Source: an optimization exercise on an open RTL-to-GDS flow (aim: a short achievable clock period and few clock cycles). Production flows keep margins and buffers that such runs may drop.
In this exercise RTL edits were held to simulation tests only and were not proved equivalent to the original.
The series may have gaps, and a smaller design here may also do less where the tests do not look.
No activity file was given, so power comes from the tool's default toggle rates.

**Run 1: congestion heat map**

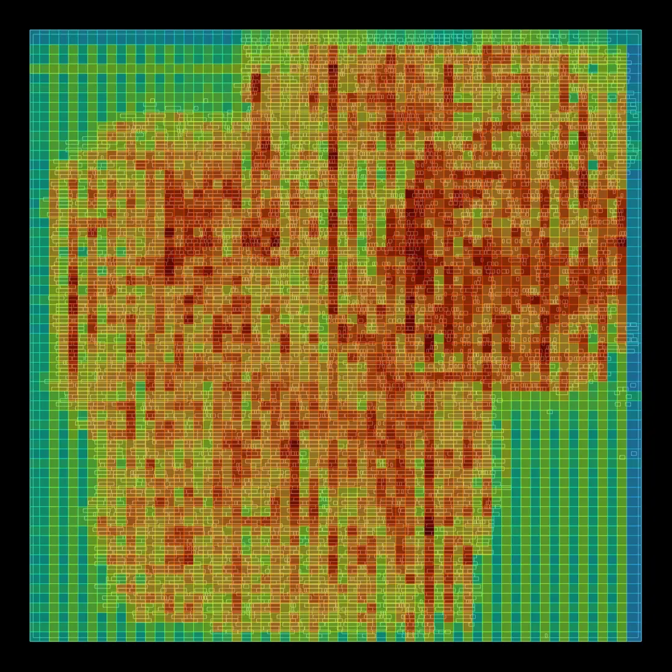
**Run 1: port wiring**

Scale: 1 px per micron.
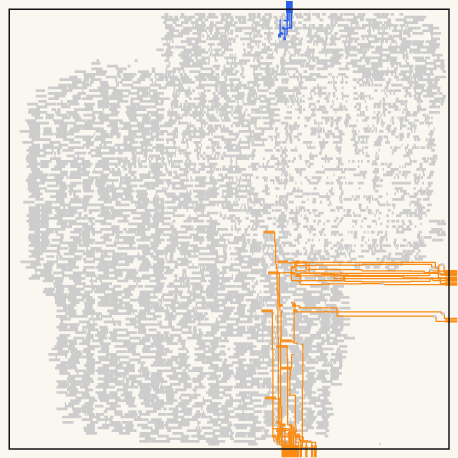
**Run 1: the worst timing path**

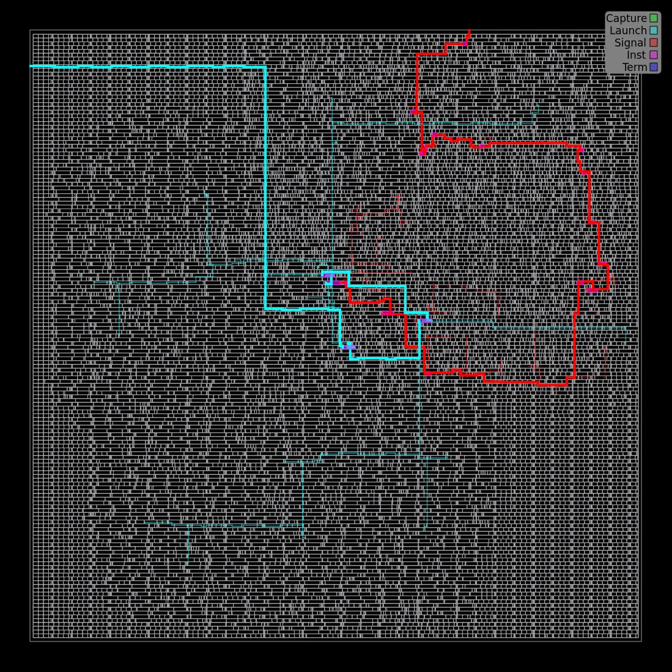
**Run 1: met4 routing**

Scale: 1 px per micron. Supply wires on this layer in grey.
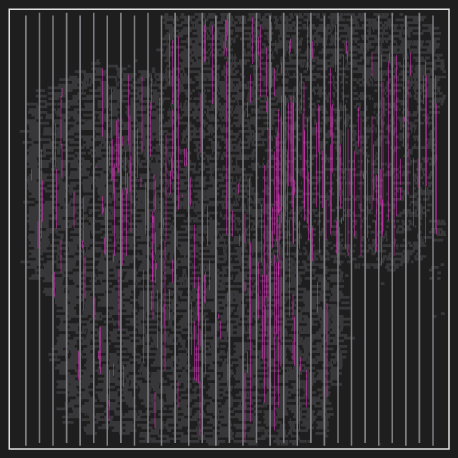
[design.v]
localparam logic [4:0] LOAD     = 5'b00000;
localparam logic [4:0] STORE    = 5'b01000;
localparam logic [4:0] BRANCH   = 5'b11000;
localparam logic [4:0] JALR     = 5'b11001;
localparam logic [4:0] MISC_MEM = 5'b00011;
localparam logic [4:0] JAL      = 5'b11011;
localparam logic [4:0] OP_IMM   = 5'b00100;
localparam logic [4:0] OP       = 5'b01100;
localparam logic [4:0] SYSTEM   = 5'b11100;
localparam logic [4:0] AUIPC    = 5'b00101;
localparam logic [4:0] LUI      = 5'b01101;
module alu #(
    parameter XLEN = 32
)(
    input [2:0] funct3,
    input [6:0] funct7,
    input [XLEN-1:0] operand_1,
    input [XLEN-1:0] operand_2,
    output logic [XLEN-1:0] result
);
    localparam BASEOP = 7'b0000000;
    localparam ADD = 3'b000;  
    localparam SL = 3'b001;  
    localparam SLT = 3'b010;  
    localparam SLTU = 3'b011;  
    localparam XOR = 3'b100;  
    localparam SRL = 3'b101;  
    localparam OR = 3'b110;  
    localparam AND = 3'b111;  
    localparam ALTOP = 7'b0100000;
    localparam SUB = 3'b000;
    localparam SRA = 3'b101;
    localparam shamt_len = XLEN == 32 ? 5 : 6;
    always @(*) begin
        case({funct7, funct3})
        {BASEOP, ADD}: result = operand_1 + operand_2;
        {BASEOP, SL}: result = operand_1 << operand_2[shamt_len-1:0];
        {BASEOP, SLT}: result = {{(XLEN-1){1'b0}}, $signed(operand_1) < $signed(operand_2)};
        {BASEOP, SLTU}: result = {{(XLEN-1){1'b0}}, operand_1 < operand_2};
        {BASEOP, XOR}: result = operand_1 ^ operand_2;
        {BASEOP, SRL}: result = operand_1>>operand_2[shamt_len-1:0];
        {BASEOP, OR}: result = operand_1 | operand_2;
        {BASEOP, AND}: result = operand_1 & operand_2;
        {ALTOP, SUB}: result = operand_1 - operand_2;
        {ALTOP, SRA}: result = $unsigned($signed(operand_1)>>>operand_2[shamt_len-1:0]);
        default: result = 'x;
        endcase
    end
endmodule
module idu #(
    parameter XLEN = 32
)(
    input logic [31:2] instr,
    output logic [XLEN-1:0] imm,
    output logic [2:0] funct3,
    output logic [6:0] funct7,
    output logic op1_pc,
    output logic op1_zero,
    output logic op2_imm
);
localparam logic [4:0] LOAD     = 5'b00000;
localparam logic [4:0] STORE    = 5'b01000;
localparam logic [4:0] BRANCH   = 5'b11000;
localparam logic [4:0] JALR     = 5'b11001;
localparam logic [4:0] MISC_MEM = 5'b00011;
localparam logic [4:0] JAL      = 5'b11011;
localparam logic [4:0] OP_IMM   = 5'b00100;
localparam logic [4:0] OP       = 5'b01100;
localparam logic [4:0] SYSTEM   = 5'b11100;
localparam logic [4:0] AUIPC    = 5'b00101;
localparam logic [4:0] LUI      = 5'b01101;
    logic [4:0] opcode;
    assign opcode = instr[6:2];
    always @(*) begin
        op1_pc = 0;
        op1_zero = 0;
        op2_imm = 0;
        funct3 = instr[14:12];
        funct7 = 0;
        imm = 'x;
        case(opcode)
        LOAD: begin
            op2_imm = 1;
            funct3 = 'b000;  
            imm = {{(XLEN-11){instr[31]}}, instr[30:20]};
        end
        STORE: begin
            op2_imm = 1;
            funct3 = 'b000;  
            imm = {{(XLEN-11){instr[31]}}, instr[30:25], instr[11:7]};
        end
        BRANCH: begin
            op1_pc = 1;
            op2_imm = 1;
            funct3 = 'b000;  
            imm = {{(XLEN-12){instr[31]}}, instr[7], instr[30:25], instr[11:8], 1'b0};
        end
        JALR: begin
            op2_imm = 1;
            funct3 = 'b000;  
            imm = {{(XLEN-11){instr[31]}}, instr[30:20]};
        end
        MISC_MEM: ;  
        JAL: begin
            op1_pc = 1;
            op2_imm = 1;
            funct3 = 'b000;  
            imm = {{(XLEN-20){instr[31]}}, instr[19:12], instr[20], instr[30:21], 1'b0};
        end
        OP_IMM: begin
            op2_imm = 1;
            imm = {{(XLEN-11){instr[31]}}, instr[30:20]};
            if(funct3 == 'b101 | funct3 == 'b001) begin
                funct7 = XLEN==32?instr[31:25]:{instr[31:26], 1'b0};
                imm = XLEN==32?{{(XLEN-5){1'b0}}, instr[24:20]}:{{(XLEN-6){1'b0}}, instr[25:20]};
            end
        end
        OP: begin
            funct7 = instr[31:25];
        end
        SYSTEM: ;  
        AUIPC: begin
            op1_pc = 1;
            op2_imm = 1;
            funct3 = 'b000;  
            imm = {{(XLEN-31){instr[31]}}, instr[30:12], {12{1'b0}}};
        end
        LUI: begin
            op1_zero = 1;
            op2_imm = 1;
            funct3 = 'b000;  
            imm = {{(XLEN-31){instr[31]}}, instr[30:12], {12{1'b0}}};
        end
        default: ;
        endcase
    end
endmodule
module ieu #(
    parameter XLEN = 32
) (
    input logic clk,
    input logic [31:2] instr,
    input logic stall,
    input logic [XLEN-1:0] curr_pc,  
    input logic [XLEN-1:0] rs1_data,
    input logic [XLEN-1:0] rs2_data,
    output logic [XLEN-1:0] result
);
    logic [XLEN-1:0] imm_0, imm_1, operand_1, operand_2;
    logic [2:0] funct3_0, funct3_1;
    logic [6:0] funct7_0, funct7_1;
    logic op1_pc_0, op1_pc_1, op1_zero_0, op1_zero_1, op2_imm_0, op2_imm_1;
    assign operand_1 = op1_pc_1 ? curr_pc : (op1_zero_1 ? '0 : rs1_data);
    assign operand_2 = op2_imm_1 ? imm_1 : rs2_data;
    always @(posedge clk) begin
        if(!stall) begin
            imm_1 <= imm_0;
            funct3_1 <= funct3_0;
            funct7_1 <= funct7_0;
            op1_pc_1 <= op1_pc_0;
            op1_zero_1 <= op1_zero_0;
            op2_imm_1 <= op2_imm_0;
        end
    end
    idu #(
        .XLEN(XLEN)
    ) idu (
        .instr,
        .imm(imm_0),
        .funct3(funct3_0),
        .funct7(funct7_0),
        .op1_pc(op1_pc_0),
        .op1_zero(op1_zero_0),
        .op2_imm(op2_imm_0)
    );
    alu #(
        .XLEN(XLEN)
    ) alu (
        .funct3(funct3_1),
        .funct7(funct7_1),
        .operand_1,
        .operand_2,
        .result
    );
endmodule
module jbu #(
    parameter XLEN = 32
) (
    input logic [31:2] instr,
    input logic [XLEN-1:0] rs1_data,
    input logic [XLEN-1:0] rs2_data,
    output logic jack,
    output logic je
);
    localparam BEQ = 3'b000;
    localparam BNE = 3'b001;
    localparam BLT = 3'b100;
    localparam BGE = 3'b101;
    localparam BLTU = 3'b110;
    localparam BGEU = 3'b111;
localparam logic [4:0] LOAD     = 5'b00000;
localparam logic [4:0] STORE    = 5'b01000;
localparam logic [4:0] BRANCH   = 5'b11000;
localparam logic [4:0] JALR     = 5'b11001;
localparam logic [4:0] MISC_MEM = 5'b00011;
localparam logic [4:0] JAL      = 5'b11011;
localparam logic [4:0] OP_IMM   = 5'b00100;
localparam logic [4:0] OP       = 5'b01100;
localparam logic [4:0] SYSTEM   = 5'b11100;
localparam logic [4:0] AUIPC    = 5'b00101;
localparam logic [4:0] LUI      = 5'b01101;
    logic [4:0] opcode;
    logic [2:0] funct3;
    assign opcode = instr[6:2];
    assign funct3 = instr[14:12];
    always @(*) begin
        jack = 0;
        je = 0;
        case(opcode)
        BRANCH: begin
            jack = 1;
            case(funct3)
            BEQ: je = rs1_data == rs2_data;
            BNE: je = rs1_data != rs2_data;
            BLT: je = $signed(rs1_data) < $signed(rs2_data);
            BGE: je = $signed(rs1_data) >= $signed(rs2_data);
            BLTU: je = rs1_data < rs2_data;
            BGEU: je = rs1_data >= rs2_data;
            default: ;
            endcase
        end
        JALR: begin
            jack = 1;
            je = 1;
        end
        JAL: begin
            jack = 1;
            je = 1;
        end
        default: ;
        endcase
    end
endmodule
module hc #(
    parameter pipeline_length = 4
) (
    input logic [31:2] instr_1,
    input logic [31:2] instr_2,
    input logic [31:2] instr_3,
    output logic stall
);
localparam logic [4:0] LOAD     = 5'b00000;
localparam logic [4:0] STORE    = 5'b01000;
localparam logic [4:0] BRANCH   = 5'b11000;
localparam logic [4:0] JALR     = 5'b11001;
localparam logic [4:0] MISC_MEM = 5'b00011;
localparam logic [4:0] JAL      = 5'b11011;
localparam logic [4:0] OP_IMM   = 5'b00100;
localparam logic [4:0] OP       = 5'b01100;
localparam logic [4:0] SYSTEM   = 5'b11100;
localparam logic [4:0] AUIPC    = 5'b00101;
localparam logic [4:0] LUI      = 5'b01101;
    logic [4:0] rs1;
    logic [4:0] rs2;
    always @(*) begin
        rs1 = instr_1[19:15];
        rs2 = instr_1[24:20];
        case(instr_1[6:2])
        LOAD: begin
            rs2 = 0;
        end
        JALR: begin
            rs2 = 0;
        end
        OP_IMM: begin
            rs2 = 0;
        end
        SYSTEM: begin
            rs1 = 0;
            rs2 = 0;
        end
        AUIPC: begin
            rs1 = 0;
            rs2 = 0;
        end
        LUI: begin
            rs1 = 0;
            rs2 = 0;
        end
        default: ;
        endcase
    end
    logic [pipeline_length-1:2] hit;
    generate
        for (genvar i = 2; i < pipeline_length; i++) begin : gen_hazard
            logic [31:2] ins;
            logic [4:0] op, rd;
            assign ins = (i == 2) ? instr_2 : instr_3;
            assign op = ins[6:2];
            assign rd = ins[11:7];
            assign hit[i] = (op == LOAD | op == JALR | op == JAL | op == OP_IMM | op == OP | op == AUIPC | op == LUI)
                & (rd == rs1 | rd == rs2) & (rd != 0);
        end
    endgenerate
    assign stall = |hit;
endmodule
module sync_sram #(
    parameter XLEN = 32,
    parameter depth = 5
) (
    input logic clk,
    input logic rs_hold,
    input logic [depth-1:0] rs1_addr,
    input logic [depth-1:0] rs2_addr,
    input logic rd_we,
    input logic [depth-1:0] rd_addr,
    input logic [XLEN-1:0] rd_data,
    output logic [XLEN-1:0] rs1_data,
    output logic [XLEN-1:0] rs2_data
);
    logic [XLEN-1:0] ram [(1<<depth)-1:1];
    always @(posedge clk) begin
        if(rd_we && rd_addr != 0) ram[rd_addr] <= rd_data;
        if(!rs_hold) begin
            if(rs1_addr != 0) rs1_data <= ram[rs1_addr];
            else rs1_data <= 0;
            if(rs2_addr != 0) rs2_data <= ram[rs2_addr];
            else rs2_data <= 0;
        end
    end
endmodule
module rf #(
    parameter XLEN = 32
) (
    input logic clk,
    input logic rs_hold,
    input logic [31:2] rs_instr,
    input logic [31:2] rd_instr,
    input logic [XLEN-1:0] ieu_result,
    input logic [XLEN-1:0] lsu_data,
    input logic [XLEN-1:0] inc_pc,
    output logic [XLEN-1:0] rs1_data,
    output logic [XLEN-1:0] rs2_data
);
    logic rd_we;
localparam logic [4:0] LOAD     = 5'b00000;
localparam logic [4:0] STORE    = 5'b01000;
localparam logic [4:0] BRANCH   = 5'b11000;
localparam logic [4:0] JALR     = 5'b11001;
localparam logic [4:0] MISC_MEM = 5'b00011;
localparam logic [4:0] JAL      = 5'b11011;
localparam logic [4:0] OP_IMM   = 5'b00100;
localparam logic [4:0] OP       = 5'b01100;
localparam logic [4:0] SYSTEM   = 5'b11100;
localparam logic [4:0] AUIPC    = 5'b00101;
localparam logic [4:0] LUI      = 5'b01101;
    logic [4:0] rd_opcode;
    logic [XLEN-1:0] rd_data;
    logic [4:0] rs1_addr;
    logic [4:0] rs2_addr;
    logic [4:0] rd_addr;
    assign rd_opcode = rd_instr[6:2];
    assign rs1_addr = rs_instr[19:15];
    assign rs2_addr = rs_instr[24:20];
    assign rd_addr = rd_instr[11:7];
    always @(*) begin
        rd_we = 0;
        rd_data = 'x;
        case(rd_opcode)
        LOAD: begin
            rd_we = 1;
            rd_data = lsu_data;
        end
        JALR: begin
            rd_we = 1;
            rd_data = inc_pc;
        end
        JAL: begin
            rd_we = 1;
            rd_data = inc_pc;
        end
        OP_IMM: begin
            rd_we = 1;
            rd_data = ieu_result;
        end
        OP: begin
            rd_we = 1;
            rd_data = ieu_result;
        end
        AUIPC: begin
            rd_we = 1;
            rd_data = ieu_result;
        end
        LUI: begin
            rd_we = 1;
            rd_data = ieu_result;
        end
        default: ;
        endcase
    end
    sync_sram #(
        .XLEN(XLEN)
    ) irf (
        .clk,
        .rs_hold,
        .rs1_addr,
        .rs2_addr,
        .rd_we,
        .rd_addr,
        .rd_data,
        .rs1_data,
        .rs2_data
    );
endmodule
module decomp (
    input logic [31:0] instr_in,
    output logic compressed,
    output logic [31:2] instr_out
);
    always @(*) begin
        compressed = 0;
        if(instr_in[1:0] == 'b11) instr_out = instr_in[31:2];
        else begin
            compressed = 1;
            instr_out = 30'h4;  
        end
    end
endmodule
module pc #(
    parameter XLEN = 32
) (
    input logic clk,
    input logic rst,
    input logic stall,
    input logic compressed,
    input logic je,
    input logic [XLEN-1:0] ja,
    output logic [XLEN-1:0] curr_pc,
    output logic [XLEN-1:0] inc_pc,
    output logic [XLEN-1:0] next_pc
);
    assign inc_pc = curr_pc + (compressed?2:4);
    always_comb begin
        next_pc = inc_pc;
        if(je) begin
            next_pc = ja;
        end
        if(stall) begin
            next_pc = curr_pc;
        end
    end
    always @(posedge clk) begin
        if(rst) curr_pc <= 0;
        else curr_pc <= next_pc;
    end
endmodule
module ifu #(
    parameter XLEN = 32
) (
    input logic clk,
    input logic rst,
    output logic [XLEN-1:0] i_adr,
    output logic i_stb,
    input logic [XLEN-1:0] i_dat_r,
    input logic i_ack,
    input logic stall,
    input logic jack,
    input logic je,
    input logic [XLEN-1:0] ja,
    output logic stalled,
    output logic [31:2] instr_out,
    output logic [XLEN-1:0] curr_pc,
    output logic [XLEN-1:0] inc_pc
);
localparam logic [4:0] LOAD     = 5'b00000;
localparam logic [4:0] STORE    = 5'b01000;
localparam logic [4:0] BRANCH   = 5'b11000;
localparam logic [4:0] JALR     = 5'b11001;
localparam logic [4:0] MISC_MEM = 5'b00011;
localparam logic [4:0] JAL      = 5'b11011;
localparam logic [4:0] OP_IMM   = 5'b00100;
localparam logic [4:0] OP       = 5'b01100;
localparam logic [4:0] SYSTEM   = 5'b11100;
localparam logic [4:0] AUIPC    = 5'b00101;
localparam logic [4:0] LUI      = 5'b01101;
    localparam logic RUNNING = 1'b0;  
    localparam logic JUMP = 1'b1;  
    logic curr_state;
    logic next_state;
    logic [31:2] instr_decomp;
    logic [4:0] opcode;
    assign opcode = instr_out[6:2];
    logic compressed, pc_stall;
    always @(*) begin
        next_state = curr_state;
        stalled = 0;
        instr_out = instr_decomp;
        i_stb = 1;
        pc_stall = stall;
        if(!i_ack) begin
            pc_stall = 1;
            instr_out = 'h4;
        end
        case(curr_state)
        RUNNING: begin
            if((opcode == BRANCH | opcode == JALR | opcode == JAL) & !stall) begin
                pc_stall = 1;
                next_state = JUMP;
            end
        end
        JUMP: begin
            pc_stall = 1;
            instr_out = 'h4;
            if(jack) begin
                pc_stall = 0;
                next_state = RUNNING;
            end
        end
        endcase
    end
    always @(posedge clk) begin
        if(rst) curr_state <= RUNNING;
        else curr_state <= next_state;
    end
    pc #(
        .XLEN(XLEN)
    ) pc (
        .clk,
        .rst,
        .stall(pc_stall),
        .compressed(compressed & i_ack & (curr_state == RUNNING)),
        .je(je & (curr_state == JUMP)),
        .ja({ja[XLEN-1:1], 1'b0}),
        .curr_pc,
        .inc_pc,
        .next_pc(i_adr)
    );
    decomp decomp (
        .instr_in(i_dat_r),
        .compressed,
        .instr_out(instr_decomp)
    );
endmodule
module lsu #(
    parameter XLEN = 32
) (
    input logic clk,
    input logic rst,
    output logic [XLEN-1:0] d_adr,
    output logic [XLEN-1:0] d_dat_w,
    output logic [XLEN/8-1:0] d_sel,
    output logic d_we,
    output logic d_stb,
    input logic [XLEN-1:0] d_dat_r,
    input logic d_ack,
    input logic [31:2] instr,
    input logic [XLEN-1:0] ieu_result,
    input logic [XLEN-1:0] rs2_data,
    output logic stalled,
    output logic [XLEN-1:0] data
);
localparam logic [4:0] LOAD     = 5'b00000;
localparam logic [4:0] STORE    = 5'b01000;
localparam logic [4:0] BRANCH   = 5'b11000;
localparam logic [4:0] JALR     = 5'b11001;
localparam logic [4:0] MISC_MEM = 5'b00011;
localparam logic [4:0] JAL      = 5'b11011;
localparam logic [4:0] OP_IMM   = 5'b00100;
localparam logic [4:0] OP       = 5'b01100;
localparam logic [4:0] SYSTEM   = 5'b11100;
localparam logic [4:0] AUIPC    = 5'b00101;
localparam logic [4:0] LUI      = 5'b01101;
    localparam logic [1:0] IDLE = 2'd0;
    localparam logic [1:0] READ = 2'd1;
    localparam logic [1:0] WRITE = 2'd2;
    localparam BYTE = 2'b00;
    localparam HALF = 2'b01;
    localparam WORD = 2'b10;
    localparam SIGNED = 1'b0;
    localparam UNSIGNED = 1'b1;
    logic [1:0] curr_state;
    logic [1:0] next_state;
    logic [2:0] funct3;
    assign funct3 = instr[14:12];
    logic [XLEN-1:0] dat_r;
    assign dat_r = d_dat_r >> {ieu_result[1:0], 3'b000};
    assign d_adr = ieu_result;
    always @(*) begin
        case(funct3[1:0])
        BYTE: begin
            d_dat_w = {4{rs2_data[7:0]}};
            d_sel = 4'b0001 << ieu_result[1:0];
        end
        HALF: begin
            d_dat_w = {2{rs2_data[15:0]}};
            d_sel = ieu_result[1] ? 4'b1100 : 4'b0011;
        end
        default: begin
            d_dat_w = rs2_data;
            d_sel = 4'b1111;
        end
        endcase
    end
    always @(*) begin
        next_state = curr_state;
        stalled = 0;
        data = 'x;
        d_we = 0;
        d_stb = 0;
        case(curr_state)
        IDLE: begin
            stalled = 0;
            data = 'x;
            d_we = 0;
            d_stb = 0;
            if(instr[6:2] == LOAD) begin
                next_state = READ;
                stalled = 1;
                d_stb = 1;
            end
            if(instr[6:2] == STORE) begin
                next_state = WRITE;
                d_we = 1;
                stalled = 1;
                d_stb = 1;
            end
        end
        READ: begin
            stalled = 1;
            case(funct3)
                {SIGNED, BYTE}: data = {{(XLEN-7){dat_r[7]}}, dat_r[6:0]};
                {SIGNED, HALF}: data = {{(XLEN-15){dat_r[15]}}, dat_r[14:0]};
                {SIGNED, WORD}: data = {{(XLEN-31){dat_r[31]}}, dat_r[30:0]};
                {UNSIGNED, BYTE}: data = {{(XLEN-8){1'b0}}, dat_r[7:0]};
                {UNSIGNED, HALF}: data = {{(XLEN-16){1'b0}}, dat_r[15:0]};
                {UNSIGNED, WORD}: data = {{(XLEN-32){1'b0}}, dat_r[31:0]};
                default: data = 'x;
            endcase
            d_we = 0;
            d_stb = 1;
            if(d_ack) begin
                next_state = IDLE;
                stalled = 0;
                d_we = 0;
                d_stb = 0;
            end
        end
        WRITE: begin
            stalled = 1;
            data = 'x;
            d_we = 1;
            d_stb = 1;
            if(d_ack) begin
                next_state = IDLE;
                stalled = 0;
                d_we = 0;
                d_stb = 0;
            end
        end
        default: ;
        endcase
    end
    always @(posedge clk) begin
        if(rst) curr_state <= IDLE;
        else curr_state <= next_state;
    end
endmodule
/*verilator lint_off UNOPTFLAT*/
module core #(
    parameter XLEN = 32
) (
    input logic clk,
    input logic rst,
    output logic [XLEN-1:0] i_adr,
    output logic i_stb,
    input logic [XLEN-1:0] i_dat_r,
    input logic i_ack,
    output logic [XLEN-1:0] d_adr,
    output logic [XLEN-1:0] d_dat_w,
    output logic [XLEN/8-1:0] d_sel,
    output logic d_we,
    output logic d_stb,
    input logic [XLEN-1:0] d_dat_r,
    input logic d_ack
);
    localparam pipeline_length = 4;
    localparam NOP = 30'h4;
    logic [pipeline_length-1:0][31:2] instr;
    logic [pipeline_length-1:0][XLEN-1:0] curr_pc;
    logic [pipeline_length-1:0][XLEN-1:0] inc_pc;
    logic [XLEN-1:0] rs1_data_2, rs2_data_2, ieu_result_2;
    logic [XLEN-1:0] rs1_data_3, rs2_data_3, ieu_result_3, lsu_data;
    logic [pipeline_length-1:0] stalled;
    logic [pipeline_length-1:0] stall;
    logic je, jack;
    assign stalled[2] = 1'b0;
    generate
        for (genvar i = 0; i < pipeline_length; i++) begin : gen_stall
            if (i == pipeline_length - 1) begin: gen_final_stall
                assign stall[i] = stalled[i];
            end else begin: gen_prop_stall
                assign stall[i] = stalled[i] | stall[i+1];
            end
        end
    endgenerate
    generate
        for (genvar i = 1; i < pipeline_length; i++) begin : gen_pipe_regs
            always @(posedge clk) begin
                if (!stall[i]) begin
                    instr[i]   <= instr[i-1];
                    inc_pc[i]  <= inc_pc[i-1];
                    curr_pc[i] <= curr_pc[i-1];
                end
                if (stall[i-1] && !stall[i]) begin
                    instr[i] <= NOP;
                end
                if (rst) begin
                    instr[i] <= NOP;
                end
            end
        end
    endgenerate
    always @(posedge clk) begin
        if(!stall[3]) begin
            ieu_result_3 <= ieu_result_2;
            rs1_data_3 <= rs1_data_2;
            rs2_data_3 <= rs2_data_2;
        end
    end
    hc #(
        .pipeline_length(pipeline_length)
    ) hc (
        .instr_1(instr[1]),
        .instr_2(instr[2]),
        .instr_3(instr[3]),
        .stall(stalled[1])
    );
    rf #(
        .XLEN(XLEN)
    ) rf (
        .clk,
        .rs_hold(stall[2]),
        .rs_instr(instr[1]),
        .rd_instr(instr[3]),
        .ieu_result(ieu_result_3),
        .lsu_data,
        .inc_pc(inc_pc[3]),
        .rs1_data(rs1_data_2),
        .rs2_data(rs2_data_2)
    );
    ifu #(
        .XLEN(XLEN)
    ) ifu (
        .clk,
        .rst,
        .i_adr,
        .i_stb,
        .i_dat_r,
        .i_ack,
        .stall(stall[0]),
        .jack,
        .je,
        .ja(ieu_result_2),
        .stalled(stalled[0]),
        .instr_out(instr[0]),
        .curr_pc(curr_pc[0]),
        .inc_pc(inc_pc[0])
    );
    ieu #(
        .XLEN(XLEN)
    ) ieu (
        .clk,
        .instr(instr[1]),
        .stall(stall[2]),
        .curr_pc(curr_pc[2]),
        .rs1_data(rs1_data_2),
        .rs2_data(rs2_data_2),
        .result(ieu_result_2)
    );
    jbu #(
        .XLEN(XLEN)
    ) jbu (
        .instr(instr[2]),
        .rs1_data(rs1_data_2),
        .rs2_data(rs2_data_2),
        .jack,
        .je
    );
    lsu #(
        .XLEN(XLEN)
    ) lsu (
        .clk,
        .rst,
        .d_adr,
        .d_dat_w,
        .d_sel,
        .d_we,
        .d_stb,
        .d_dat_r,
        .d_ack,
        .instr(instr[3]),
        .ieu_result(ieu_result_3),
        .rs2_data(rs2_data_3),
        .stalled(stalled[3]),
        .data(lsu_data)
    );
endmodule
/*verilator lint_on UNOPTFLAT*/
module riscv_core #(
    parameter XLEN = 32
) (
    input logic clk,
    input logic rst,
    output logic [XLEN-1:0] i_adr,
    output logic i_stb,
    input logic [XLEN-1:0] i_dat_r,
    input logic i_ack,
    output logic [XLEN-1:0] d_adr,
    output logic [XLEN-1:0] d_dat_w,
    output logic [XLEN/8-1:0] d_sel,
    output logic d_we,
    output logic d_stb,
    input logic [XLEN-1:0] d_dat_r,
    input logic d_ack
);
    logic [XLEN-1:0] i_dat_r_q, d_dat_r_q;
    logic i_ack_q, d_ack_q;
    always @(posedge clk) begin
        i_dat_r_q <= i_dat_r;
        d_dat_r_q <= d_dat_r;
        if(rst) begin
            i_ack_q <= 0;
            d_ack_q <= 0;
        end else begin
            i_ack_q <= i_ack;
            d_ack_q <= d_ack;
        end
    end
    core #(
        .XLEN(XLEN)
    ) core (
        .clk,
        .rst,
        .i_adr,
        .i_stb,
        .i_dat_r(i_dat_r_q),
        .i_ack(i_ack_q),
        .d_adr,
        .d_dat_w,
        .d_sel,
        .d_we,
        .d_stb,
        .d_dat_r(d_dat_r_q),
        .d_ack(d_ack_q)
    );
endmodule
[run.sh]
#!/bin/bash
# synth_recipe.tcl (not shown) runs the flow's synth.tcl, then flattens the netlist and writes it again
# the make line also repeats each setting of config.mk as NAME=value (left out here)
make -C /OpenROAD-flow-scripts/flow DESIGN_CONFIG=/design/flow/config.mk WORK_HOME=/design/flow/orfs CLKGATE_MAP_FILE= SYNTH_SCRIPT=/design/flow/synth_recipe.tcl finish
[config.mk]
export PLATFORM = sky130hd
export DESIGN_NAME = riscv_core
export DESIGN_NICKNAME = riscv_core
export VERILOG_FILES = /design/flow/design.v
export SDC_FILE = /design/flow/constraint.sdc
export NUM_CORES = 4
export LEC_CHECK = 0
export CAP_MARGIN = 20
export CORE_MARGIN = 2
export CORE_UTILIZATION = 40
export PLACE_DENSITY = 0.6
export SLEW_MARGIN = 20
[constraint.sdc]
create_clock -name core_clock -period 10.0 [get_ports {clk}]
set_input_delay 2.0000 -clock core_clock [delete_from_list [all_inputs] [get_ports {clk}]]
set_output_delay 2.0000 -clock core_clock [all_outputs]
set_load 0.01 [all_outputs]
==> results.ini, run 1 <==
[synth]
syn_area_sq_um = 75440
synthCells = 5275
yosysWarnings = 13
synth_edf_count = 1323
synth-seq-cells = 1480
synthDistinctLibCells = 99
async_flop_share_pct = 0
syn_avg_cell_area_sq_um = 14.30
synth_flop_cell = edfxtp_1
synth_top_area_share_pct = 52.66
seq_area_frac_synth_pct = 56.83
synth_area_leaders = edfxtp_1 53%, mux4_2 17%, dfxtp_1 4.2%
yosysTopAreaCell = edfxtp_1

[power]
power_density_nw_per_um2 = 295.0
p_seq_share_pct = 37.8
p_comb_share_pct = 38.6
sw_frac_of_total_pct = 40.40
internal_power_mw = 15.04
power.leakage_nw = 27.67
ir_drop_v = 0.0002654
power.switching_mw = 10.19
clkPwrFrac_pct = 23.6

[layout]
syn2layout_area_growth_pct = 13.36
mostFrequentLayoutCells = 1323 x edfxtp_1, 582 x mux4_2, 365 x nor2_1
final_common_cell = edfxtp_1
final_nets = 5566
drive_gt1_share_pct = 20.42

[critical_path]
cpPeakStageDelay_ns = 0.73
crit_slowest_cell = mux2i_4
worst_path_most_repeated_cell = buf_4
cp_top_family = compound AO/OA/AOI/OAI gates
end_kind = output port
worstPathMaxFanout = 58
arrival_ns = 6.96
startpoint_type = register
critical_path_class = reg2out
required_ns = 8.00
path_cells = buf_4 > mux2i_4 > inv_6 > ha_1 > fa_1 > nor2b_1 > o21ai_0 > a31oi_1 > a221oi_1 > buf_4 > o21a_1 > o21ba_2 > nor2_1 > mux2i_1 > o221ai_1 > a221o_1 > clkdlybuf4s50_1
crit_buf_inv = 4

[grt]
antenna_found_initial = 15
grt.total_usage_pct = 28.07
grt_pass1_wl_microns = 381100
busiest_layer = met2
grtUsageMet2_pct = 44.79
grt_pass1_vias = 49100
grt_max_degree = 175
grtUsageMet3_pct = 5.513
grt_overflow = 0

[floorplan]
die_y_microns = 438.3
fp.dieArea_sq_um = 192100
rows = 159
coreArea_sq_um = 187600
die_w_microns = 438.3
start_util_pct = 40.21

[timing]
hold_viol = 0
maxSlewViolCount = 0
fmax_mhz = 111.6
slew_headroom_pct = 23.13
period_share_pct = 89.61
finalSetupViolations = 0
rsz0062_at_grt = false
fin_worst_skew_ns = 0.06764
worst_slew_pin_slew_ns = 1.149
fin_setup_tns_ns = 0
holdWs_ns = 0.4075

[clocking]
cts-root-buf = clkbuf_16
cts_resized = 0
cts_buffers = 158
hold_buffers = 0
h-tree-depth = 4
clock-sinks = 1480
postCtsSetupRepairBufs = 0
clk_pin_slew_worst_paths_ns = 0.06
cts_tree = yes
cts_buffer_depth = 3
clock_latency_ns = 0.84

[drt]
drcViolationCount = 0
drt_iter0_drc = 6453
via_per_inst = 6.361
drt_wl_total_microns = 273800
ant_nets = 0
first_pass_iters = 6
vias = 50750

[status]
status = timing/DRC/antenna clean

[job]
drv_cap = 0

[placed_design]
place_congestion = 0.9718
dpl.hpwl_microns = 180700

[min_path]
hold_path_class = reg2reg

Testbench counts for the RTL of run 1, summed over its fixed seeds: cycles 42,610.
## Picture notes: 'congestion heat map'
met1 usage: 37.33%
Util after Layout: 45.58%
wire per inst: 34.31 microns

## Picture notes: 'port wiring'
[`d_dat_w`] orange | direction: output | end cells: 32 | buffers: 32 | wire: 3200 microns
[`d_sel`] blue | direction: output | end cells: 4 | buffers: 4 | wire: 120 microns
port bufs: 169
Top Ports: 171

## Picture notes: 'the worst timing path'
Final Non-Filler Cells: 7979
min Tclk post-route: 8.961 ns
Setup WS post-layout: 1.039 ns

## Picture notes: 'met4 routing'
share of all routed wire: 4.9%
wire length on this layer: 13500 microns
longest straight run: 260 microns
nets with wire on the layer: 161

-- run 1: flip-flops by register name, summed over array words and instances (netlist names) --
signal	count
d_dat_r_q	32
core.ieu.funct7_1	7
core.rf.irf.ram	992
core.ifu.curr_state	1
core.ifu.pc.curr_pc	32
core.inc_pc	96
core.instr	56
core.curr_pc	62
core.lsu.curr_state	2
core.ieu.op1_zero_1	1
core.ieu.op2_imm_1	1
i_ack_q	1
core.ieu.imm_1	32
core.ieu_result_3	32
core.ieu.funct3_1	3
core.rf.irf.rs2_data	32
i_dat_r_q	32
core.ieu.op1_pc_1	1
core.rf.irf.rs1_data	32
core.rs2_data_3	32
d_ack_q	1
-- run 1: metrics by stage --
stage                     worst slack, ns  power, mW  instances  cell area (sq um)
after floorplan                    0.5884      13.69       5275              75440
after global placement              2.005      19.13       7695              80240
after detailed placement            1.968      19.14       7695              80240
after CTS                           1.033      25.10       7975              85480
after global routing               0.6681      26.12       7976              85510
final                               1.039      25.23       7979              85520
-- run 1: power groups by stage --
stage               logic, mW  clock network (mW)  registers (mW)
floorplan                4.47                   0            9.22
detailed placement       9.52                   0            9.62
global placement         9.51                   0            9.62
finish                   9.73                5.96            9.54
CTS                      9.56                6.04            9.50
global route             10.3                6.27            9.55
-- run 1: logic make-up (layout without fill, tap and decap cells) --
group / Yosys count / count (layout) / share of synthesized area [%]
other: 1 / 4 / 0.004971
AND/OR/NAND/NOR: 1171 / 1171 / 7.109
XOR/XNOR: 53 / 53 / 0.6153
multiplexers: 882 / 882 / 21.56
flip-flops: 1480 / 1480 / 56.83
adder cells (fa/ha/maj): 137 / 137 / 2.302
AO/OA/AOI/OAI: 1002 / 1002 / 8.703
buffers and inverters: 549 / 755 / 2.879
-- run 1: area by class of cell --
type                       count  area [sq um]
fill                       16300        102100
sequential                  1480         42910
multi-input combinational   3246         30780
clock buffer                 200          4244
tap                         2495          3122
timing repair buffer         315          2840
clock inverter                80          1002
inverter                     160         606.8
antenna                        3         7.507
-- run 1: worst reg2reg max path: stages, from the launching register on --
cell and delay [ns]:
edfxtp_1 0.40, buf_4 0.54, mux2i_4 0.74, inv_6 0.39
ha_1 0.37, fa_1 0.48, nor2b_1 0.21, o31a_1 0.31
o211ai_1 0.25, a31oi_1 0.40, o31ai_1 0.20, a31oi_1 0.29
a21oi_1 0.29, or4_1 0.70
-- run 1: worst paths after layout --
path | start | endpoint | slack, ns | cells past startpoint
max reg2reg | core.ieu.op2_imm_1$_DFFE_PN_ | core.ieu_result_3[0]$_DFFE_PN_ | 4.13 | 13
min | core.inc_pc[70]$_DFFE_PN_ | core.inc_pc[102]$_DFFE_PN_ | 0.41 | 0
min reg2reg | core.inc_pc[70]$_DFFE_PN_ | core.inc_pc[102]$_DFFE_PN_ | 0.41 | 0
max | core.ieu.op2_imm_1$_DFFE_PN_ | i_adr[30] | 1.04 | 17
-- run 1: Yosys cell counts (all sizes together) (22+ instances only) --
cell / n
a211oi: 28
a21o: 30
a21oi: 320
a221o: 46
a22o: 23
a22oi: 34
a31oi: 37
and2: 38
and3: 25
buf: 132
clkbuf: 257
dfxtp: 157
edfxtp: 1323
ha: 134
inv: 158
mux2: 45
mux2i: 250
mux4: 587
nand2: 348
nand2b: 24
nand3: 86
nand4: 23
nor2: 400
nor2b: 61
nor3: 80
nor4: 29
o211ai: 37
o21a: 29
o21ai: 188
o221ai: 33
o22ai: 45
xnor2: 31
xor2: 22
-- run 1: layer usage --
| metal | share of wire [%] | wire length, microns | up-vias |
|---|---|---|---|
| met5 | 0.016 | 45 | - |
| met4 | 4.9 | 13540 | 6 |
| met3 | 8.4 | 23070 | 538 |
| met2 | 47 | 129300 | 2573 |
| met1 | 39 | 107800 | 26500 |
| li1 | - | - | 21140 |
**Run 1: wiring by layer**

Scale: 1 px per micron.
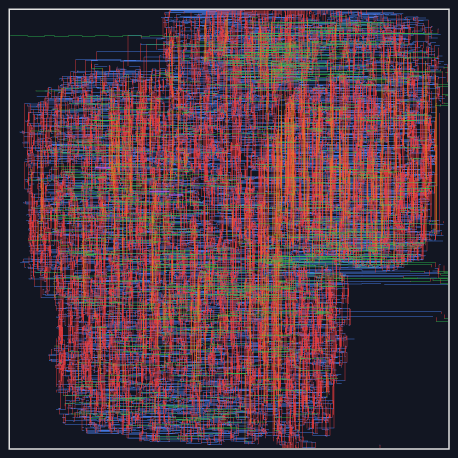

## Run 2: files that changed since run 1, shown whole
==> design.v <==
localparam logic [4:0] LOAD     = 5'b00000;
localparam logic [4:0] STORE    = 5'b01000;
localparam logic [4:0] BRANCH   = 5'b11000;
localparam logic [4:0] JALR     = 5'b11001;
localparam logic [4:0] MISC_MEM = 5'b00011;
localparam logic [4:0] JAL      = 5'b11011;
localparam logic [4:0] OP_IMM   = 5'b00100;
localparam logic [4:0] OP       = 5'b01100;
localparam logic [4:0] SYSTEM   = 5'b11100;
localparam logic [4:0] AUIPC    = 5'b00101;
localparam logic [4:0] LUI      = 5'b01101;
module riscv_core #(
    parameter XLEN = 32
) (
    input logic clk,
    input logic rst,
    output logic [XLEN-1:0] i_adr,
    output logic i_stb,
    input logic [XLEN-1:0] i_dat_r,
    input logic i_ack,
    output logic [XLEN-1:0] d_adr,
    output logic [XLEN-1:0] d_dat_w,
    output logic [XLEN/8-1:0] d_sel,
    output logic d_we,
    output logic d_stb,
    input logic [XLEN-1:0] d_dat_r,
    input logic d_ack
);
localparam logic [4:0] LOAD     = 5'b00000;
localparam logic [4:0] STORE    = 5'b01000;
localparam logic [4:0] BRANCH   = 5'b11000;
localparam logic [4:0] JALR     = 5'b11001;
localparam logic [4:0] MISC_MEM = 5'b00011;
localparam logic [4:0] JAL      = 5'b11011;
localparam logic [4:0] OP_IMM   = 5'b00100;
localparam logic [4:0] OP       = 5'b01100;
localparam logic [4:0] SYSTEM   = 5'b11100;
localparam logic [4:0] AUIPC    = 5'b00101;
localparam logic [4:0] LUI      = 5'b01101;
    logic [31:2] pc_f;
    logic        v_d;
    logic [31:0] ir_d;
    logic [31:2] pc_d;
    logic        ex_wr, ex_load, ex_store, ex_branch, ex_jalr, ex_pred;
    logic [4:0]  ex_rd;
    logic [2:0]  ex_f3;
    logic [31:0] ex_a, ex_b, ex_sd, ex_link;
    logic [31:2] ex_alt;
    logic        ex_fa_m, ex_fa_w, ex_fb_m, ex_fb_w, ex_fs_m, ex_fs_w;
    logic        ex_inv, ex_s_sum, ex_s_slt, ex_s_sltu, ex_s_xor, ex_s_or, ex_s_and,
                 ex_s_sll, ex_s_sr, ex_arith, ex_s_link;
    logic        mem_wr, mem_load, mem_memop;
    logic [4:0]  mem_rd;
    logic [2:0]  mem_f3;
    logic [31:0] mem_res, mem_sd;
    logic [3:0]  mem_sel;
    logic        wb_wr;
    logic [4:0]  wb_rd;
    logic [31:0] wb_res;
    logic [31:0] rf [1:31];
    assign i_adr   = {pc_f, 2'b00};
    assign i_stb   = 1'b1;
    assign d_adr   = mem_res;
    assign d_dat_w = mem_sd;
    assign d_sel   = mem_sel;
    assign d_we    = !mem_load;
    assign d_stb   = mem_memop;
    logic freeze;
    assign freeze = mem_memop & !d_ack;
    logic [4:0] opc_d, rs1_d, rs2_d, rd_d;
    logic [2:0] f3_d;
    assign opc_d = ir_d[6:2];
    assign rs1_d = ir_d[19:15];
    assign rs2_d = ir_d[24:20];
    assign rd_d  = ir_d[11:7];
    assign f3_d  = ir_d[14:12];
    logic d_lui, d_auipc, d_jal, d_jalr, d_branch, d_load, d_store, d_opimm, d_op;
    assign d_lui    = opc_d == LUI;
    assign d_auipc  = opc_d == AUIPC;
    assign d_jal    = opc_d == JAL;
    assign d_jalr   = opc_d == JALR;
    assign d_branch = opc_d == BRANCH;
    assign d_load   = opc_d == LOAD;
    assign d_store  = opc_d == STORE;
    assign d_opimm  = opc_d == OP_IMM;
    assign d_op     = opc_d == OP;
    logic use1_d, use2_d, wr_d;
    assign use1_d = d_jalr | d_branch | d_load | d_store | d_opimm | d_op;
    assign use2_d = d_branch | d_store | d_op;
    assign wr_d   = (d_lui | d_auipc | d_jal | d_jalr | d_load | d_opimm | d_op) & (rd_d != 5'd0);
    logic [31:0] imm_i, imm_s, imm_b, imm_u, imm_j;
    assign imm_i = {{21{ir_d[31]}}, ir_d[30:20]};
    assign imm_s = {{21{ir_d[31]}}, ir_d[30:25], ir_d[11:7]};
    assign imm_b = {{20{ir_d[31]}}, ir_d[7], ir_d[30:25], ir_d[11:8], 1'b0};
    assign imm_u = {ir_d[31:12], 12'b0};
    assign imm_j = {{12{ir_d[31]}}, ir_d[19:12], ir_d[20], ir_d[30:21], 1'b0};
    logic [31:2] tgt_d, pc4_d;
    logic        b_next_d;       
    assign tgt_d = pc_d + (d_jal ? imm_j[31:2] : imm_b[31:2]);
    assign pc4_d = pc_d + 30'd1;
    assign b_next_d = imm_b == 32'd4;
    logic br_d, pred_d;
    assign br_d   = d_branch & !b_next_d;
    assign pred_d = br_d & ir_d[31];           
    logic [31:0] r1_d, r2_d;
    always_comb begin
        r1_d = (rs1_d == 5'd0) ? 32'd0 : rf[rs1_d];
        r2_d = (rs2_d == 5'd0) ? 32'd0 : rf[rs2_d];
        if (wb_wr && wb_rd == rs1_d) r1_d = wb_res;
        if (wb_wr && wb_rd == rs2_d) r2_d = wb_res;
    end
    logic fa_m, fa_w, fb_m, fb_w, f1_m, f1_w, f2_m, f2_w;
    assign f1_m = ex_wr && !ex_load && ex_rd == rs1_d;
    assign f1_w = mem_wr && mem_rd == rs1_d;
    assign f2_m = ex_wr && !ex_load && ex_rd == rs2_d;
    assign f2_w = mem_wr && mem_rd == rs2_d;
    logic ld_stall;
    assign ld_stall = v_d && ex_load && ex_wr &&
                      ((use1_d && ex_rd == rs1_d) || (use2_d && ex_rd == rs2_d));
    logic a_rs1_d, b_rs2_d;
    logic [31:0] a_d, b_d, imm_d;
    assign a_rs1_d = !(d_lui | d_auipc);
    assign b_rs2_d = d_op | d_branch;
    always_comb begin
        if (d_lui | d_auipc) imm_d = imm_u;
        else if (d_store) imm_d = imm_s;
        else imm_d = imm_i;
        if (d_lui) a_d = 32'd0;
        else if (d_auipc) a_d = {pc_d, 2'b00};
        else a_d = r1_d;
        b_d = b_rs2_d ? r2_d : imm_d;
    end
    logic s_sum, s_slt, s_sltu, s_xor, s_or, s_and, s_sll, s_sr, inv_d, arith_d, s_link;
    always_comb begin
        s_sum = 0; s_slt = 0; s_sltu = 0; s_xor = 0; s_or = 0; s_and = 0;
        s_sll = 0; s_sr = 0; inv_d = 0; arith_d = ir_d[30]; s_link = 0;
        if (d_op | d_opimm) begin
            case (f3_d)
            3'b000: begin s_sum = 1; inv_d = d_op & ir_d[30]; end
            3'b001: s_sll = 1;
            3'b010: begin s_slt = 1; inv_d = 1; end
            3'b011: begin s_sltu = 1; inv_d = 1; end
            3'b100: s_xor = 1;
            3'b101: s_sr = 1;
            3'b110: s_or = 1;
            default: s_and = 1;
            endcase
        end else if (d_jal | d_jalr) begin
            s_link = 1;
        end else if (d_branch) begin
            inv_d = 1;
        end else begin
            s_sum = 1;
        end
    end
    logic ex_redirect;
    logic [31:2] ex_tgt;
    logic id_ok;          
    logic id_redirect;
    assign id_ok = v_d && !ld_stall && !ex_redirect;
    assign id_redirect = v_d && !ld_stall && (d_jal || pred_d);
    always @(posedge clk) begin
        if (rst) begin
            pc_f <= '0;
            v_d <= 1'b0;
        end else if (!freeze) begin
            if (ex_redirect) begin
                pc_f <= ex_tgt;
                v_d <= 1'b0;
            end else if (ld_stall) begin
            end else if (id_redirect) begin
                pc_f <= tgt_d;
                v_d <= 1'b0;
            end else begin
                v_d <= i_ack;
                ir_d <= i_dat_r;
                pc_d <= pc_f;
                if (i_ack) pc_f <= pc_f + 30'd1;
            end
        end
    end
    always @(posedge clk) begin
        if (rst) begin
            ex_wr <= 0; ex_load <= 0; ex_store <= 0; ex_branch <= 0; ex_jalr <= 0;
        end else if (!freeze) begin
            ex_wr     <= id_ok & wr_d;
            ex_load   <= id_ok & d_load;
            ex_store  <= id_ok & d_store;
            ex_branch <= id_ok & br_d;
            ex_jalr   <= id_ok & d_jalr;
        end
        if (!freeze) begin
            ex_pred  <= pred_d;
            ex_rd    <= rd_d;
            ex_f3    <= f3_d;
            ex_a     <= a_d;
            ex_b     <= b_d;
            ex_sd    <= r2_d;
            ex_link  <= {pc4_d, 2'b00};
            ex_alt   <= pred_d ? pc4_d : tgt_d;
            ex_fa_m  <= a_rs1_d & f1_m;
            ex_fa_w  <= a_rs1_d & !f1_m & f1_w;
            ex_fb_m  <= b_rs2_d & f2_m;
            ex_fb_w  <= b_rs2_d & !f2_m & f2_w;
            ex_fs_m  <= f2_m;
            ex_fs_w  <= !f2_m & f2_w;
            ex_inv   <= inv_d;
            ex_s_sum <= s_sum;
            ex_s_slt <= s_slt;
            ex_s_sltu <= s_sltu;
            ex_s_xor <= s_xor;
            ex_s_or  <= s_or;
            ex_s_and <= s_and;
            ex_s_sll <= s_sll;
            ex_s_sr  <= s_sr;
            ex_arith <= arith_d;
            ex_s_link <= s_link;
        end
    end
    logic [31:0] a, b, sd;
    assign a  = ex_fa_m ? mem_res : (ex_fa_w ? wb_res : ex_a);
    assign b  = ex_fb_m ? mem_res : (ex_fb_w ? wb_res : ex_b);
    assign sd = ex_fs_m ? mem_res : (ex_fs_w ? wb_res : ex_sd);
    logic [32:0] sum;
    assign sum = {1'b0, a} + {1'b0, ex_inv ? ~b : b} + {32'd0, ex_inv};
    logic ltu, lt, eq;
    assign ltu = !sum[32];
    assign lt  = (a[31] ^ b[31]) ? a[31] : sum[31];
    assign eq  = a == b;
    logic [31:0] sll, sr;
    assign sll = a << b[4:0];
    assign sr  = $unsigned($signed({ex_arith & a[31], a}) >>> b[4:0]);
    logic [31:0] res;
    assign res = ({32{ex_s_sum}} & sum[31:0])
               | ({32{ex_s_slt}} & {31'd0, lt})
               | ({32{ex_s_sltu}} & {31'd0, ltu})
               | ({32{ex_s_xor}} & (a ^ b))
               | ({32{ex_s_or}} & (a | b))
               | ({32{ex_s_and}} & (a & b))
               | ({32{ex_s_sll}} & sll)
               | ({32{ex_s_sr}} & sr)
               | ({32{ex_s_link}} & ex_link);
    logic taken;
    always_comb begin
        case (ex_f3)
        3'b000: taken = eq;
        3'b001: taken = !eq;
        3'b100: taken = lt;
        3'b101: taken = !lt;
        3'b110: taken = ltu;
        default: taken = !ltu;
        endcase
    end
    assign ex_redirect = (ex_branch & (taken ^ ex_pred)) | ex_jalr;
    assign ex_tgt = ex_jalr ? sum[31:2] : ex_alt;
    logic [31:0] sd_w;
    logic [3:0]  sel_w;
    always_comb begin
        case (ex_f3[1:0])
        2'b00: begin sd_w = {4{sd[7:0]}};  sel_w = 4'b0001 << sum[1:0]; end
        2'b01: begin sd_w = {2{sd[15:0]}}; sel_w = sum[1] ? 4'b1100 : 4'b0011; end
        default: begin sd_w = sd;          sel_w = 4'b1111; end
        endcase
    end
    always @(posedge clk) begin
        if (rst) begin
            mem_wr <= 0; mem_load <= 0; mem_memop <= 0;
        end else if (!freeze) begin
            mem_wr    <= ex_wr;
            mem_load  <= ex_load;
            mem_memop <= ex_load | ex_store;
        end
        if (!freeze) begin
            mem_rd  <= ex_rd;
            mem_f3  <= ex_f3;
            mem_res <= res;
            mem_sd  <= sd_w;
            mem_sel <= sel_w;
        end
    end
    logic [31:0] ld_sh, ld_v;
    assign ld_sh = d_dat_r >> {mem_res[1:0], 3'b000};
    always_comb begin
        case (mem_f3)
        3'b000: ld_v = {{24{ld_sh[7]}}, ld_sh[7:0]};
        3'b001: ld_v = {{16{ld_sh[15]}}, ld_sh[15:0]};
        3'b100: ld_v = {24'd0, ld_sh[7:0]};
        3'b101: ld_v = {16'd0, ld_sh[15:0]};
        default: ld_v = ld_sh;
        endcase
    end
    always @(posedge clk) begin
        if (rst) begin
            wb_wr <= 0;
        end else if (!freeze) begin
            wb_wr <= mem_wr;
        end
        if (!freeze) begin
            wb_rd  <= mem_rd;
            wb_res <= mem_load ? ld_v : mem_res;
        end
    end
    always @(posedge clk) begin
        if (wb_wr) rf[wb_rd] <= wb_res;
    end
endmodule
==> config.mk <==
export PLATFORM = sky130hd
export DESIGN_NAME = riscv_core
export DESIGN_NICKNAME = riscv_core
export VERILOG_FILES = /design/flow/design.v
export SDC_FILE = /design/flow/constraint.sdc
export NUM_CORES = 4
export LEC_CHECK = 0
export ABC_CLOCK_PERIOD_IN_PS = 3000
export CAP_MARGIN = 20
export CORE_MARGIN = 2
export CORE_UTILIZATION = 40
export PLACE_DENSITY = 0.6
export SETUP_SLACK_MARGIN = 5
export SLEW_MARGIN = 20
**Run 2: wiring by layer**

Scale: 1 px per micron.
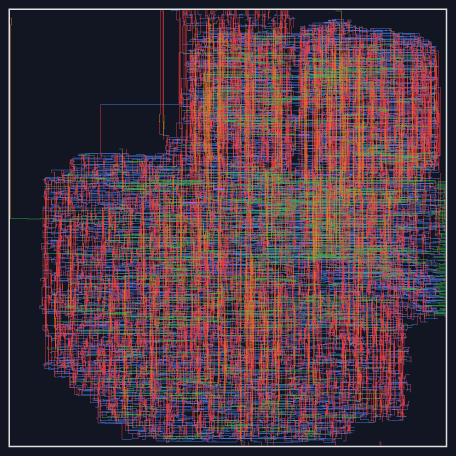
[metal 5] purple | wire length: 32.2 microns
[metal 3] green | wire length: 28.0 mm
[metal 2] red | wire length: 122 mm
[metal 4] orange | wire length: 14500 microns
[metal 1] blue | wire length: 106 mm
wire per inst: 33.34 microns
Post-Route WL: 270300 microns
DR vias: 51960

**Run 2: port wiring**

Scale: 1 px per micron.
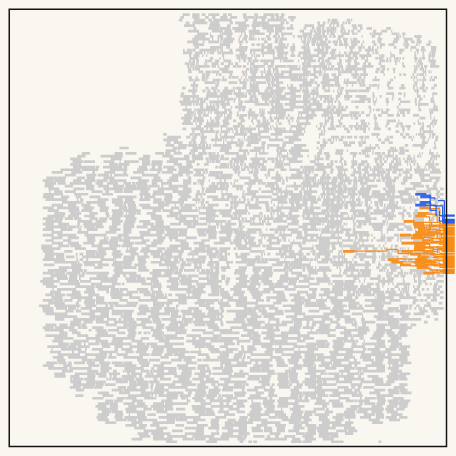
[`d_sel`] blue | direction: output | end cells: 4 | buffers: 4 | wire: 130 microns
[`d_dat_w`] orange | direction: output | end cells: 32 | buffers: 32 | wire: 844 microns
port bufs: 165

==> results.ini, run 2 <==
[status]
status = timing/DRC/antenna clean

[timing]
fin_crit_ns = 5.059
worst_slew_pin_slew_ns = 1.215
hold_viol = 0
fin_setup_tns_ns = 0
fmax_mhz = 197.6
fin_worst_skew_ns = 0.06415
slew_headroom_pct = 19.02
maxSlewViolCount = 0
period_share_pct = 50.59
postLayoutSetupSlackWorst_ns = 4.941
finalSetupViolations = 0

[synth]
synth_top_area_share_pct = 54.22
synth_edf_count = 1347
syn_area_sq_um = 74600
yosysTopAreaCell = edfxtp_1
synthDistinctLibCells = 88
seq_area_frac_synth_pct = 55.57
yosysWarnings = 1
async_flop_share_pct = 0
synth_flop_cell = edfxtp_1
synth_area_leaders = edfxtp_1 54%, mux4_2 17%, mux2i_1 4.4%

[critical_path]
required_ns = 10.66
critical_path_class = reg2reg
path_cells = buf_6 > buf_6 > buf_16 > mux2i_2 > nor2_2 > a21oi_4 > buf_12 > xnor2_2 > ha_2 > nand2_1 > nor3_1 > inv_1 > o21ai_2 > a21oi_4 > a32oi_2 > o41ai_4 > buf_12 > o21a_4 > nor4bb_4 > buf_6 > buf_12 > buf_12 > mux2_4
crit_buf_inv = 9
end_kind = register
cpPeakStageDelay_ns = 0.54
worstPathMaxFanout = 8
cp_top_family = buffers and inverters
crit_slowest_cell = nor3_1
arrival_ns = 5.72
worst_path_most_repeated_cell = buf_12

[placed_design]
dp_slack_ns = 3.435
dpl.hpwl_microns = 171400
dpl-instance-area_sq_um = 79300
place_congestion = 0.9786

[grt]
grt_pass1_wl_microns = 376300
grt.total_usage_pct = 27.72
grt_overflow = 0
grt_pass1_vias = 49650

[floorplan]
rows = 158
io_pins = 171
coreArea_sq_um = 185400
die_w_microns = 435.8
die_y_microns = 435.8
start_util_pct = 40.23

[clocking]
cts_tree = yes
cts-root-buf = clkbuf_16
clock-sinks = 1397
h-tree-depth = 4
clock_latency_ns = 0.82
cts_buffer_depth = 3

[job]
drv_cap = 0

[drt]
drt_iter0_drc = 7283
via_per_inst = 6.410

[power]
internal_power_mw = 12.21
sw_frac_of_total_pct = 33.25
power_density_nw_per_um2 = 210.8
power.switching_mw = 6.083
ir_drop_v = 0.0001653

[layout]
final_util_pct = 46.80
final_common_cell = edfxtp_1
syn2layout_area_growth_pct = 16.35

Testbench counts for the RTL of run 2, summed over its fixed seeds: cycles 24,431.
**Run 2: met4 routing**

Scale: 1 px per micron. Supply wires on this layer in grey.
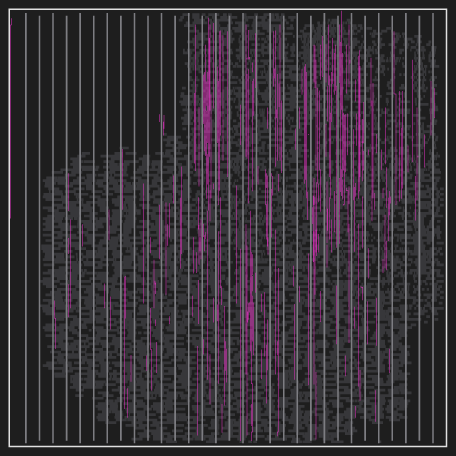
wire length on this layer: 14500 microns
nets with wire on the layer: 189
main direction: vertical
share of all routed wire: 5.4%
longest straight run: 193 microns

## run 2: cell types whose count changed in the layout (fill, tap and decap cells not counted), sizes merged, moves of 31 or more
cell,previous run,this run
nand2,348,401
a211oi,28,107
o221ai,33,2
nor3,80,35
buf,147,262
mux2i,250,327
o21ai,188,273
o22ai,45,4
mux4,587,553
xor2,22,54
inv,162,120
nor2b,61,18
dfxtp,157,50
xnor2,31,122
## run 2: stage by stage
step / power, mW / instances / hold slack, ns
final: 18.29 / 8107 / 0.4699
after global routing: 18.76 / 8102 / 0.5155
after CTS: 18.10 / 8066 / 0.4685
after detailed placement: 12.28 / 7712 / 0.4548
after global placement: 12.24 / 7712 / 0.4456
after floorplan: 10.11 / 5317 / 0.4244
## run 2: per-layer routing
metal  GRT usage (%)  share of wire, %  vias to the layer above  wire (microns)
met2           42.47                45                     3229          122000
met1           38.19                39                    26720          105900
met5               0             0.012                        -              32
met3           5.584                10                      579           27960
li1                -                 -                    21430               -
met4           12.55               5.4                        6           14480
## run 2: final cells by class
type	instances	area, sq um
Fill cell	16200	98640
Sequential cell	1397	41490
Multi-Input combinational cell	3404	32440
Timing Repair Buffer	436	4407
Clock buffer	184	3859
Tap cell	2480	3103
Clock inverter	82	1025
Inverter	118	454.2
Antenna cell	6	15.01
## run 2: worst min-delay path: cells and delay by family, from the launching register on
family	cells	cell delay, ns
AND/OR/NAND/NOR	1	0.05
flip-flops	1	0.33
AO/OA/AOI/OAI	1	0.06
## run 2: kinds of logic after synthesis
group | Yosys count | synth area share (%)
other cells | 2 | 0.01007
compound gates | 1065 | 9.254
xor+xnor | 176 | 2.066
buf+inv | 519 | 2.737
simple gates | 1113 | 6.567
flops | 1397 | 55.57
fa+ha+maj | 129 | 2.184
mux | 915 | 21.62
## run 2: path summary, 6_finish.rpt
path	from	end	slack [ns]	cells after the start
worst max-delay path	ex_fb_w$_DFFE_PN_	register	4.94	23
worst min-delay path	ex_store$_SDFFE_PP0N_	ex_store$_SDFFE_PP0N_	0.47	2
worst max register to register	ex_fb_w$_DFFE_PN_	register	4.94	23
worst min register to register	ex_store$_SDFFE_PP0N_	ex_store$_SDFFE_PP0N_	0.47	2
## run 2: power by group through the flow
| stage | registers [mW] | clock network [mW] | logic (mW) |
|---|---|---|---|
| after detailed placement | 8.00 | 0 | 4.28 |
| after global placement | 8.00 | 0 | 4.24 |
| final | 7.94 | 5.59 | 4.76 |
| after floorplan | 8.06 | 0 | 2.05 |
| after global routing | 7.93 | 5.87 | 4.96 |
| after CTS | 7.91 | 5.65 | 4.54 |
## run 2: what timing repair did
action	in CTS	in global routing
pin swaps	55	46
cloned	14	4
buffers inserted	74	31
endpoints found under the hold margin	0	0
gates resized for setup	211	83
setup endpoints to repair	119	110
**Run 2: congestion heat map**

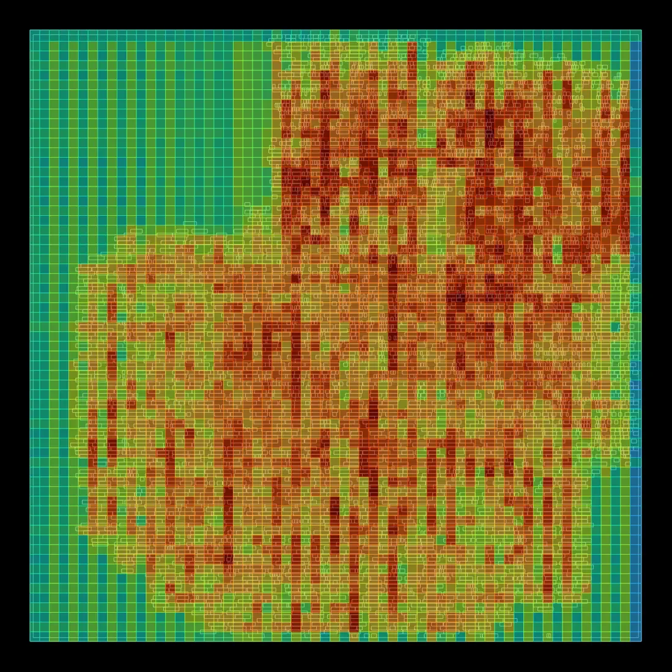

## Run 3: what changed since run 2
--- a/config.mk
+++ b/config.mk
@@ -5,10 +5,8 @@
 export SDC_FILE = /design/flow/constraint.sdc
 export NUM_CORES = 4
 export LEC_CHECK = 0
-export ABC_CLOCK_PERIOD_IN_PS = 3000
 export CAP_MARGIN = 20
 export CORE_MARGIN = 2
 export CORE_UTILIZATION = 40
 export PLACE_DENSITY = 0.6
-export SETUP_SLACK_MARGIN = 5
 export SLEW_MARGIN = 20
**Run 3: congestion heat map**

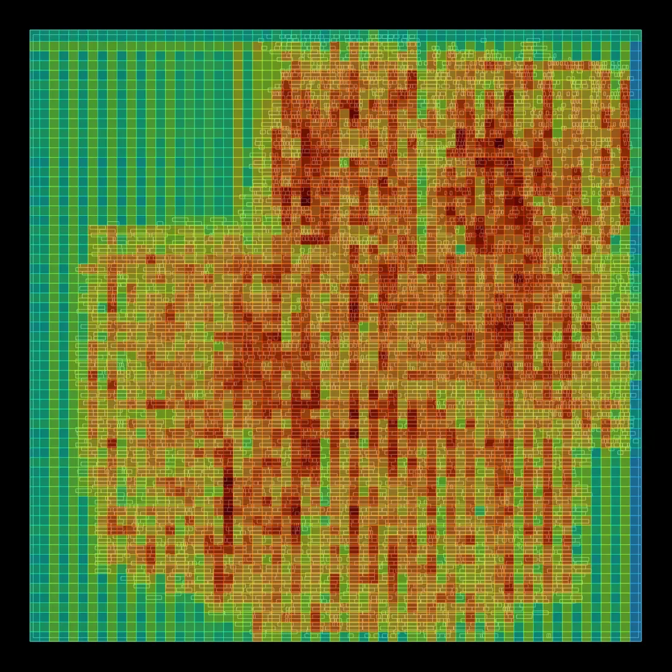
met3 Usage GRT: 5.544%
GRT Total Usage: 27.21%
Util after Layout: 45.50%
met2 GRT Util: 41.89%

**Run 3: the worst timing path**

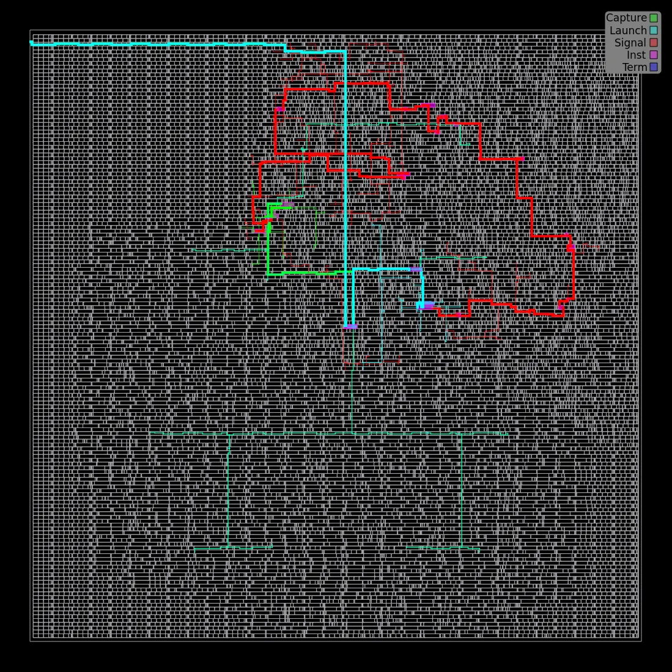
min Tclk post-route: 7.363 ns
Setup WS post-layout: 2.637 ns
Post-Route Setup TNS: 0 ns
Final Non-Filler Cells: 7996

**Run 3: wiring by layer**

Scale: 1 px per micron.
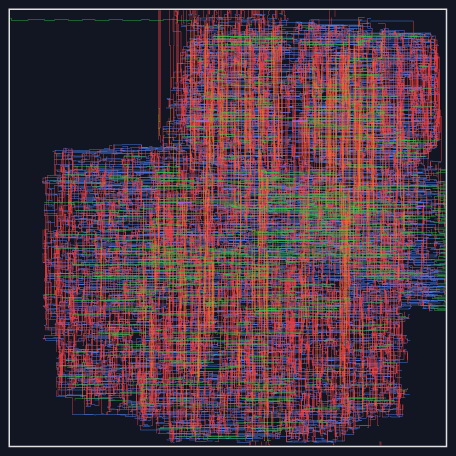
[metal 4] orange | wire length: 12900 microns
[metal 2] red | wire length: 120 mm
[metal 1] blue | wire length: 104 mm
[metal 5] purple | wire length: 52.4 microns
[metal 3] green | wire length: 26.3 mm
Post-Route WL: 264000 microns
wire per inst: 33.02 microns
DR vias: 50770

==> results.ini, run 3 <==
[timing]
fin_worst_skew_ns = 0.08197
finalSetupViolations = 0
worst_slew_pin_slew_ns = 1.181
fmax_mhz = 135.8
maxSlewViolCount = 0
period_share_pct = 73.63
rsz0062_at_grt = false
slew_headroom_pct = 21.26
hold_viol = 0
holdWs_ns = 0.4584

[power]
power_density_nw_per_um2 = 212.7
ir_drop_v = 0.0001887
power.leakage_nw = 28.29

[placed_design]
dpl.hpwl_microns = 171600
place_congestion = 0.9669
dpl-instance-area_sq_um = 79300
portBuffers = 165

[synth]
synthDistinctLibCells = 88
synthCells = 5316
yosysWarnings = 1
synth_area_leaders = edfxtp_1 54%, mux4_2 17%, mux2i_1 4.4%
synth-seq-cells = 1397
synth_flop_cell = edfxtp_1
synth_commonest_cells = 1347 x edfxtp_1, 553 x mux4_2, 413 x nor2_1
synth.most_common_cell = edfxtp_1
synth_top_area_share_pct = 54.22
async_flop_share_pct = 0
syn_avg_cell_area_sq_um = 14.03
yosysTopAreaCell = edfxtp_1
synth_edf_count = 1347
syn_area_sq_um = 74600
seq_area_frac_synth_pct = 55.57

[clocking]
cts_buffer_depth = 3
h-tree-depth = 4
cts_buffers = 152
cts_tree = yes
clock-sinks = 1397
cts_resized = 0
cts-root-buf = clkbuf_16
clk_pin_slew_worst_paths_ns = 0.06
hold_buffers = 0
clock_latency_ns = 0.85
postCtsSetupRepairBufs = 0

[critical_path]
worstPathMaxFanout = 71
path_cells = buf_4 > mux2i_1 > o21ai_0 > inv_1 > ha_1 > nor4_1 > nand4_1 > nor2_1 > xnor2_1 > xnor2_1 > o21ai_0 > a32oi_1 > o41ai_4 > buf_4 > o21a_4 > nor4bb_4 > buf_4 > mux2_1
required_ns = 10.66
r2r_setup_slack_ns = 2.64
end_kind = register
cpPeakStageDelay_ns = 0.85
arrival_ns = 8.02
crit_slowest_cell = buf_4
cp_top_family = compound AO/OA/AOI/OAI gates
worst_path_most_repeated_cell = buf_4
crit_buf_inv = 4
startpoint_type = register
critical_path_class = reg2reg

[grt]
antenna_found_initial = 14
grt_pass1_wl_microns = 368800
grt_overflow = 0
grt_pass1_vias = 48240
grt_max_degree = 161

[layout]
largest_reg_flops = 992
max_flop_register = rf
num-fill-cells = 16420
final_common_cell = edfxtp_1
final_nets = 5583
drive_gt1_share_pct = 18.95
mostFrequentLayoutCells = 1347 x edfxtp_1, 553 x mux4_2, 401 x nand2_1
syn2layout_area_growth_pct = 13.11
final_area_sq_um = 84370

[min_path]
hold_path_class = reg2reg

[job]
drv_cap = 0

[drt]
drt_iter0_drc = 6963
ant_nets = 0
first_pass_iters = 6
via_per_inst = 6.350
drcViolationCount = 0

[floorplan]
fp.dieArea_sq_um = 190000
die_y_microns = 435.8
start_util_pct = 40.23
rows = 158
die_w_microns = 435.8
io_pins = 171
coreArea_sq_um = 185400

[status]
status = timing/DRC/antenna clean

==> run 3: path summary, 6_finish.rpt <==
check                        start                     to  depth (start not counted)
max              ex_fa_w$_DFFE_PN_               register                         18
min          ex_store$_SDFFE_PP0N_  ex_store$_SDFFE_PP0N_                          2
max reg2reg      ex_fa_w$_DFFE_PN_               register                         18
min reg2reg  ex_store$_SDFFE_PP0N_  ex_store$_SDFFE_PP0N_                          2
==> run 3: area by class of cell <==
class	count	area [sq um]	share of cell area (%)
diodes	2	5.005	0.005932
clock buffers	197	4044	4.793
clock inverters	85	1021	1.210
inverters	118	450.4	0.5338
multi-input cells	3401	31390	37.20
flip-flops and latches	1397	41490	49.17
well taps	2480	3103	3.678
repair buffers	316	2873	3.405
==> run 3: logic make-up after synthesis <==
logic type	count (synthesis)	synth area share [%]
DFF	1397	55.57
and+or+nand+nor	1113	6.567
AOI/OAI and AO/OA	1065	9.254
muxes	915	21.62
buffers and inverters	519	2.737
xor gates and xnor gates	176	2.066
adders and majority gates	129	2.184
other	2	0.01007
==> run 3: power by group <==
group          switching (mW)  internal [mW]
clock network            2.50           3.20
registers               0.505           7.41
logic                    2.91           1.42
total                    5.92           12.0
==> run 3: metrics by stage <==
stage               std cells  power (mW)  setup WS [ns]  util (%)
finish                   7996       17.95          2.637     45.50
global route             7994       18.44          2.479     45.50
floorplan                5317       10.11          2.862         -
global placement         7712       12.20          3.055     42.76
CTS                      7994       17.89          2.829     45.49
detailed placement       7712       12.25          2.919     42.76
==> run 3: worst min-delay path, cell delays in order, from the launching register on <==
cell	delay [ns]
dfxtp_1	0.32
nand2_1	0.05
o21ai_0	0.06
==> run 3: per-layer routing <==
layer	vias up	part of all wire [%]	global-route usage [%]
met4	10	4.9	11.55
li1	21180	-	-
met3	477	10	5.544
met5	-	0.020	0
met1	26050	40	37.57
met2	3054	46	41.89
**Run 3: port wiring**

Scale: 1 px per micron.
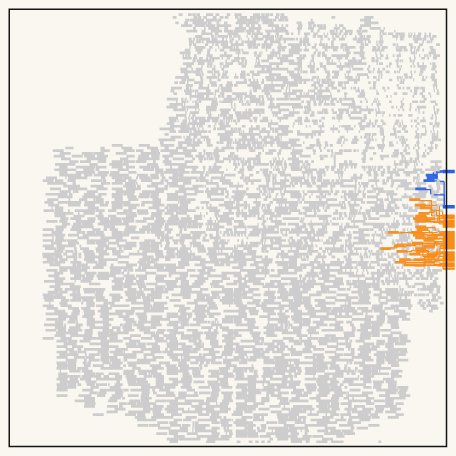

## Run 4: what changed since run 3
--- a/design.v
+++ b/design.v
@@ -41,7 +41,8 @@
     logic        v_d;
     logic [31:0] ir_d;
     logic [31:2] pc_d;
-    logic        ex_wr, ex_load, ex_store, ex_branch, ex_jalr, ex_pred;
+    logic        ex_wr, ex_load, ex_store, ex_jalr;
+    logic        ex_c_eq, ex_c_ne, ex_c_lt, ex_c_ge, ex_c_ltu, ex_c_geu;
     logic [4:0]  ex_rd;
     logic [2:0]  ex_f3;
     logic [31:0] ex_a, ex_b, ex_sd, ex_link;
@@ -153,44 +154,72 @@
             s_sum = 1;
         end
     end
+    logic c_eq, c_ne, c_lt, c_ge, c_ltu, c_geu;
+    always_comb begin
+        c_eq = 0; c_ne = 0; c_lt = 0; c_ge = 0; c_ltu = 0; c_geu = 0;
+        case (f3_d)
+        3'b000: if (pred_d) c_ne = 1; else c_eq = 1;
+        3'b001: if (pred_d) c_eq = 1; else c_ne = 1;
+        3'b100: if (pred_d) c_ge = 1; else c_lt = 1;
+        3'b101: if (pred_d) c_lt = 1; else c_ge = 1;
+        3'b110: if (pred_d) c_geu = 1; else c_ltu = 1;
+        3'b111: if (pred_d) c_ltu = 1; else c_geu = 1;
+        default: ;
+        endcase
+    end
     logic ex_redirect;
     logic [31:2] ex_tgt;
     logic id_ok;          
     logic id_redirect;
     assign id_ok = v_d && !ld_stall && !ex_redirect;
     assign id_redirect = v_d && !ld_stall && (d_jal || pred_d);
+    logic [31:2] pc_nx_id, pc_nx;
+    always_comb begin
+        if (ld_stall) pc_nx_id = pc_f;
+        else if (id_redirect) pc_nx_id = tgt_d;
+        else if (i_ack) pc_nx_id = pc_f + 30'd1;
+        else pc_nx_id = pc_f;
+    end
+    assign pc_nx = ex_redirect ? ex_tgt : pc_nx_id;
+    always @(posedge clk) begin
+        if (rst) pc_f <= '0;
+        else if (!freeze) pc_f <= pc_nx;
+    end
     always @(posedge clk) begin
         if (rst) begin
-            pc_f <= '0;
             v_d <= 1'b0;
         end else if (!freeze) begin
             if (ex_redirect) begin
-                pc_f <= ex_tgt;
                 v_d <= 1'b0;
             end else if (ld_stall) begin
             end else if (id_redirect) begin
-                pc_f <= tgt_d;
                 v_d <= 1'b0;
             end else begin
                 v_d <= i_ack;
-                ir_d <= i_dat_r;
-                pc_d <= pc_f;
-                if (i_ack) pc_f <= pc_f + 30'd1;
             end
         end
+        if (!freeze && !ld_stall) begin
+            ir_d <= i_dat_r;
+            pc_d <= pc_f;
+        end
     end
     always @(posedge clk) begin
         if (rst) begin
-            ex_wr <= 0; ex_load <= 0; ex_store <= 0; ex_branch <= 0; ex_jalr <= 0;
+            ex_wr <= 0; ex_load <= 0; ex_store <= 0; ex_jalr <= 0;
+            ex_c_eq <= 0; ex_c_ne <= 0; ex_c_lt <= 0; ex_c_ge <= 0; ex_c_ltu <= 0; ex_c_geu <= 0;
         end else if (!freeze) begin
             ex_wr     <= id_ok & wr_d;
             ex_load   <= id_ok & d_load;
             ex_store  <= id_ok & d_store;
-            ex_branch <= id_ok & br_d;
+            ex_c_eq   <= id_ok & br_d & c_eq;
+            ex_c_ne   <= id_ok & br_d & c_ne;
+            ex_c_lt   <= id_ok & br_d & c_lt;
+            ex_c_ge   <= id_ok & br_d & c_ge;
+            ex_c_ltu  <= id_ok & br_d & c_ltu;
+            ex_c_geu  <= id_ok & br_d & c_geu;
             ex_jalr   <= id_ok & d_jalr;
         end
         if (!freeze) begin
-            ex_pred  <= pred_d;
             ex_rd    <= rd_d;
             ex_f3    <= f3_d;
             ex_a     <= a_d;
@@ -223,10 +252,28 @@
     assign sd = ex_fs_m ? mem_res : (ex_fs_w ? wb_res : ex_sd);
     logic [32:0] sum;
     assign sum = {1'b0, a} + {1'b0, ex_inv ? ~b : b} + {32'd0, ex_inv};
-    logic ltu, lt, eq;
-    assign ltu = !sum[32];
-    assign lt  = (a[31] ^ b[31]) ? a[31] : sum[31];
-    assign eq  = a == b;
+    logic [30:0] lt_l0, eq_l0;
+    logic lt_lo, eq_lo;
+    assign lt_l0 = ~a[30:0] & b[30:0];
+    assign eq_l0 = ~(a[30:0] ^ b[30:0]);
+    always_comb begin
+        logic [31:0] l, e;
+        l = {1'b0, lt_l0};
+        e = {1'b1, eq_l0};
+        for (int w = 1; w < 32; w = w * 2) begin
+            for (int i = 0; i < 32; i += 2 * w) begin
+                l[i] = l[i + w] | (e[i + w] & l[i]);
+                e[i] = e[i + w] & e[i];
+            end
+        end
+        lt_lo = l[0];
+        eq_lo = e[0];
+    end
+    logic ltu, lt, eq, eq31;
+    assign eq31 = a[31] ~^ b[31];
+    assign ltu = (!a[31] & b[31]) | (eq31 & lt_lo);
+    assign lt  = (a[31] & !b[31]) | (eq31 & lt_lo);
+    assign eq  = eq31 & eq_lo;
     logic [31:0] sll, sr;
     assign sll = a << b[4:0];
     assign sr  = $unsigned($signed({ex_arith & a[31], a}) >>> b[4:0]);
@@ -240,18 +287,8 @@
                | ({32{ex_s_sll}} & sll)
                | ({32{ex_s_sr}} & sr)
                | ({32{ex_s_link}} & ex_link);
-    logic taken;
-    always_comb begin
-        case (ex_f3)
-        3'b000: taken = eq;
-        3'b001: taken = !eq;
-        3'b100: taken = lt;
-        3'b101: taken = !lt;
-        3'b110: taken = ltu;
-        default: taken = !ltu;
-        endcase
-    end
-    assign ex_redirect = (ex_branch & (taken ^ ex_pred)) | ex_jalr;
+    assign ex_redirect = ex_jalr | (ex_c_eq & eq) | (ex_c_ne & !eq) | (ex_c_lt & lt) | (ex_c_ge & !lt)
+                       | (ex_c_ltu & ltu) | (ex_c_geu & !ltu);
     assign ex_tgt = ex_jalr ? sum[31:2] : ex_alt;
     logic [31:0] sd_w;
     logic [3:0]  sel_w;
--- a/config.mk
+++ b/config.mk
@@ -5,8 +5,10 @@
 export SDC_FILE = /design/flow/constraint.sdc
 export NUM_CORES = 4
 export LEC_CHECK = 0
+export ABC_CLOCK_PERIOD_IN_PS = 3000
 export CAP_MARGIN = 20
 export CORE_MARGIN = 2
 export CORE_UTILIZATION = 40
 export PLACE_DENSITY = 0.6
+export SETUP_SLACK_MARGIN = 5
 export SLEW_MARGIN = 20
**Run 4: port wiring**

Scale: 1 px per micron.
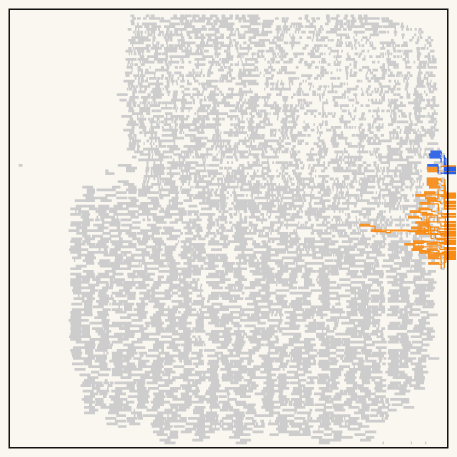
[`d_dat_w`] orange | direction: output | end cells: 32 | buffers: 32 | wire: 779 microns
[`d_sel`] blue | direction: output | end cells: 4 | buffers: 4 | wire: 60.6 microns

**Run 4: congestion heat map**

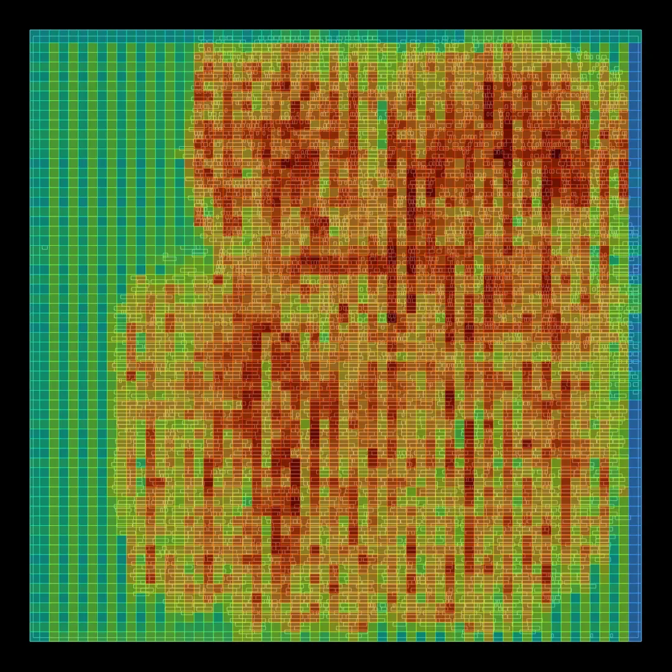
Util after Layout: 45.96%
met3 Usage GRT: 5.115%
Top Usage Layer GRT: met2
met1 usage: 37.04%
met2 GRT Util: 42.65%

**Run 4: met4 routing**

Scale: 1 px per micron. Supply wires on this layer in grey.
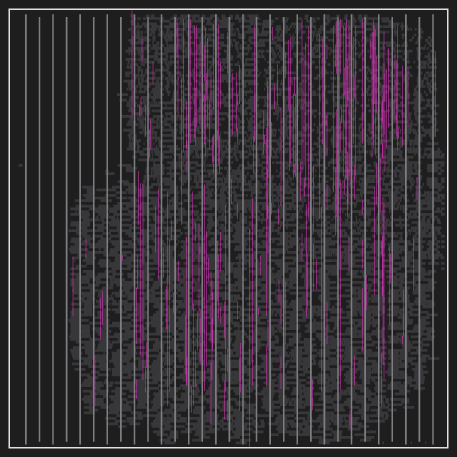
wire length on this layer: 14500 microns
main direction: vertical
Post-Route WL: 266700 microns
DR vias: 51070

==> results.ini, run 4 <==
[status]
status = timing/DRC/antenna clean

[critical_path]
arrival_ns = 5.67
worstPathMaxFanout = 32
critical_path_class = reg2reg
end_kind = register
required_ns = 10.69
startpoint_type = register

[clocking]
h-tree-depth = 4
clk_pin_slew_worst_paths_ns = 0.06
clock-sinks = 1401
clock_latency_ns = 0.84
cts_buffers = 152
cts_tree = yes
hold_buffers = 0
cts_buffer_depth = 3
cts-root-buf = clkbuf_16

[floorplan]
coreArea_sq_um = 185800
io_pins = 171
die_y_microns = 436.9
rows = 158
die_w_microns = 436.9
fp.dieArea_sq_um = 190900
start_util_pct = 40.34

[timing]
hold_viol = 0
fin_worst_skew_ns = 0.06367
slew_headroom_pct = 28.19
maxSlewViolCount = 0
finalSetupViolations = 0
rsz0062_at_grt = true
holdWs_ns = 0.4233
fin_crit_ns = 4.985
period_share_pct = 49.85
worst_slew_pin_slew_ns = 1.047
fmax_mhz = 200.6
fin_setup_tns_ns = 0

[synth]
synth_flop_cell = edfxtp_1
synth_area_leaders = edfxtp_1 54%, mux4_2 17%, mux2i_1 4.9%
synthCells = 5385
synth-seq-cells = 1401
async_flop_share_pct = 0
yosysWarnings = 1
synth_commonest_cells = 1346 x edfxtp_1, 552 x mux4_2, 439 x nand2_1
syn_avg_cell_area_sq_um = 13.92
synth_top_area_share_pct = 53.92
seq_area_frac_synth_pct = 55.39
yosysTopAreaCell = edfxtp_1
synth_edf_count = 1346
synth.most_common_cell = edfxtp_1
syn_area_sq_um = 74960
synthDistinctLibCells = 79

[placed_design]
portBuffers = 165
dpl.hpwl_microns = 171100
place_congestion = 0.9955
dpl-instance-area_sq_um = 79710

[grt]
grt_max_degree = 149
grt_pass1_wl_microns = 372400
antenna_found_initial = 9
grt.total_usage_pct = 27.38
grt_pass1_vias = 49480
grt_overflow = 0

[layout]
largest_reg_flops = 992
final_common_cell = edfxtp_1
mostFrequentLayoutCells = 1346 x edfxtp_1, 552 x mux4_2, 439 x nand2_1
max_flop_register = rf
final_nets = 5705
final_area_sq_um = 85410
syn2layout_area_growth_pct = 13.94
drive_gt1_share_pct = 18.91

[drt]
drcViolationCount = 0
via_per_inst = 6.318
first_pass_iters = 6
drt_iter0_drc = 6686
wl_per_cell_microns = 32.99
ant_nets = 0

[power]
power_mw = 17.29
power_density_nw_per_um2 = 202.5
ir_drop_v = 0.0001675
power.leakage_nw = 29.35

[job]
drv_cap = 0

[min_path]
hold_path_class = reg2reg

Testbench counts for the RTL of run 4, summed over its fixed seeds: cycles 24,431.
==> run 4: cell count changes in the layout (fill, tap and decap cells not counted), moves of 14 or more <==
cell,before,now
a21oi_1,308,382
nor2b_1,17,31
clkinv_2,30,14
nand3b_1,32,7
mux2i_1,327,362
xnor2_1,122,104
ha_1,127,159
o21ai_0,263,195
nand2_1,401,439
==> run 4: power breakdown <==
group          internal, mW  switching, mW  total, mW
registers              7.35          0.455       7.80
clock network          3.33           2.51       5.84
logic                  1.18           2.47       3.65
==> run 4: metrics by stage <==
stage	std cells	setup slack, ns
floorplan	5386	5.029
global placement	7776	3.688
detailed placement	7779	3.625
CTS	8065	4.951
global route	8080	4.875
finish	8084	5.015
==> run 4: worst paths after layout <==
kind | start | to | slack (ns) | cells past startpoint
worst max-delay path | ex_fa_w$_DFFE_PN_ | pc_f[29]$_SDFFE_PP0P_ | 5.01 | 16
worst min-delay path | ex_f3[2]$_DFFE_PN_ | mem_f3[2]$_DFFE_PN_ | 0.42 | 0
worst max register to register | ex_fa_w$_DFFE_PN_ | pc_f[29]$_SDFFE_PP0P_ | 5.01 | 16
worst min register to register | ex_f3[2]$_DFFE_PN_ | mem_f3[2]$_DFFE_PN_ | 0.42 | 0
==> run 4: layout make-up <==
cell class,count,area [sq um]
fillers,16350,100400
flip-flops and latches,1401,41560
multi-input cells,3477,32030
clock buffers,186,3971
repair buffers,333,3120
well taps,2480,3103
clock inverters,91,1180
inverters,111,429.2
diodes,5,12.51
==> run 4: critical path, stage by stage, from the launching register on <==
cell,delay [ns]
edfxtp_1,0.38
buf_12,0.25
mux2_2,0.40
mux2i_4,0.31
inv_1,0.12
ha_1,0.35
nand2_1,0.13
or3_1,0.45
or3_1,0.39
o211a_1,0.34
o21a_1,0.22
o211ai_1,0.17
buf_4,0.19
a41oi_1,0.18
xnor2_2,0.39
a211oi_1,0.15
a2111oi_0,0.36
==> run 4: per-layer routing <==
layer / global-route usage, % / vias to the layer above / routed length [microns]
met2: 42.65 / 2816 / 122500
met4: 13.09 / 2 / 14470
met5: 0 / - / 13
met3: 5.115 / 514 / 24200
met1: 37.04 / 26350 / 105500
li1: - / 21390 / -
==> run 4: kinds of logic (layout without fill, tap and decap cells) <==
logic type      Yosys count  in the layout  share of synthesized area (%)
compound gates         1061           1062                          8.950
xor+xnor                175            175                          2.045
fa+ha+maj               161            161                          2.707
buf+inv                 510            721                          2.599
flops                  1401           1401                          55.39
mux                     941            941                          21.82
other cells               2              8                        0.01002
simple gates           1134           1135                          6.480
==> run 4: what timing repair did <==
item                       4_1_cts  5_1_grt
setup endpoints to repair       61       50
gates resized for setup         48       30
setup buffers                    8       12
cloned                           1        1
pin swaps                        7        4
**Run 4: wiring by layer**

Scale: 1 px per micron.
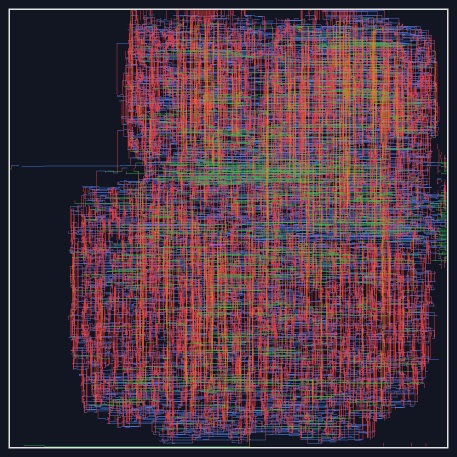

## Run 5: what changed since run 4
--- a/design.v
+++ b/design.v
@@ -47,7 +47,6 @@
     logic [2:0]  ex_f3;
     logic [31:0] ex_a, ex_b, ex_sd, ex_link;
     logic [31:2] ex_alt;
-    logic        ex_fa_m, ex_fa_w, ex_fb_m, ex_fb_w, ex_fs_m, ex_fs_w;
     logic        ex_inv, ex_s_sum, ex_s_slt, ex_s_sltu, ex_s_xor, ex_s_or, ex_s_and,
                  ex_s_sll, ex_s_sr, ex_arith, ex_s_link;
     logic        mem_wr, mem_load, mem_memop;
@@ -110,11 +109,16 @@
         if (wb_wr && wb_rd == rs1_d) r1_d = wb_res;
         if (wb_wr && wb_rd == rs2_d) r2_d = wb_res;
     end
-    logic fa_m, fa_w, fb_m, fb_w, f1_m, f1_w, f2_m, f2_w;
+    logic f1_m, f1_w, f2_m, f2_w;
+    logic [31:0] res, wbv, r1_f, r2_f;
     assign f1_m = ex_wr && !ex_load && ex_rd == rs1_d;
     assign f1_w = mem_wr && mem_rd == rs1_d;
     assign f2_m = ex_wr && !ex_load && ex_rd == rs2_d;
     assign f2_w = mem_wr && mem_rd == rs2_d;
+    always_comb begin
+        r1_f = f1_m ? res : (f1_w ? wbv : r1_d);
+        r2_f = f2_m ? res : (f2_w ? wbv : r2_d);
+    end
     logic ld_stall;
     assign ld_stall = v_d && ex_load && ex_wr &&
                       ((use1_d && ex_rd == rs1_d) || (use2_d && ex_rd == rs2_d));
@@ -128,8 +132,8 @@
         else imm_d = imm_i;
         if (d_lui) a_d = 32'd0;
         else if (d_auipc) a_d = {pc_d, 2'b00};
-        else a_d = r1_d;
-        b_d = b_rs2_d ? r2_d : imm_d;
+        else a_d = r1_f;
+        b_d = b_rs2_d ? r2_f : imm_d;
     end
     logic s_sum, s_slt, s_sltu, s_xor, s_or, s_and, s_sll, s_sr, inv_d, arith_d, s_link;
     always_comb begin
@@ -224,15 +228,9 @@
             ex_f3    <= f3_d;
             ex_a     <= a_d;
             ex_b     <= b_d;
-            ex_sd    <= r2_d;
+            ex_sd    <= r2_f;
             ex_link  <= {pc4_d, 2'b00};
             ex_alt   <= pred_d ? pc4_d : tgt_d;
-            ex_fa_m  <= a_rs1_d & f1_m;
-            ex_fa_w  <= a_rs1_d & !f1_m & f1_w;
-            ex_fb_m  <= b_rs2_d & f2_m;
-            ex_fb_w  <= b_rs2_d & !f2_m & f2_w;
-            ex_fs_m  <= f2_m;
-            ex_fs_w  <= !f2_m & f2_w;
             ex_inv   <= inv_d;
             ex_s_sum <= s_sum;
             ex_s_slt <= s_slt;
@@ -247,11 +245,25 @@
         end
     end
     logic [31:0] a, b, sd;
-    assign a  = ex_fa_m ? mem_res : (ex_fa_w ? wb_res : ex_a);
-    assign b  = ex_fb_m ? mem_res : (ex_fb_w ? wb_res : ex_b);
-    assign sd = ex_fs_m ? mem_res : (ex_fs_w ? wb_res : ex_sd);
-    logic [32:0] sum;
-    assign sum = {1'b0, a} + {1'b0, ex_inv ? ~b : b} + {32'd0, ex_inv};
+    assign a  = ex_a;
+    assign b  = ex_b;
+    assign sd = ex_sd;
+    logic [31:0] sum;
+    always_comb begin
+        logic [31:0] bb, p0, g, p;
+        bb = ex_inv ? ~b : b;
+        p0 = a ^ bb;
+        g = a & bb;
+        g[0] = g[0] | (p0[0] & ex_inv);
+        p = p0;
+        for (int d = 1; d < 32; d = d * 2) begin
+            for (int i = 31; i >= d; i--) begin
+                g[i] = g[i] | (p[i] & g[i - d]);
+                p[i] = p[i] & p[i - d];
+            end
+        end
+        sum = p0 ^ {g[30:0], ex_inv};
+    end
     logic [30:0] lt_l0, eq_l0;
     logic lt_lo, eq_lo;
     assign lt_l0 = ~a[30:0] & b[30:0];
@@ -277,8 +289,7 @@
     logic [31:0] sll, sr;
     assign sll = a << b[4:0];
     assign sr  = $unsigned($signed({ex_arith & a[31], a}) >>> b[4:0]);
-    logic [31:0] res;
-    assign res = ({32{ex_s_sum}} & sum[31:0])
+    assign res = ({32{ex_s_sum}} & sum)
                | ({32{ex_s_slt}} & {31'd0, lt})
                | ({32{ex_s_sltu}} & {31'd0, ltu})
                | ({32{ex_s_xor}} & (a ^ b))
@@ -326,6 +337,7 @@
         default: ld_v = ld_sh;
         endcase
     end
+    assign wbv = mem_load ? ld_v : mem_res;
     always @(posedge clk) begin
         if (rst) begin
             wb_wr <= 0;
@@ -334,7 +346,7 @@
         end
         if (!freeze) begin
             wb_rd  <= mem_rd;
-            wb_res <= mem_load ? ld_v : mem_res;
+            wb_res <= wbv;
         end
     end
     always @(posedge clk) begin
==> flow/run.sh (new file) <==
#!/bin/bash
set -e
export SETUP_SLACK_MARGIN=7
bash standard.sh > standard.log 2>&1
==> standard.sh (new file) <==
#!/bin/bash
# synth_recipe.tcl (not shown) runs the flow's synth.tcl, then flattens the netlist and writes it again
# the make line also repeats each setting of config.mk as NAME=value (left out here)
make -C /OpenROAD-flow-scripts/flow DESIGN_CONFIG=/design/flow/config.mk WORK_HOME=/design/flow/orfs CLKGATE_MAP_FILE= SYNTH_SCRIPT=/design/flow/synth_recipe.tcl "${@:-finish}"
--- a/config.mk
+++ b/config.mk
@@ -10,5 +10,4 @@
 export CORE_MARGIN = 2
 export CORE_UTILIZATION = 40
 export PLACE_DENSITY = 0.6
-export SETUP_SLACK_MARGIN = 5
 export SLEW_MARGIN = 20
removed: run.sh
**Run 5: wiring by layer**

Scale: 1 px per micron.
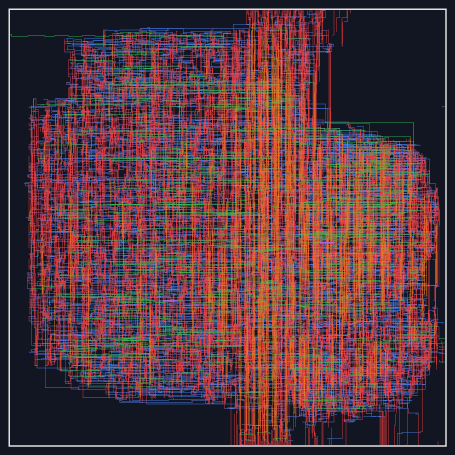
[metal 4] orange | wire length: 24.3 mm
[metal 3] green | wire length: 24.5 mm
[metal 5] purple | wire length: 25.8 microns
[metal 1] blue | wire length: 97.9 mm
[metal 2] red | wire length: 136 mm
wire per inst: 34.43 microns
GRT Total Usage: 29.03%
DR vias: 52870
Post-Route WL: 282900 microns

**Run 5: congestion heat map**

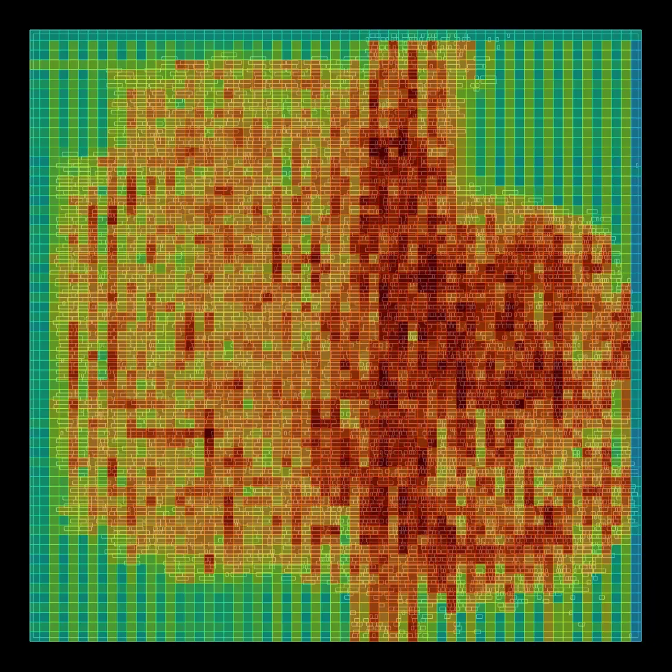
met1 usage: 34.64%
Util after Layout: 50.23%
met2 GRT Util: 47.39%
met3 Usage GRT: 5.334%

==> results.ini, run 5 <==
[synth]
yosysTopAreaCell = edfxtp_1
synth_top_area_share_pct = 54.10
syn_avg_cell_area_sq_um = 14.54
synthDistinctLibCells = 81
syn_area_sq_um = 74380
yosysWarnings = 1
synth_edf_count = 1340
synth_flop_cell = edfxtp_1
async_flop_share_pct = 0
synth.most_common_cell = edfxtp_1
synth_commonest_cells = 1340 x edfxtp_1, 622 x mux4_2, 367 x nor2_1
synth-seq-cells = 1395
synthCells = 5117
synth_area_leaders = edfxtp_1 54%, mux4_2 19%, ha_1 2.7%
seq_area_frac_synth_pct = 55.58

[timing]
period_share_pct = 42.12
fin_worst_skew_ns = 0.06174
fin_setup_tns_ns = 0
slew_headroom_pct = 26.28
hold_viol = 0
rsz0062_at_grt = true
maxSlewViolCount = 0
fmax_mhz = 237.4
fin_crit_ns = 4.212
finalSetupViolations = 0
worst_slew_pin_slew_ns = 1.106

[layout]
largest_reg_flops = 992
syn2layout_area_growth_pct = 24.95
max_flop_register = rf
drive_gt1_share_pct = 37.01
final_common_cell = edfxtp_1
final_nets = 5843
mostFrequentLayoutCells = 1340 x edfxtp_1, 622 x mux4_2, 331 x buf_4

[clocking]
cts_tree = yes
h-tree-depth = 4
cts_buffers = 153
cts-root-buf = clkbuf_16
clk_pin_slew_worst_paths_ns = 0.06
clock_latency_ns = 0.81
clock-sinks = 1395
cts_buffer_depth = 3
hold_buffers = 0

[floorplan]
coreArea_sq_um = 185000
die_y_microns = 435.2
fp.dieArea_sq_um = 189400
start_util_pct = 40.20
die_w_microns = 435.2
rows = 158
io_pins = 171

[placed_design]
portBuffers = 165
place_congestion = 0.9751
dpl.hpwl_microns = 165800

[critical_path]
path_cells = buf_12 > mux2_4 > fa_2 > a21o_1 > a311o_1 > a211o_1 > o21ai_4 > o31ai_4 > a41o_4 > a41oi_4 > xor2_4 > o21bai_4 > o2bb2ai_4 > o21a_1
critical_path_class = reg2reg
r2r_setup_slack_ns = 5.79
crit_slowest_cell = edfxtp_1
arrival_ns = 4.75
worstRegToRegCells = 14
cpPeakStageDelay_ns = 0.47
crit_start = ex_inv$_DFFE_PN_
startpoint_type = register
required_ns = 10.54
end_kind = register
worstPathMaxFanout = 5
timing.rr.end = ex_b[30]$_DFFE_PN_
rr_startpoint = ex_inv$_DFFE_PN_

[status]
status = timing/DRC/antenna clean

[drt]
via_per_inst = 6.433
drcViolationCount = 0
first_pass_iters = 6
drt_iter0_drc = 6492
ant_nets = 0

[job]
drv_cap = 0

[min_path]
holdPathEnd = mem_f3[2]$_DFFE_PN_
hp-start = ex_f3[2]$_DFFE_PN_
hold_depth = 0
hold_path_class = reg2reg

[power]
power_density_nw_per_um2 = 194.7
power_mw = 18.09
ir_drop_v = 0.0001462
power.leakage_nw = 32.54

[grt]
antenna_found_initial = 8
grt_overflow = 0
grt_max_degree = 69
grt_pass1_wl_microns = 390200
grt_pass1_vias = 51510

Testbench counts for the RTL of run 5, summed over its fixed seeds: cycles 24,431.
**Run 5: port wiring**

Scale: 1 px per micron.
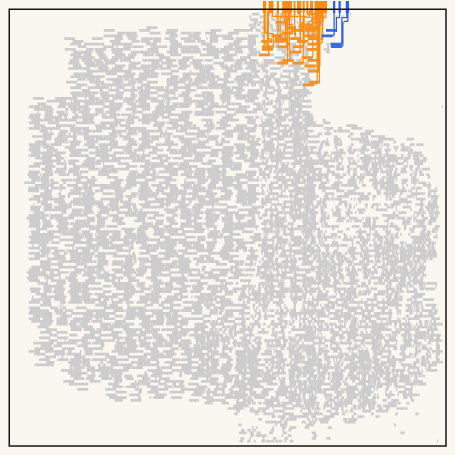
[`d_sel`] blue | direction: output | end cells: 4 | buffers: 4 | wire: 128 microns
[`d_dat_w`] orange | direction: output | end cells: 32 | buffers: 32 | wire: 1360 microns

[run 5: cell count changes after synthesis, sizes merged, moves of 36 or more]
cell	before	now
xnor2	111	75
nand2	439	355
mux4	552	622
mux2i	365	196
nor2	420	368
a21oi	390	320
o211ai	54	111
[run 5: cells by family (layout without fill, tap and decap cells)]
| kind of cell | after synthesis | after routing | synth area share, % |
|---|---|---|---|
| fa+ha+maj | 161 | 161 | 2.728 |
| compound gates | 1029 | 1029 | 8.897 |
| other cells | 2 | 4 | 0.01010 |
| flops | 1395 | 1395 | 55.58 |
| mux | 872 | 872 | 22.29 |
| simple gates | 986 | 987 | 5.844 |
| buf+inv | 500 | 1118 | 2.629 |
| xor+xnor | 172 | 172 | 2.025 |
[run 5: critical path, delay by kind of cell (launching register included)]
family	cells	cell delay, ns
compound gates	10	2.36
xor+xnor	1	0.25
fa+ha+maj	1	0.37
buf+inv	1	0.18
flops	1	0.47
mux	1	0.29
[run 5: worst max path at each step]
stage / end / depth (start not counted) / slack [ns]
floorplan: ex_a[0]$_SDFFCE_PN0N_ / 3 / 3.00
CTS: ex_b[30]$_DFFE_PN_ / 14 / 5.86
detailed placement: pc_f[17]$_SDFFE_PP0P_ / 11 / 4.37
global route: ex_c_geu$_SDFFE_PP0N_ / 15 / 5.74
finish: ex_b[30]$_DFFE_PN_ / 14 / 5.79
global placement: pc_f[17]$_SDFFE_PP0P_ / 11 / 4.44
[run 5: layout make-up]
cell class,instances,area [sq um]
diodes,1,2.502
clock buffers,190,4020
clock inverters,88,1012
fillers,15410,92100
inverters,112,454.2
multi-input cells,3224,34610
flip-flops and latches,1395,41490
well taps,2480,3103
repair buffers,726,8233
repair inverters,2,16.27
[run 5: per-layer routing]
metal	vias to the layer above	share of wire, %	GRT usage (%)
li1	21500	-	-
met1	27430	35	34.64
met2	3137	48	47.39
met3	800	8.7	5.334
met4	4	8.6	20.95
met5	-	0.0088	0
[run 5: power breakdown]
group	switching [mW]	internal (mW)
clock	2.46	3.27
combinational	2.49	1.88
sequential	0.680	7.31
total	5.63	12.5
[run 5: metrics by stage]
| stage | setup slack [ns] | area [sq um] | utilization (%) | cells | hold WS [ns] |
|---|---|---|---|---|---|
| floorplan | 3.003 | 75050 | - | 5118 | 0.4003 |
| global placement | 4.437 | 79360 | 42.89 | 7485 | 0.4101 |
| detailed placement | 4.367 | 79360 | 42.89 | 7485 | 0.4223 |
| CTS | 5.858 | 90620 | 48.97 | 8089 | 0.4231 |
| global route | 5.739 | 92940 | 50.23 | 8217 | 0.4368 |
| finish | 5.788 | 92940 | 50.23 | 8218 | 0.4234 |
[run 5: repair_timing]
action / in CTS / in global routing
setup buffers: 276 / 102
endpoints found under the hold margin: 0 / 0
pin swaps: 162 / 150
endpoints found under the setup margin: 774 / 430
resized for setup: 1104 / 232
cloned: 50 / 4
**Run 5: the worst timing path**

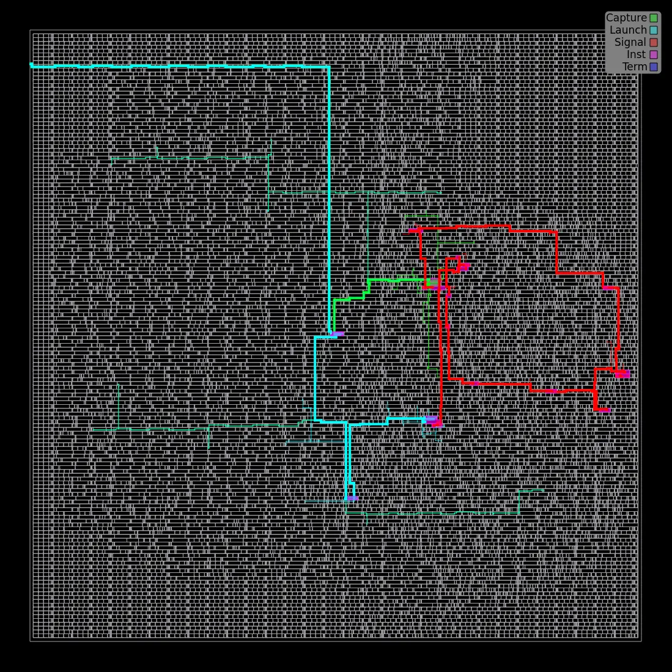

## Run 6: what changed since run 5
--- a/design.v
+++ b/design.v
@@ -39,6 +39,8 @@
 localparam logic [4:0] LUI      = 5'b01101;
     logic [31:2] pc_f;
     logic        v_d;
+    logic        hit_d;          
+    logic [31:2] off_d;          
     logic [31:0] ir_d;
     logic [31:2] pc_d;
     logic        ex_wr, ex_load, ex_store, ex_jalr;
@@ -96,7 +98,7 @@
     assign imm_j = {{12{ir_d[31]}}, ir_d[19:12], ir_d[20], ir_d[30:21], 1'b0};
     logic [31:2] tgt_d, pc4_d;
     logic        b_next_d;       
-    assign tgt_d = pc_d + (d_jal ? imm_j[31:2] : imm_b[31:2]);
+    assign tgt_d = pc_d + off_d;
     assign pc4_d = pc_d + 30'd1;
     assign b_next_d = imm_b == 32'd4;
     logic br_d, pred_d;
@@ -116,14 +118,18 @@
     assign f2_m = ex_wr && !ex_load && ex_rd == rs2_d;
     assign f2_w = mem_wr && mem_rd == rs2_d;
     always_comb begin
-        r1_f = f1_m ? res : (f1_w ? wbv : r1_d);
-        r2_f = f2_m ? res : (f2_w ? wbv : r2_d);
+        r1_f = f1_m ? res : (f1_w ? mem_res : r1_d);
+        r2_f = f2_m ? res : (f2_w ? mem_res : r2_d);
     end
     logic ld_stall;
     assign ld_stall = v_d && ex_load && ex_wr &&
                       ((use1_d && ex_rd == rs1_d) || (use2_d && ex_rd == rs2_d));
     logic a_rs1_d, b_rs2_d;
-    logic [31:0] a_d, b_d, imm_d;
+    logic [31:0] a_d, b_d, sd_d, imm_d;
+    logic ld1_d, ld2_d;         
+    logic [31:0] ld_v;
+    assign ld1_d = a_rs1_d && !f1_m && f1_w && mem_load;
+    assign ld2_d = !f2_m && f2_w && mem_load;
     assign a_rs1_d = !(d_lui | d_auipc);
     assign b_rs2_d = d_op | d_branch;
     always_comb begin
@@ -134,6 +140,12 @@
         else if (d_auipc) a_d = {pc_d, 2'b00};
         else a_d = r1_f;
         b_d = b_rs2_d ? r2_f : imm_d;
+        sd_d = r2_f;
+        if (ld1_d) a_d = ld_v;
+        if (ld2_d) begin
+            sd_d = ld_v;
+            if (b_rs2_d) b_d = ld_v;
+        end
     end
     logic s_sum, s_slt, s_sltu, s_xor, s_or, s_and, s_sll, s_sr, inv_d, arith_d, s_link;
     always_comb begin
@@ -176,12 +188,48 @@
     logic id_ok;          
     logic id_redirect;
     assign id_ok = v_d && !ld_stall && !ex_redirect;
-    assign id_redirect = v_d && !ld_stall && (d_jal || pred_d);
+    logic take_d;
+    logic [31:2] nx_d;
+    assign take_d = d_jal || pred_d;
+    assign nx_d = take_d ? tgt_d : pc4_d;
+    assign id_redirect = v_d && !ld_stall && (hit_d ^ take_d);
+    localparam NBTB = 4;
+    logic [NBTB-1:0] btb_v;
+    logic [31:2] btb_tag [NBTB];
+    logic [31:2] btb_tgt [NBTB];
+    logic [1:0] btb_ptr;
+    logic btb_hit;
+    logic [31:2] btb_t;
+    always_comb begin
+        btb_hit = 0;
+        btb_t = '0;
+        for (int i = 0; i < NBTB; i++) begin
+            if (btb_v[i] && btb_tag[i] == pc_f) begin
+                btb_hit = 1;
+                btb_t = btb_t | btb_tgt[i];
+            end
+        end
+    end
+    logic btb_wr;
+    assign btb_wr = v_d && !ld_stall && take_d && !hit_d;
+    always @(posedge clk) begin
+        if (rst) begin
+            btb_v <= '0;
+            btb_ptr <= '0;
+        end else if (btb_wr) begin
+            btb_v[btb_ptr] <= 1'b1;
+            btb_ptr <= btb_ptr + 1'b1;
+        end
+        if (btb_wr) begin
+            btb_tag[btb_ptr] <= pc_d;
+            btb_tgt[btb_ptr] <= tgt_d;
+        end
+    end
     logic [31:2] pc_nx_id, pc_nx;
     always_comb begin
         if (ld_stall) pc_nx_id = pc_f;
-        else if (id_redirect) pc_nx_id = tgt_d;
-        else if (i_ack) pc_nx_id = pc_f + 30'd1;
+        else if (id_redirect) pc_nx_id = nx_d;
+        else if (i_ack) pc_nx_id = btb_hit ? btb_t : pc_f + 30'd1;
         else pc_nx_id = pc_f;
     end
     assign pc_nx = ex_redirect ? ex_tgt : pc_nx_id;
@@ -203,7 +251,10 @@
             end
         end
         if (!freeze && !ld_stall) begin
+            hit_d <= btb_hit;
             ir_d <= i_dat_r;
+            off_d <= (i_dat_r[6:2] == JAL) ? {{12{i_dat_r[31]}}, i_dat_r[19:12], i_dat_r[20], i_dat_r[30:22]}
+                                           : {{20{i_dat_r[31]}}, i_dat_r[7], i_dat_r[30:25], i_dat_r[11:9]};
             pc_d <= pc_f;
         end
     end
@@ -228,7 +279,7 @@
             ex_f3    <= f3_d;
             ex_a     <= a_d;
             ex_b     <= b_d;
-            ex_sd    <= r2_f;
+            ex_sd    <= sd_d;
             ex_link  <= {pc4_d, 2'b00};
             ex_alt   <= pred_d ? pc4_d : tgt_d;
             ex_inv   <= inv_d;
@@ -326,7 +377,7 @@
             mem_sel <= sel_w;
         end
     end
-    logic [31:0] ld_sh, ld_v;
+    logic [31:0] ld_sh;
     assign ld_sh = d_dat_r >> {mem_res[1:0], 3'b000};
     always_comb begin
         case (mem_f3)
**Run 6: the worst timing path**

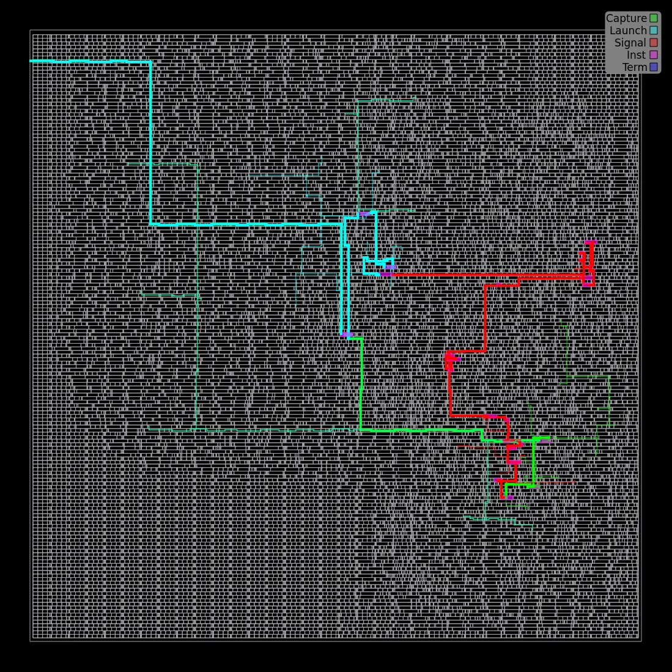
min Tclk post-route: 4.111 ns
Setup WS post-layout: 5.889 ns

**Run 6: met4 routing**

Scale: 1 px per micron. Supply wires on this layer in grey.
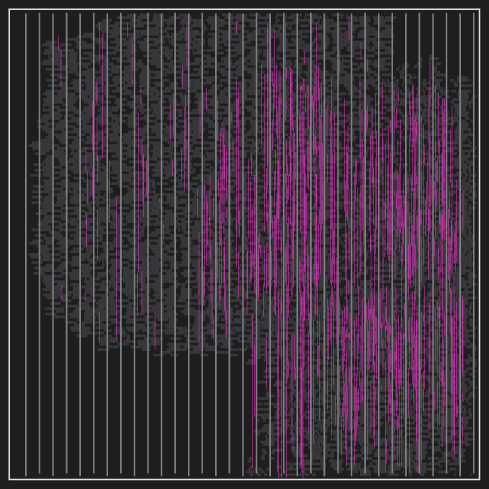
main direction: vertical
share of all routed wire: 8.1%
longest straight run: 234 microns
wire length on this layer: 28.6 mm
DR vias: 63060
Post-Route WL: 354500 microns

==> results.ini, run 6 <==
[status]
status = timing/DRC/antenna clean

[synth]
synth_commonest_cells = 1593 x edfxtp_1, 623 x mux4_2, 394 x nor2_1
syn_area_sq_um = 86400
synth_edf_count = 1593
synth_area_leaders = edfxtp_1 55%, mux4_2 16%, ha_1 2.4%
seq_area_frac_synth_pct = 56.78
async_flop_share_pct = 0
synthDistinctLibCells = 105
syn_avg_cell_area_sq_um = 14.64
synth.most_common_cell = edfxtp_1
yosysWarnings = 1
synthCells = 5903
synth_top_area_share_pct = 55.37
synth-seq-cells = 1654
yosysTopAreaCell = edfxtp_1
synth_flop_cell = edfxtp_1

[layout]
largest_reg_flops = 992
final_nets = 6861
drive_gt1_share_pct = 37.78
mostFrequentLayoutCells = 1593 x edfxtp_1, 623 x mux4_2, 510 x buf_4
final_area_sq_um = 109300
reg_top3 = rf: 992 flops, btb_tag: 120 flops, btb_tgt: 120 flops
fin_cells = 9638
num-fill-cells = 17610
final_common_cell = edfxtp_1
max_flop_register = rf
syn2layout_area_growth_pct = 26.50

[timing]
rsz0062_at_grt = true
fmax_mhz = 243.3
hold_viol = 0
slew_headroom_pct = 17.06
period_share_pct = 41.11
fin_setup_tns_ns = 0
worst_slew_pin_slew_ns = 1.240
finalSetupViolations = 0
fin_worst_skew_ns = 0.06703
maxSlewViolCount = 0

[floorplan]
die_y_microns = 468.8
coreArea_sq_um = 214600
rows = 170
start_util_pct = 40.26
die_w_microns = 468.8
io_pins = 171
fp.dieArea_sq_um = 219700

[power]
power.leakage_nw = 37.63
power_density_nw_per_um2 = 210.3
ir_drop_v = 0.0001630
power_mw = 22.99

[clocking]
clk_pin_slew_worst_paths_ns = 0.07
clock-sinks = 1654
clock_latency_ns = 0.85
cts-root-buf = clkbuf_16
cts_tree = yes
hold_buffers = 0
cts_buffer_depth = 3
cts_buffers = 177
h-tree-depth = 4

[drt]
first_pass_iters = 6
met2_length_microns = 157000
drt_iter0_drc = 9517
via_per_inst = 6.543
wl_met1_microns = 127800
wl_per_cell_microns = 36.78
route.top_layer_used = met5
met3_length_microns = 40890
drcViolationCount = 0
ant_nets = 0

[placed_design]
dpl-instance-area_sq_um = 91550
dpl.hpwl_microns = 209200
dp_cells = 8668
dp_slack_ns = 3.922
portBuffers = 165
place_congestion = 1.000

[min_path]
hold_path_class = reg2reg

[grt]
grt.total_usage_pct = 31.43
grt_pass1_wl_microns = 479800
grt_overflow = 0
antenna_found_initial = 27
grt_pass1_vias = 60180
grt_max_degree = 67

[critical_path]
arrival_ns = 4.80
critical_path_class = reg2reg
required_ns = 10.69
worstPathMaxFanout = 5
startpoint_type = register
end_kind = register

[job]
drv_cap = 0

Testbench counts for the RTL of run 6, summed over its fixed seeds: cycles 23,919.
**Run 6: wiring by layer**

Scale: 1 px per micron.
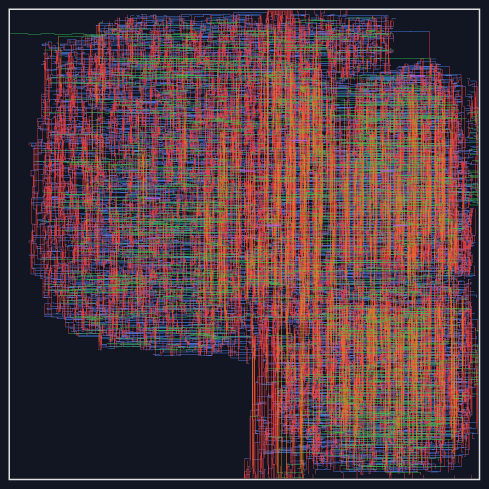
[metal 1] blue | wire length: 128 mm
[metal 5] purple | wire length: 96.6 microns
[metal 2] red | wire length: 157 mm
[metal 4] orange | wire length: 28.6 mm
[metal 3] green | wire length: 40.9 mm

[run 6: metal layers]
layer / GRT usage, % / vias to the layer above
li1: - / 25150
met1: 40.87 / 32370
met2: 47.34 / 4459
met3: 7.239 / 1068
met4: 20.51 / 14
met5: 0 / -
[run 6: critical path, stage by stage (launching register included)]
cell	delay (ns)
edfxtp_1	0.60
buf_4	0.20
buf_4	0.11
inv_1	0.07
ha_4	0.29
inv_1	0.05
a21oi_2	0.18
a21oi_4	0.08
a2111oi_4	0.31
o31a_1	0.35
buf_4	0.18
a2111oi_4	0.06
or3b_4	0.45
buf_12	0.16
a41oi_4	0.19
buf_6	0.14
buf_8	0.09
buf_4	0.11
buf_12	0.11
buf_16	0.13
a311oi_2	0.09
[run 6: cell families (layout without fill, tap and decap cells)]
| logic type | Yosys count | count (layout) | share of synthesized area, % |
|---|---|---|---|
| other | 2 | 22 | 0.008692 |
| AO/OA/AOI/OAI | 1086 | 1088 | 8.611 |
| multiplexers | 894 | 894 | 19.48 |
| buffers and inverters | 596 | 1460 | 3.040 |
| flip-flops | 1654 | 1654 | 56.78 |
| adder cells (fa/ha/maj) | 167 | 167 | 2.436 |
| AND/OR/NAND/NOR | 1209 | 1220 | 6.641 |
| XOR/XNOR | 295 | 295 | 2.999 |
[run 6: timing repair]
item / in CTS / in global routing
resized for setup: 1461 / 277
gates cloned: 64 / 7
pin swaps: 200 / 142
endpoints found under the setup margin: 1049 / 883
setup buffers: 415 / 114
[run 6: power by group]
part / internal [mW] / switching (mW) / total (mW)
combinational: 2.91 / 4.03 / 6.94
clock: 3.64 / 2.90 / 6.53
sequential: 8.77 / 0.748 / 9.52
total: 15.3 / 7.67 / 23.0
[run 6: area by class of cell]
class | instances | area (sq um) | share of cell area [%]
timing repair buffer | 963 | 10580 | 9.680
multi-input combinational | 3667 | 39460 | 36.10
sequential | 1654 | 49190 | 45.01
inverter | 160 | 683.2 | 0.6251
timing repair inverter | 3 | 33.78 | 0.03091
clock buffer | 220 | 4674 | 4.277
tap | 2838 | 3551 | 3.249
clock inverter | 114 | 1075 | 0.9834
antenna | 19 | 47.55 | 0.04350
[run 6: through the flow]
stage | util [%] | hold WS [ns]
after CTS | 49.68 | 0.4199
final | 50.92 | 0.4258
after detailed placement | 42.66 | 0.4052
after floorplan | - | 0.4003
after global routing | 50.91 | 0.4367
after global placement | 42.66 | 0.4105
[run 6: final timing paths]
path | startpoint | endpoint | slack (ns) | depth (start not counted)
hold reg to reg | ex_f3[2]$_DFFE_PN_ | mem_f3[2]$_DFFE_PN_ | 0.43 | 0
setup / recovery | ex_b[3]$_DFFE_PN_ | pc_f[23]$_SDFFE_PP0P_ | 5.89 | 20
setup reg to reg | ex_b[3]$_DFFE_PN_ | pc_f[23]$_SDFFE_PP0P_ | 5.89 | 20
hold / removal | ex_f3[2]$_DFFE_PN_ | mem_f3[2]$_DFFE_PN_ | 0.43 | 0
**Run 6: congestion heat map**

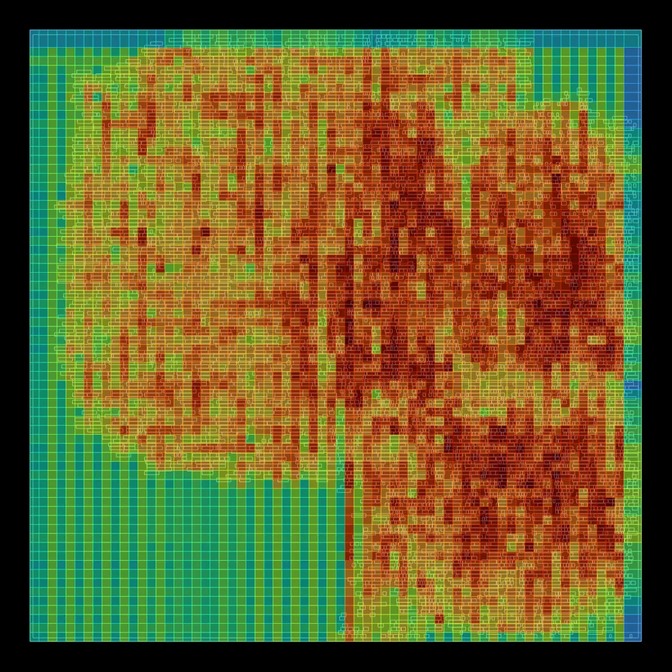

## Run 7: what changed since run 6
--- a/design.v
+++ b/design.v
@@ -40,10 +40,14 @@
     logic [31:2] pc_f;
     logic        v_d;
     logic        hit_d;          
+    logic [2:0]  idx_d;          
     logic [31:2] off_d;          
     logic [31:0] ir_d;
     logic [31:2] pc_d;
     logic        ex_wr, ex_load, ex_store, ex_jalr;
+    logic        ex_fnt, ex_ft;              
+    logic [2:0]  ex_idx;
+    logic [31:2] ex_pc;
     logic        ex_c_eq, ex_c_ne, ex_c_lt, ex_c_ge, ex_c_ltu, ex_c_geu;
     logic [4:0]  ex_rd;
     logic [2:0]  ex_f3;
@@ -103,7 +107,7 @@
     assign b_next_d = imm_b == 32'd4;
     logic br_d, pred_d;
     assign br_d   = d_branch & !b_next_d;
-    assign pred_d = br_d & ir_d[31];           
+    assign pred_d = br_d & (ir_d[31] | hit_d);
     logic [31:0] r1_d, r2_d;
     always_comb begin
         r1_d = (rs1_d == 5'd0) ? 32'd0 : rf[rs1_d];
@@ -155,8 +159,8 @@
             case (f3_d)
             3'b000: begin s_sum = 1; inv_d = d_op & ir_d[30]; end
             3'b001: s_sll = 1;
-            3'b010: begin s_slt = 1; inv_d = 1; end
-            3'b011: begin s_sltu = 1; inv_d = 1; end
+            3'b010: s_slt = 1;
+            3'b011: s_sltu = 1;
             3'b100: s_xor = 1;
             3'b101: s_sr = 1;
             3'b110: s_or = 1;
@@ -165,7 +169,6 @@
         end else if (d_jal | d_jalr) begin
             s_link = 1;
         end else if (d_branch) begin
-            inv_d = 1;
         end else begin
             s_sum = 1;
         end
@@ -194,33 +197,46 @@
     assign nx_d = take_d ? tgt_d : pc4_d;
     assign id_redirect = v_d && !ld_stall && (hit_d ^ take_d);
     localparam NBTB = 4;
+    localparam BW = 2;    
     logic [NBTB-1:0] btb_v;
     logic [31:2] btb_tag [NBTB];
     logic [31:2] btb_tgt [NBTB];
-    logic [1:0] btb_ptr;
+    logic [BW-1:0] btb_ptr;
     logic btb_hit;
     logic [31:2] btb_t;
+    logic [BW-1:0] btb_idx;
     always_comb begin
         btb_hit = 0;
         btb_t = '0;
+        btb_idx = '0;
         for (int i = 0; i < NBTB; i++) begin
             if (btb_v[i] && btb_tag[i] == pc_f) begin
                 btb_hit = 1;
                 btb_t = btb_t | btb_tgt[i];
+                btb_idx = btb_idx | BW'(i);
             end
         end
     end
+    logic        u_ins, u_del;
+    logic [BW-1:0] u_idx;
+    logic [31:2] u_pc, u_tgt;
     logic btb_wr;
     assign btb_wr = v_d && !ld_stall && take_d && !hit_d;
     always @(posedge clk) begin
         if (rst) begin
             btb_v <= '0;
             btb_ptr <= '0;
-        end else if (btb_wr) begin
-            btb_v[btb_ptr] <= 1'b1;
-            btb_ptr <= btb_ptr + 1'b1;
+        end else begin
+            if (u_del) btb_v[u_idx] <= 1'b0;
+            if (u_ins || btb_wr) begin
+                btb_v[btb_ptr] <= 1'b1;
+                btb_ptr <= btb_ptr + 1'b1;
+            end
         end
-        if (btb_wr) begin
+        if (u_ins) begin
+            btb_tag[btb_ptr] <= u_pc;
+            btb_tgt[btb_ptr] <= u_tgt;
+        end else if (btb_wr) begin
             btb_tag[btb_ptr] <= pc_d;
             btb_tgt[btb_ptr] <= tgt_d;
         end
@@ -252,6 +268,7 @@
         end
         if (!freeze && !ld_stall) begin
             hit_d <= btb_hit;
+            idx_d <= btb_idx;
             ir_d <= i_dat_r;
             off_d <= (i_dat_r[6:2] == JAL) ? {{12{i_dat_r[31]}}, i_dat_r[19:12], i_dat_r[20], i_dat_r[30:22]}
                                            : {{20{i_dat_r[31]}}, i_dat_r[7], i_dat_r[30:25], i_dat_r[11:9]};
@@ -261,11 +278,14 @@
     always @(posedge clk) begin
         if (rst) begin
             ex_wr <= 0; ex_load <= 0; ex_store <= 0; ex_jalr <= 0;
+            ex_fnt <= 0; ex_ft <= 0;
             ex_c_eq <= 0; ex_c_ne <= 0; ex_c_lt <= 0; ex_c_ge <= 0; ex_c_ltu <= 0; ex_c_geu <= 0;
         end else if (!freeze) begin
             ex_wr     <= id_ok & wr_d;
             ex_load   <= id_ok & d_load;
             ex_store  <= id_ok & d_store;
+            ex_fnt    <= id_ok & br_d & !ir_d[31] & !hit_d;
+            ex_ft     <= id_ok & br_d & !ir_d[31] & hit_d;
             ex_c_eq   <= id_ok & br_d & c_eq;
             ex_c_ne   <= id_ok & br_d & c_ne;
             ex_c_lt   <= id_ok & br_d & c_lt;
@@ -277,10 +297,12 @@
         if (!freeze) begin
             ex_rd    <= rd_d;
             ex_f3    <= f3_d;
-            ex_a     <= a_d;
+            ex_a     <= inv_d ? ~a_d : a_d;    
             ex_b     <= b_d;
             ex_sd    <= sd_d;
             ex_link  <= {pc4_d, 2'b00};
+            ex_pc    <= pc_d;
+            ex_idx   <= idx_d;
             ex_alt   <= pred_d ? pc4_d : tgt_d;
             ex_inv   <= inv_d;
             ex_s_sum <= s_sum;
@@ -301,11 +323,10 @@
     assign sd = ex_sd;
     logic [31:0] sum;
     always_comb begin
-        logic [31:0] bb, p0, g, p;
-        bb = ex_inv ? ~b : b;
-        p0 = a ^ bb;
-        g = a & bb;
-        g[0] = g[0] | (p0[0] & ex_inv);
+        logic [31:0] aa, p0, g, p;
+        aa = a;
+        p0 = aa ^ b;
+        g = aa & b;
         p = p0;
         for (int d = 1; d < 32; d = d * 2) begin
             for (int i = 31; i >= d; i--) begin
@@ -313,7 +334,7 @@
                 p[i] = p[i] & p[i - d];
             end
         end
-        sum = p0 ^ {g[30:0], ex_inv};
+        sum = p0 ^ {g[30:0], 1'b0} ^ {32{ex_inv}};
     end
     logic [30:0] lt_l0, eq_l0;
     logic lt_lo, eq_lo;
@@ -363,6 +384,17 @@
     end
     always @(posedge clk) begin
         if (rst) begin
+            u_ins <= 0; u_del <= 0;
+        end else begin
+            u_ins <= !freeze && ex_fnt && ex_redirect;
+            u_del <= !freeze && ex_ft && ex_redirect;
+        end
+        u_idx <= ex_idx;
+        u_pc  <= ex_pc;
+        u_tgt <= ex_alt;
+    end
+    always @(posedge clk) begin
+        if (rst) begin
             mem_wr <= 0; mem_load <= 0; mem_memop <= 0;
         end else if (!freeze) begin
             mem_wr    <= ex_wr;
**Run 7: congestion heat map**

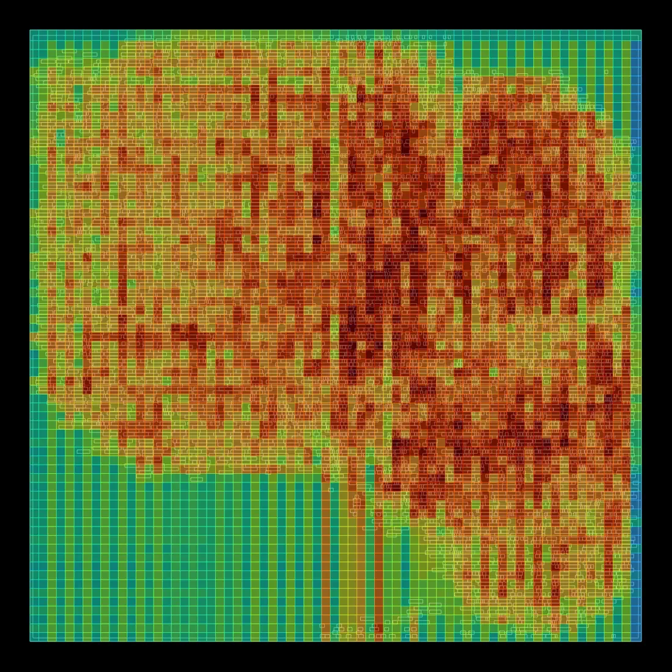
met1 usage: 39.25%
met2 GRT Util: 48.67%
GRT Total Usage: 31.38%
met3 Usage GRT: 7.472%
Util after Layout: 52.19%

**Run 7: met4 routing**

Scale: 1 px per micron. Supply wires on this layer in grey.
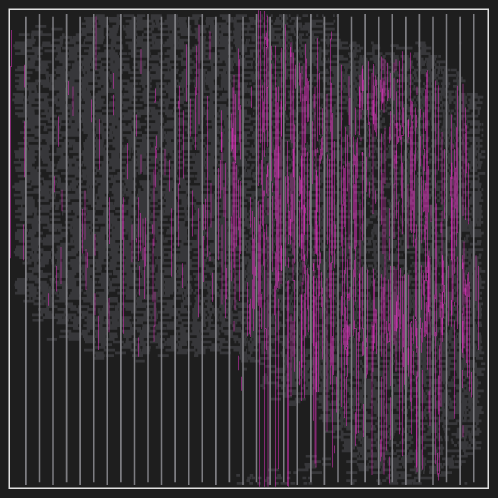
nets with wire on the layer: 363
main direction: vertical
longest straight run: 262 microns
wire length on this layer: 29.5 mm
DR vias: 66020
Post-Route WL: 367900 microns

**Run 7: the worst timing path**

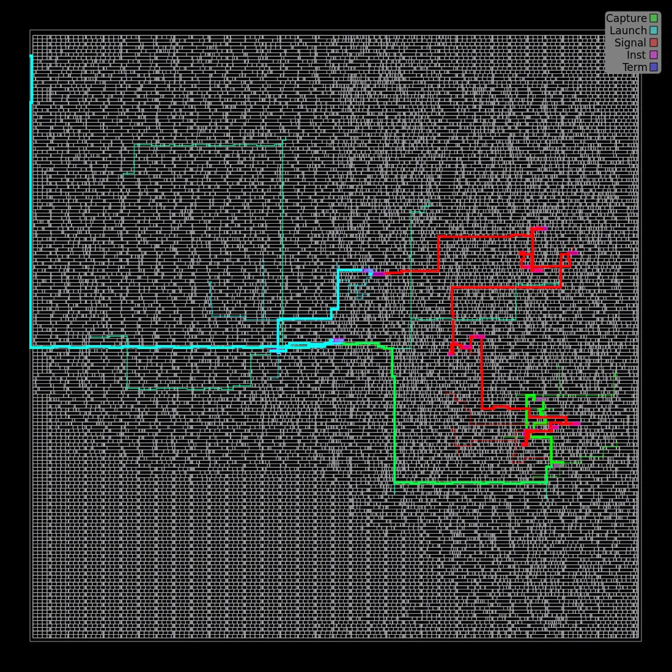
Final Non-Filler Cells: 10270
min Tclk post-route: 3.935 ns
Setup WS post-layout: 6.065 ns

==> results.ini, run 7 <==
[status]
status = timing/DRC/antenna clean

[synth]
synth_commonest_cells = 1627 x edfxtp_1, 636 x mux4_2, 477 x nand2_1
synth-seq-cells = 1754
synth_area_leaders = edfxtp_1 54%, mux4_2 16%, dfxtp_1 2.8%
synth_flop_cell = edfxtp_1
synthDistinctLibCells = 89
synthCells = 6320
seq_area_frac_synth_pct = 57.31
syn_avg_cell_area_sq_um = 14.19
yosysTopAreaCell = edfxtp_1
syn_area_sq_um = 89690
synth_top_area_share_pct = 54.48
async_flop_share_pct = 0
synth_edf_count = 1627
yosysWarnings = 1
synth.most_common_cell = edfxtp_1

[timing]
hold_viol = 0
worst_slew_pin_slew_ns = 1.192
period_share_pct = 39.35
finalSetupViolations = 0
fin_worst_skew_ns = 0.09597
rsz0062_at_grt = true
holdWs_ns = 0.2958
fin_setup_tns_ns = 0
slew_headroom_pct = 19.95
maxSlewViolCount = 0
fmax_mhz = 254.1

[clocking]
clk_pin_slew_worst_paths_ns = 0.06
hold_buffers = 0
cts_buffer_depth = 3
cts-root-buf = clkbuf_16
cts_buffers = 185
h-tree-depth = 4
clock-sinks = 1754
clock_latency_ns = 0.89
cts_tree = yes

[floorplan]
coreArea_sq_um = 222500
fp.dieArea_sq_um = 228000
rows = 173
die_w_microns = 477.5
io_pins = 171
die_y_microns = 477.5
start_util_pct = 40.30

[layout]
final_nets = 7343
reg_top3 = rf: 992 flops, btb_tag: 120 flops, btb_tgt: 120 flops
mostFrequentLayoutCells = 1627 x edfxtp_1, 636 x mux4_2, 553 x buf_4
num-fill-cells = 18290
final_common_cell = edfxtp_1
syn2layout_area_growth_pct = 29.48
largest_reg_flops = 992
drive_gt1_share_pct = 38.67
max_flop_register = rf

[min_path]
hold_path_class = reg2reg
hold_depth = 0

[grt]
antenna_found_initial = 16
grt_pass1_wl_microns = 502600
grt_max_degree = 67
grt_pass1_vias = 63400
grt_overflow = 0

[critical_path]
startpoint_type = register
worstPathMaxFanout = 8
arrival_ns = 4.72
worstRegToRegCells = 16
required_ns = 10.79
end_kind = register
critical_path_class = reg2reg

[drt]
drcViolationCount = 0
ant_nets = 0
wl_per_cell_microns = 35.81
via_per_inst = 6.427
drt_iter0_drc = 8923
first_pass_iters = 9

[placed_design]
portBuffers = 165
dp_cells = 9150
dpl.hpwl_microns = 212200
place_congestion = 0.9729
dp_slack_ns = 4.128

[power]
ir_drop_v = 0.0001985
power.leakage_nw = 40.63
power_density_nw_per_um2 = 190.1

[job]
drv_cap = 0

Testbench counts for the RTL of run 7, summed over its fixed seeds: cycles 23,492.
## run 7: cell count changes in the layout (fill, tap and decap cells not counted), sizes merged, moves of 22 or more
cell / previous run / this run
edfxtp: 1593 / 1627
a222oi: 25 / 0
ha: 165 / 133
o21ai: 215 / 296
clkbuf: 225 / 247
o211ai: 108 / 74
a22oi: 39 / 78
dfxtp: 61 / 127
a21oi: 281 / 383
nand2: 361 / 477
buf: 874 / 1006
xnor2: 205 / 240
## run 7: worst max-delay path, stage by stage (launching register included)
cell and delay [ns]:
edfxtp_1 0.57, inv_2 0.09, ha_4 0.27, nor4_4 0.33
nand4_1 0.17, buf_6 0.17, nor4_4 0.55, mux2i_1 0.19
nor3b_2 0.20, mux2i_4 0.24, nor2_4 0.07, buf_12 0.16
buf_12 0.14, buf_12 0.15, a211oi_1 0.27, a211oi_2 0.07
a211oi_1 0.19
## run 7: final timing paths
kind	start	end	slack, ns
worst max-delay path	ex_b[18]$_DFFE_PN_	pc_f[19]$_SDFFE_PP0P_	6.06
worst min-delay path	ex_pc[24]$_DFFE_PN_	u_pc[24]$_DFF_P_	0.30
worst max register to register	ex_b[18]$_DFFE_PN_	pc_f[19]$_SDFFE_PP0P_	6.06
worst min register to register	ex_pc[24]$_DFFE_PN_	u_pc[24]$_DFF_P_	0.30
## run 7: cells by family after synthesis
family,after synthesis,synth area share (%)
DFF,1754,57.31
and+or+nand+nor,1330,6.791
AOI/OAI and AO/OA,1252,8.905
muxes,891,18.89
buffers and inverters,633,2.983
xor gates and xnor gates,323,3.213
adders and majority gates,135,1.900
other,2,0.008374
## run 7: power by group
part / switching (mW) / total, mW / internal (mW)
Combinational: 3.10 / 5.40 / 2.30
Clock: 3.10 / 7.07 / 3.97
Sequential: 0.638 / 9.60 / 8.96
Total: 6.83 / 22.1 / 15.2
## run 7: through the flow
step,cell area [sq um],power [mW]
finish,116100,22.07
global route,116100,22.58
CTS,112600,21.40
detailed placement,95000,13.22
global placement,95000,13.16
floorplan,90190,11.42
## run 7: area by class of cell
cell class / instances / area [sq um] / area share (%)
Clock buffer: 238 / 4995 / 4.301
Inverter: 152 / 703.2 / 0.6055
Timing Repair inverter: 6 / 56.30 / 0.04849
Antenna cell: 7 / 17.52 / 0.01508
Tap cell: 2975 / 3722 / 3.205
Sequential cell: 1754 / 51520 / 44.36
Timing Repair Buffer: 1103 / 12880 / 11.09
Clock inverter: 99 / 1195 / 1.029
Multi-Input combinational cell: 3938 / 41040 / 35.35
## run 7: metal layers
metal | GRT usage, % | vias up | wire length (microns)
met3 | 7.472 | 1049 | 39840
met5 | 0 | - | 32
met2 | 48.67 | 4364 | 167700
met4 | 20.77 | 4 | 29530
met1 | 39.25 | 33950 | 130700
li1 | - | 26650 | -
## run 7: timing repair
| action | 4_1_cts | 5_1_grt |
|---|---|---|
| buffers inserted | 507 | 164 |
| gates resized for setup | 1643 | 359 |
| gates cloned | 81 | 8 |
| pin swaps | 225 | 193 |
| endpoints found under the setup margin | 1231 | 938 |

static timing again, ports no longer ideal:
How much do the figures lean on ideal ports? The routed layouts below were timed once more, with nothing changed but the port constraints. Step 1: set_driving_cell puts a clkbuf_16 on clk and a buf_2 on each other input, an assumption about the parent block. Step 2 also shifts input and output timing later by t, the mid clock arrival at the registers, as if the neighbouring blocks saw the same clock. a / b / c = ideal / step 1 / step 2; a / b = the first two.
run | shift t [ns] | slack for setup (ns) | clock arrival spread, ns | worst slew at a driven data input, ns | cell pins on the clock port's net
run 1 | 0.898 | 1.039 / 0.946 / 1.844 | 0.068 / 0.068 | 0.11 | 1
run 2 | 0.871 | 4.941 / 4.941 / 4.941 | 0.067 / 0.067 | 0.10 | 1
run 3 | 0.902 | 2.637 / 2.637 / 2.637 | 0.082 / 0.082 | 0.09 | 1
run 4 | 0.895 | 5.015 / 5.015 / 4.849 | 0.066 / 0.067 | 0.05 | 1
run 5 | 0.871 | 5.788 / 5.788 / 5.404 | 0.067 / 0.067 | 0.06 | 1
run 6 | 0.920 | 5.889 / 5.889 / 5.134 | 0.073 / 0.073 | 0.06 | 1
run 7 | 0.933 | 6.065 / 6.065 / 5.436 | 0.098 / 0.098 | 0.09 | 1
After both steps setup and hold are still met in every run listed. The setup slack of run 6, which loses most, moves by 0.000 ns with the drivers and by -0.755 ns with both steps.
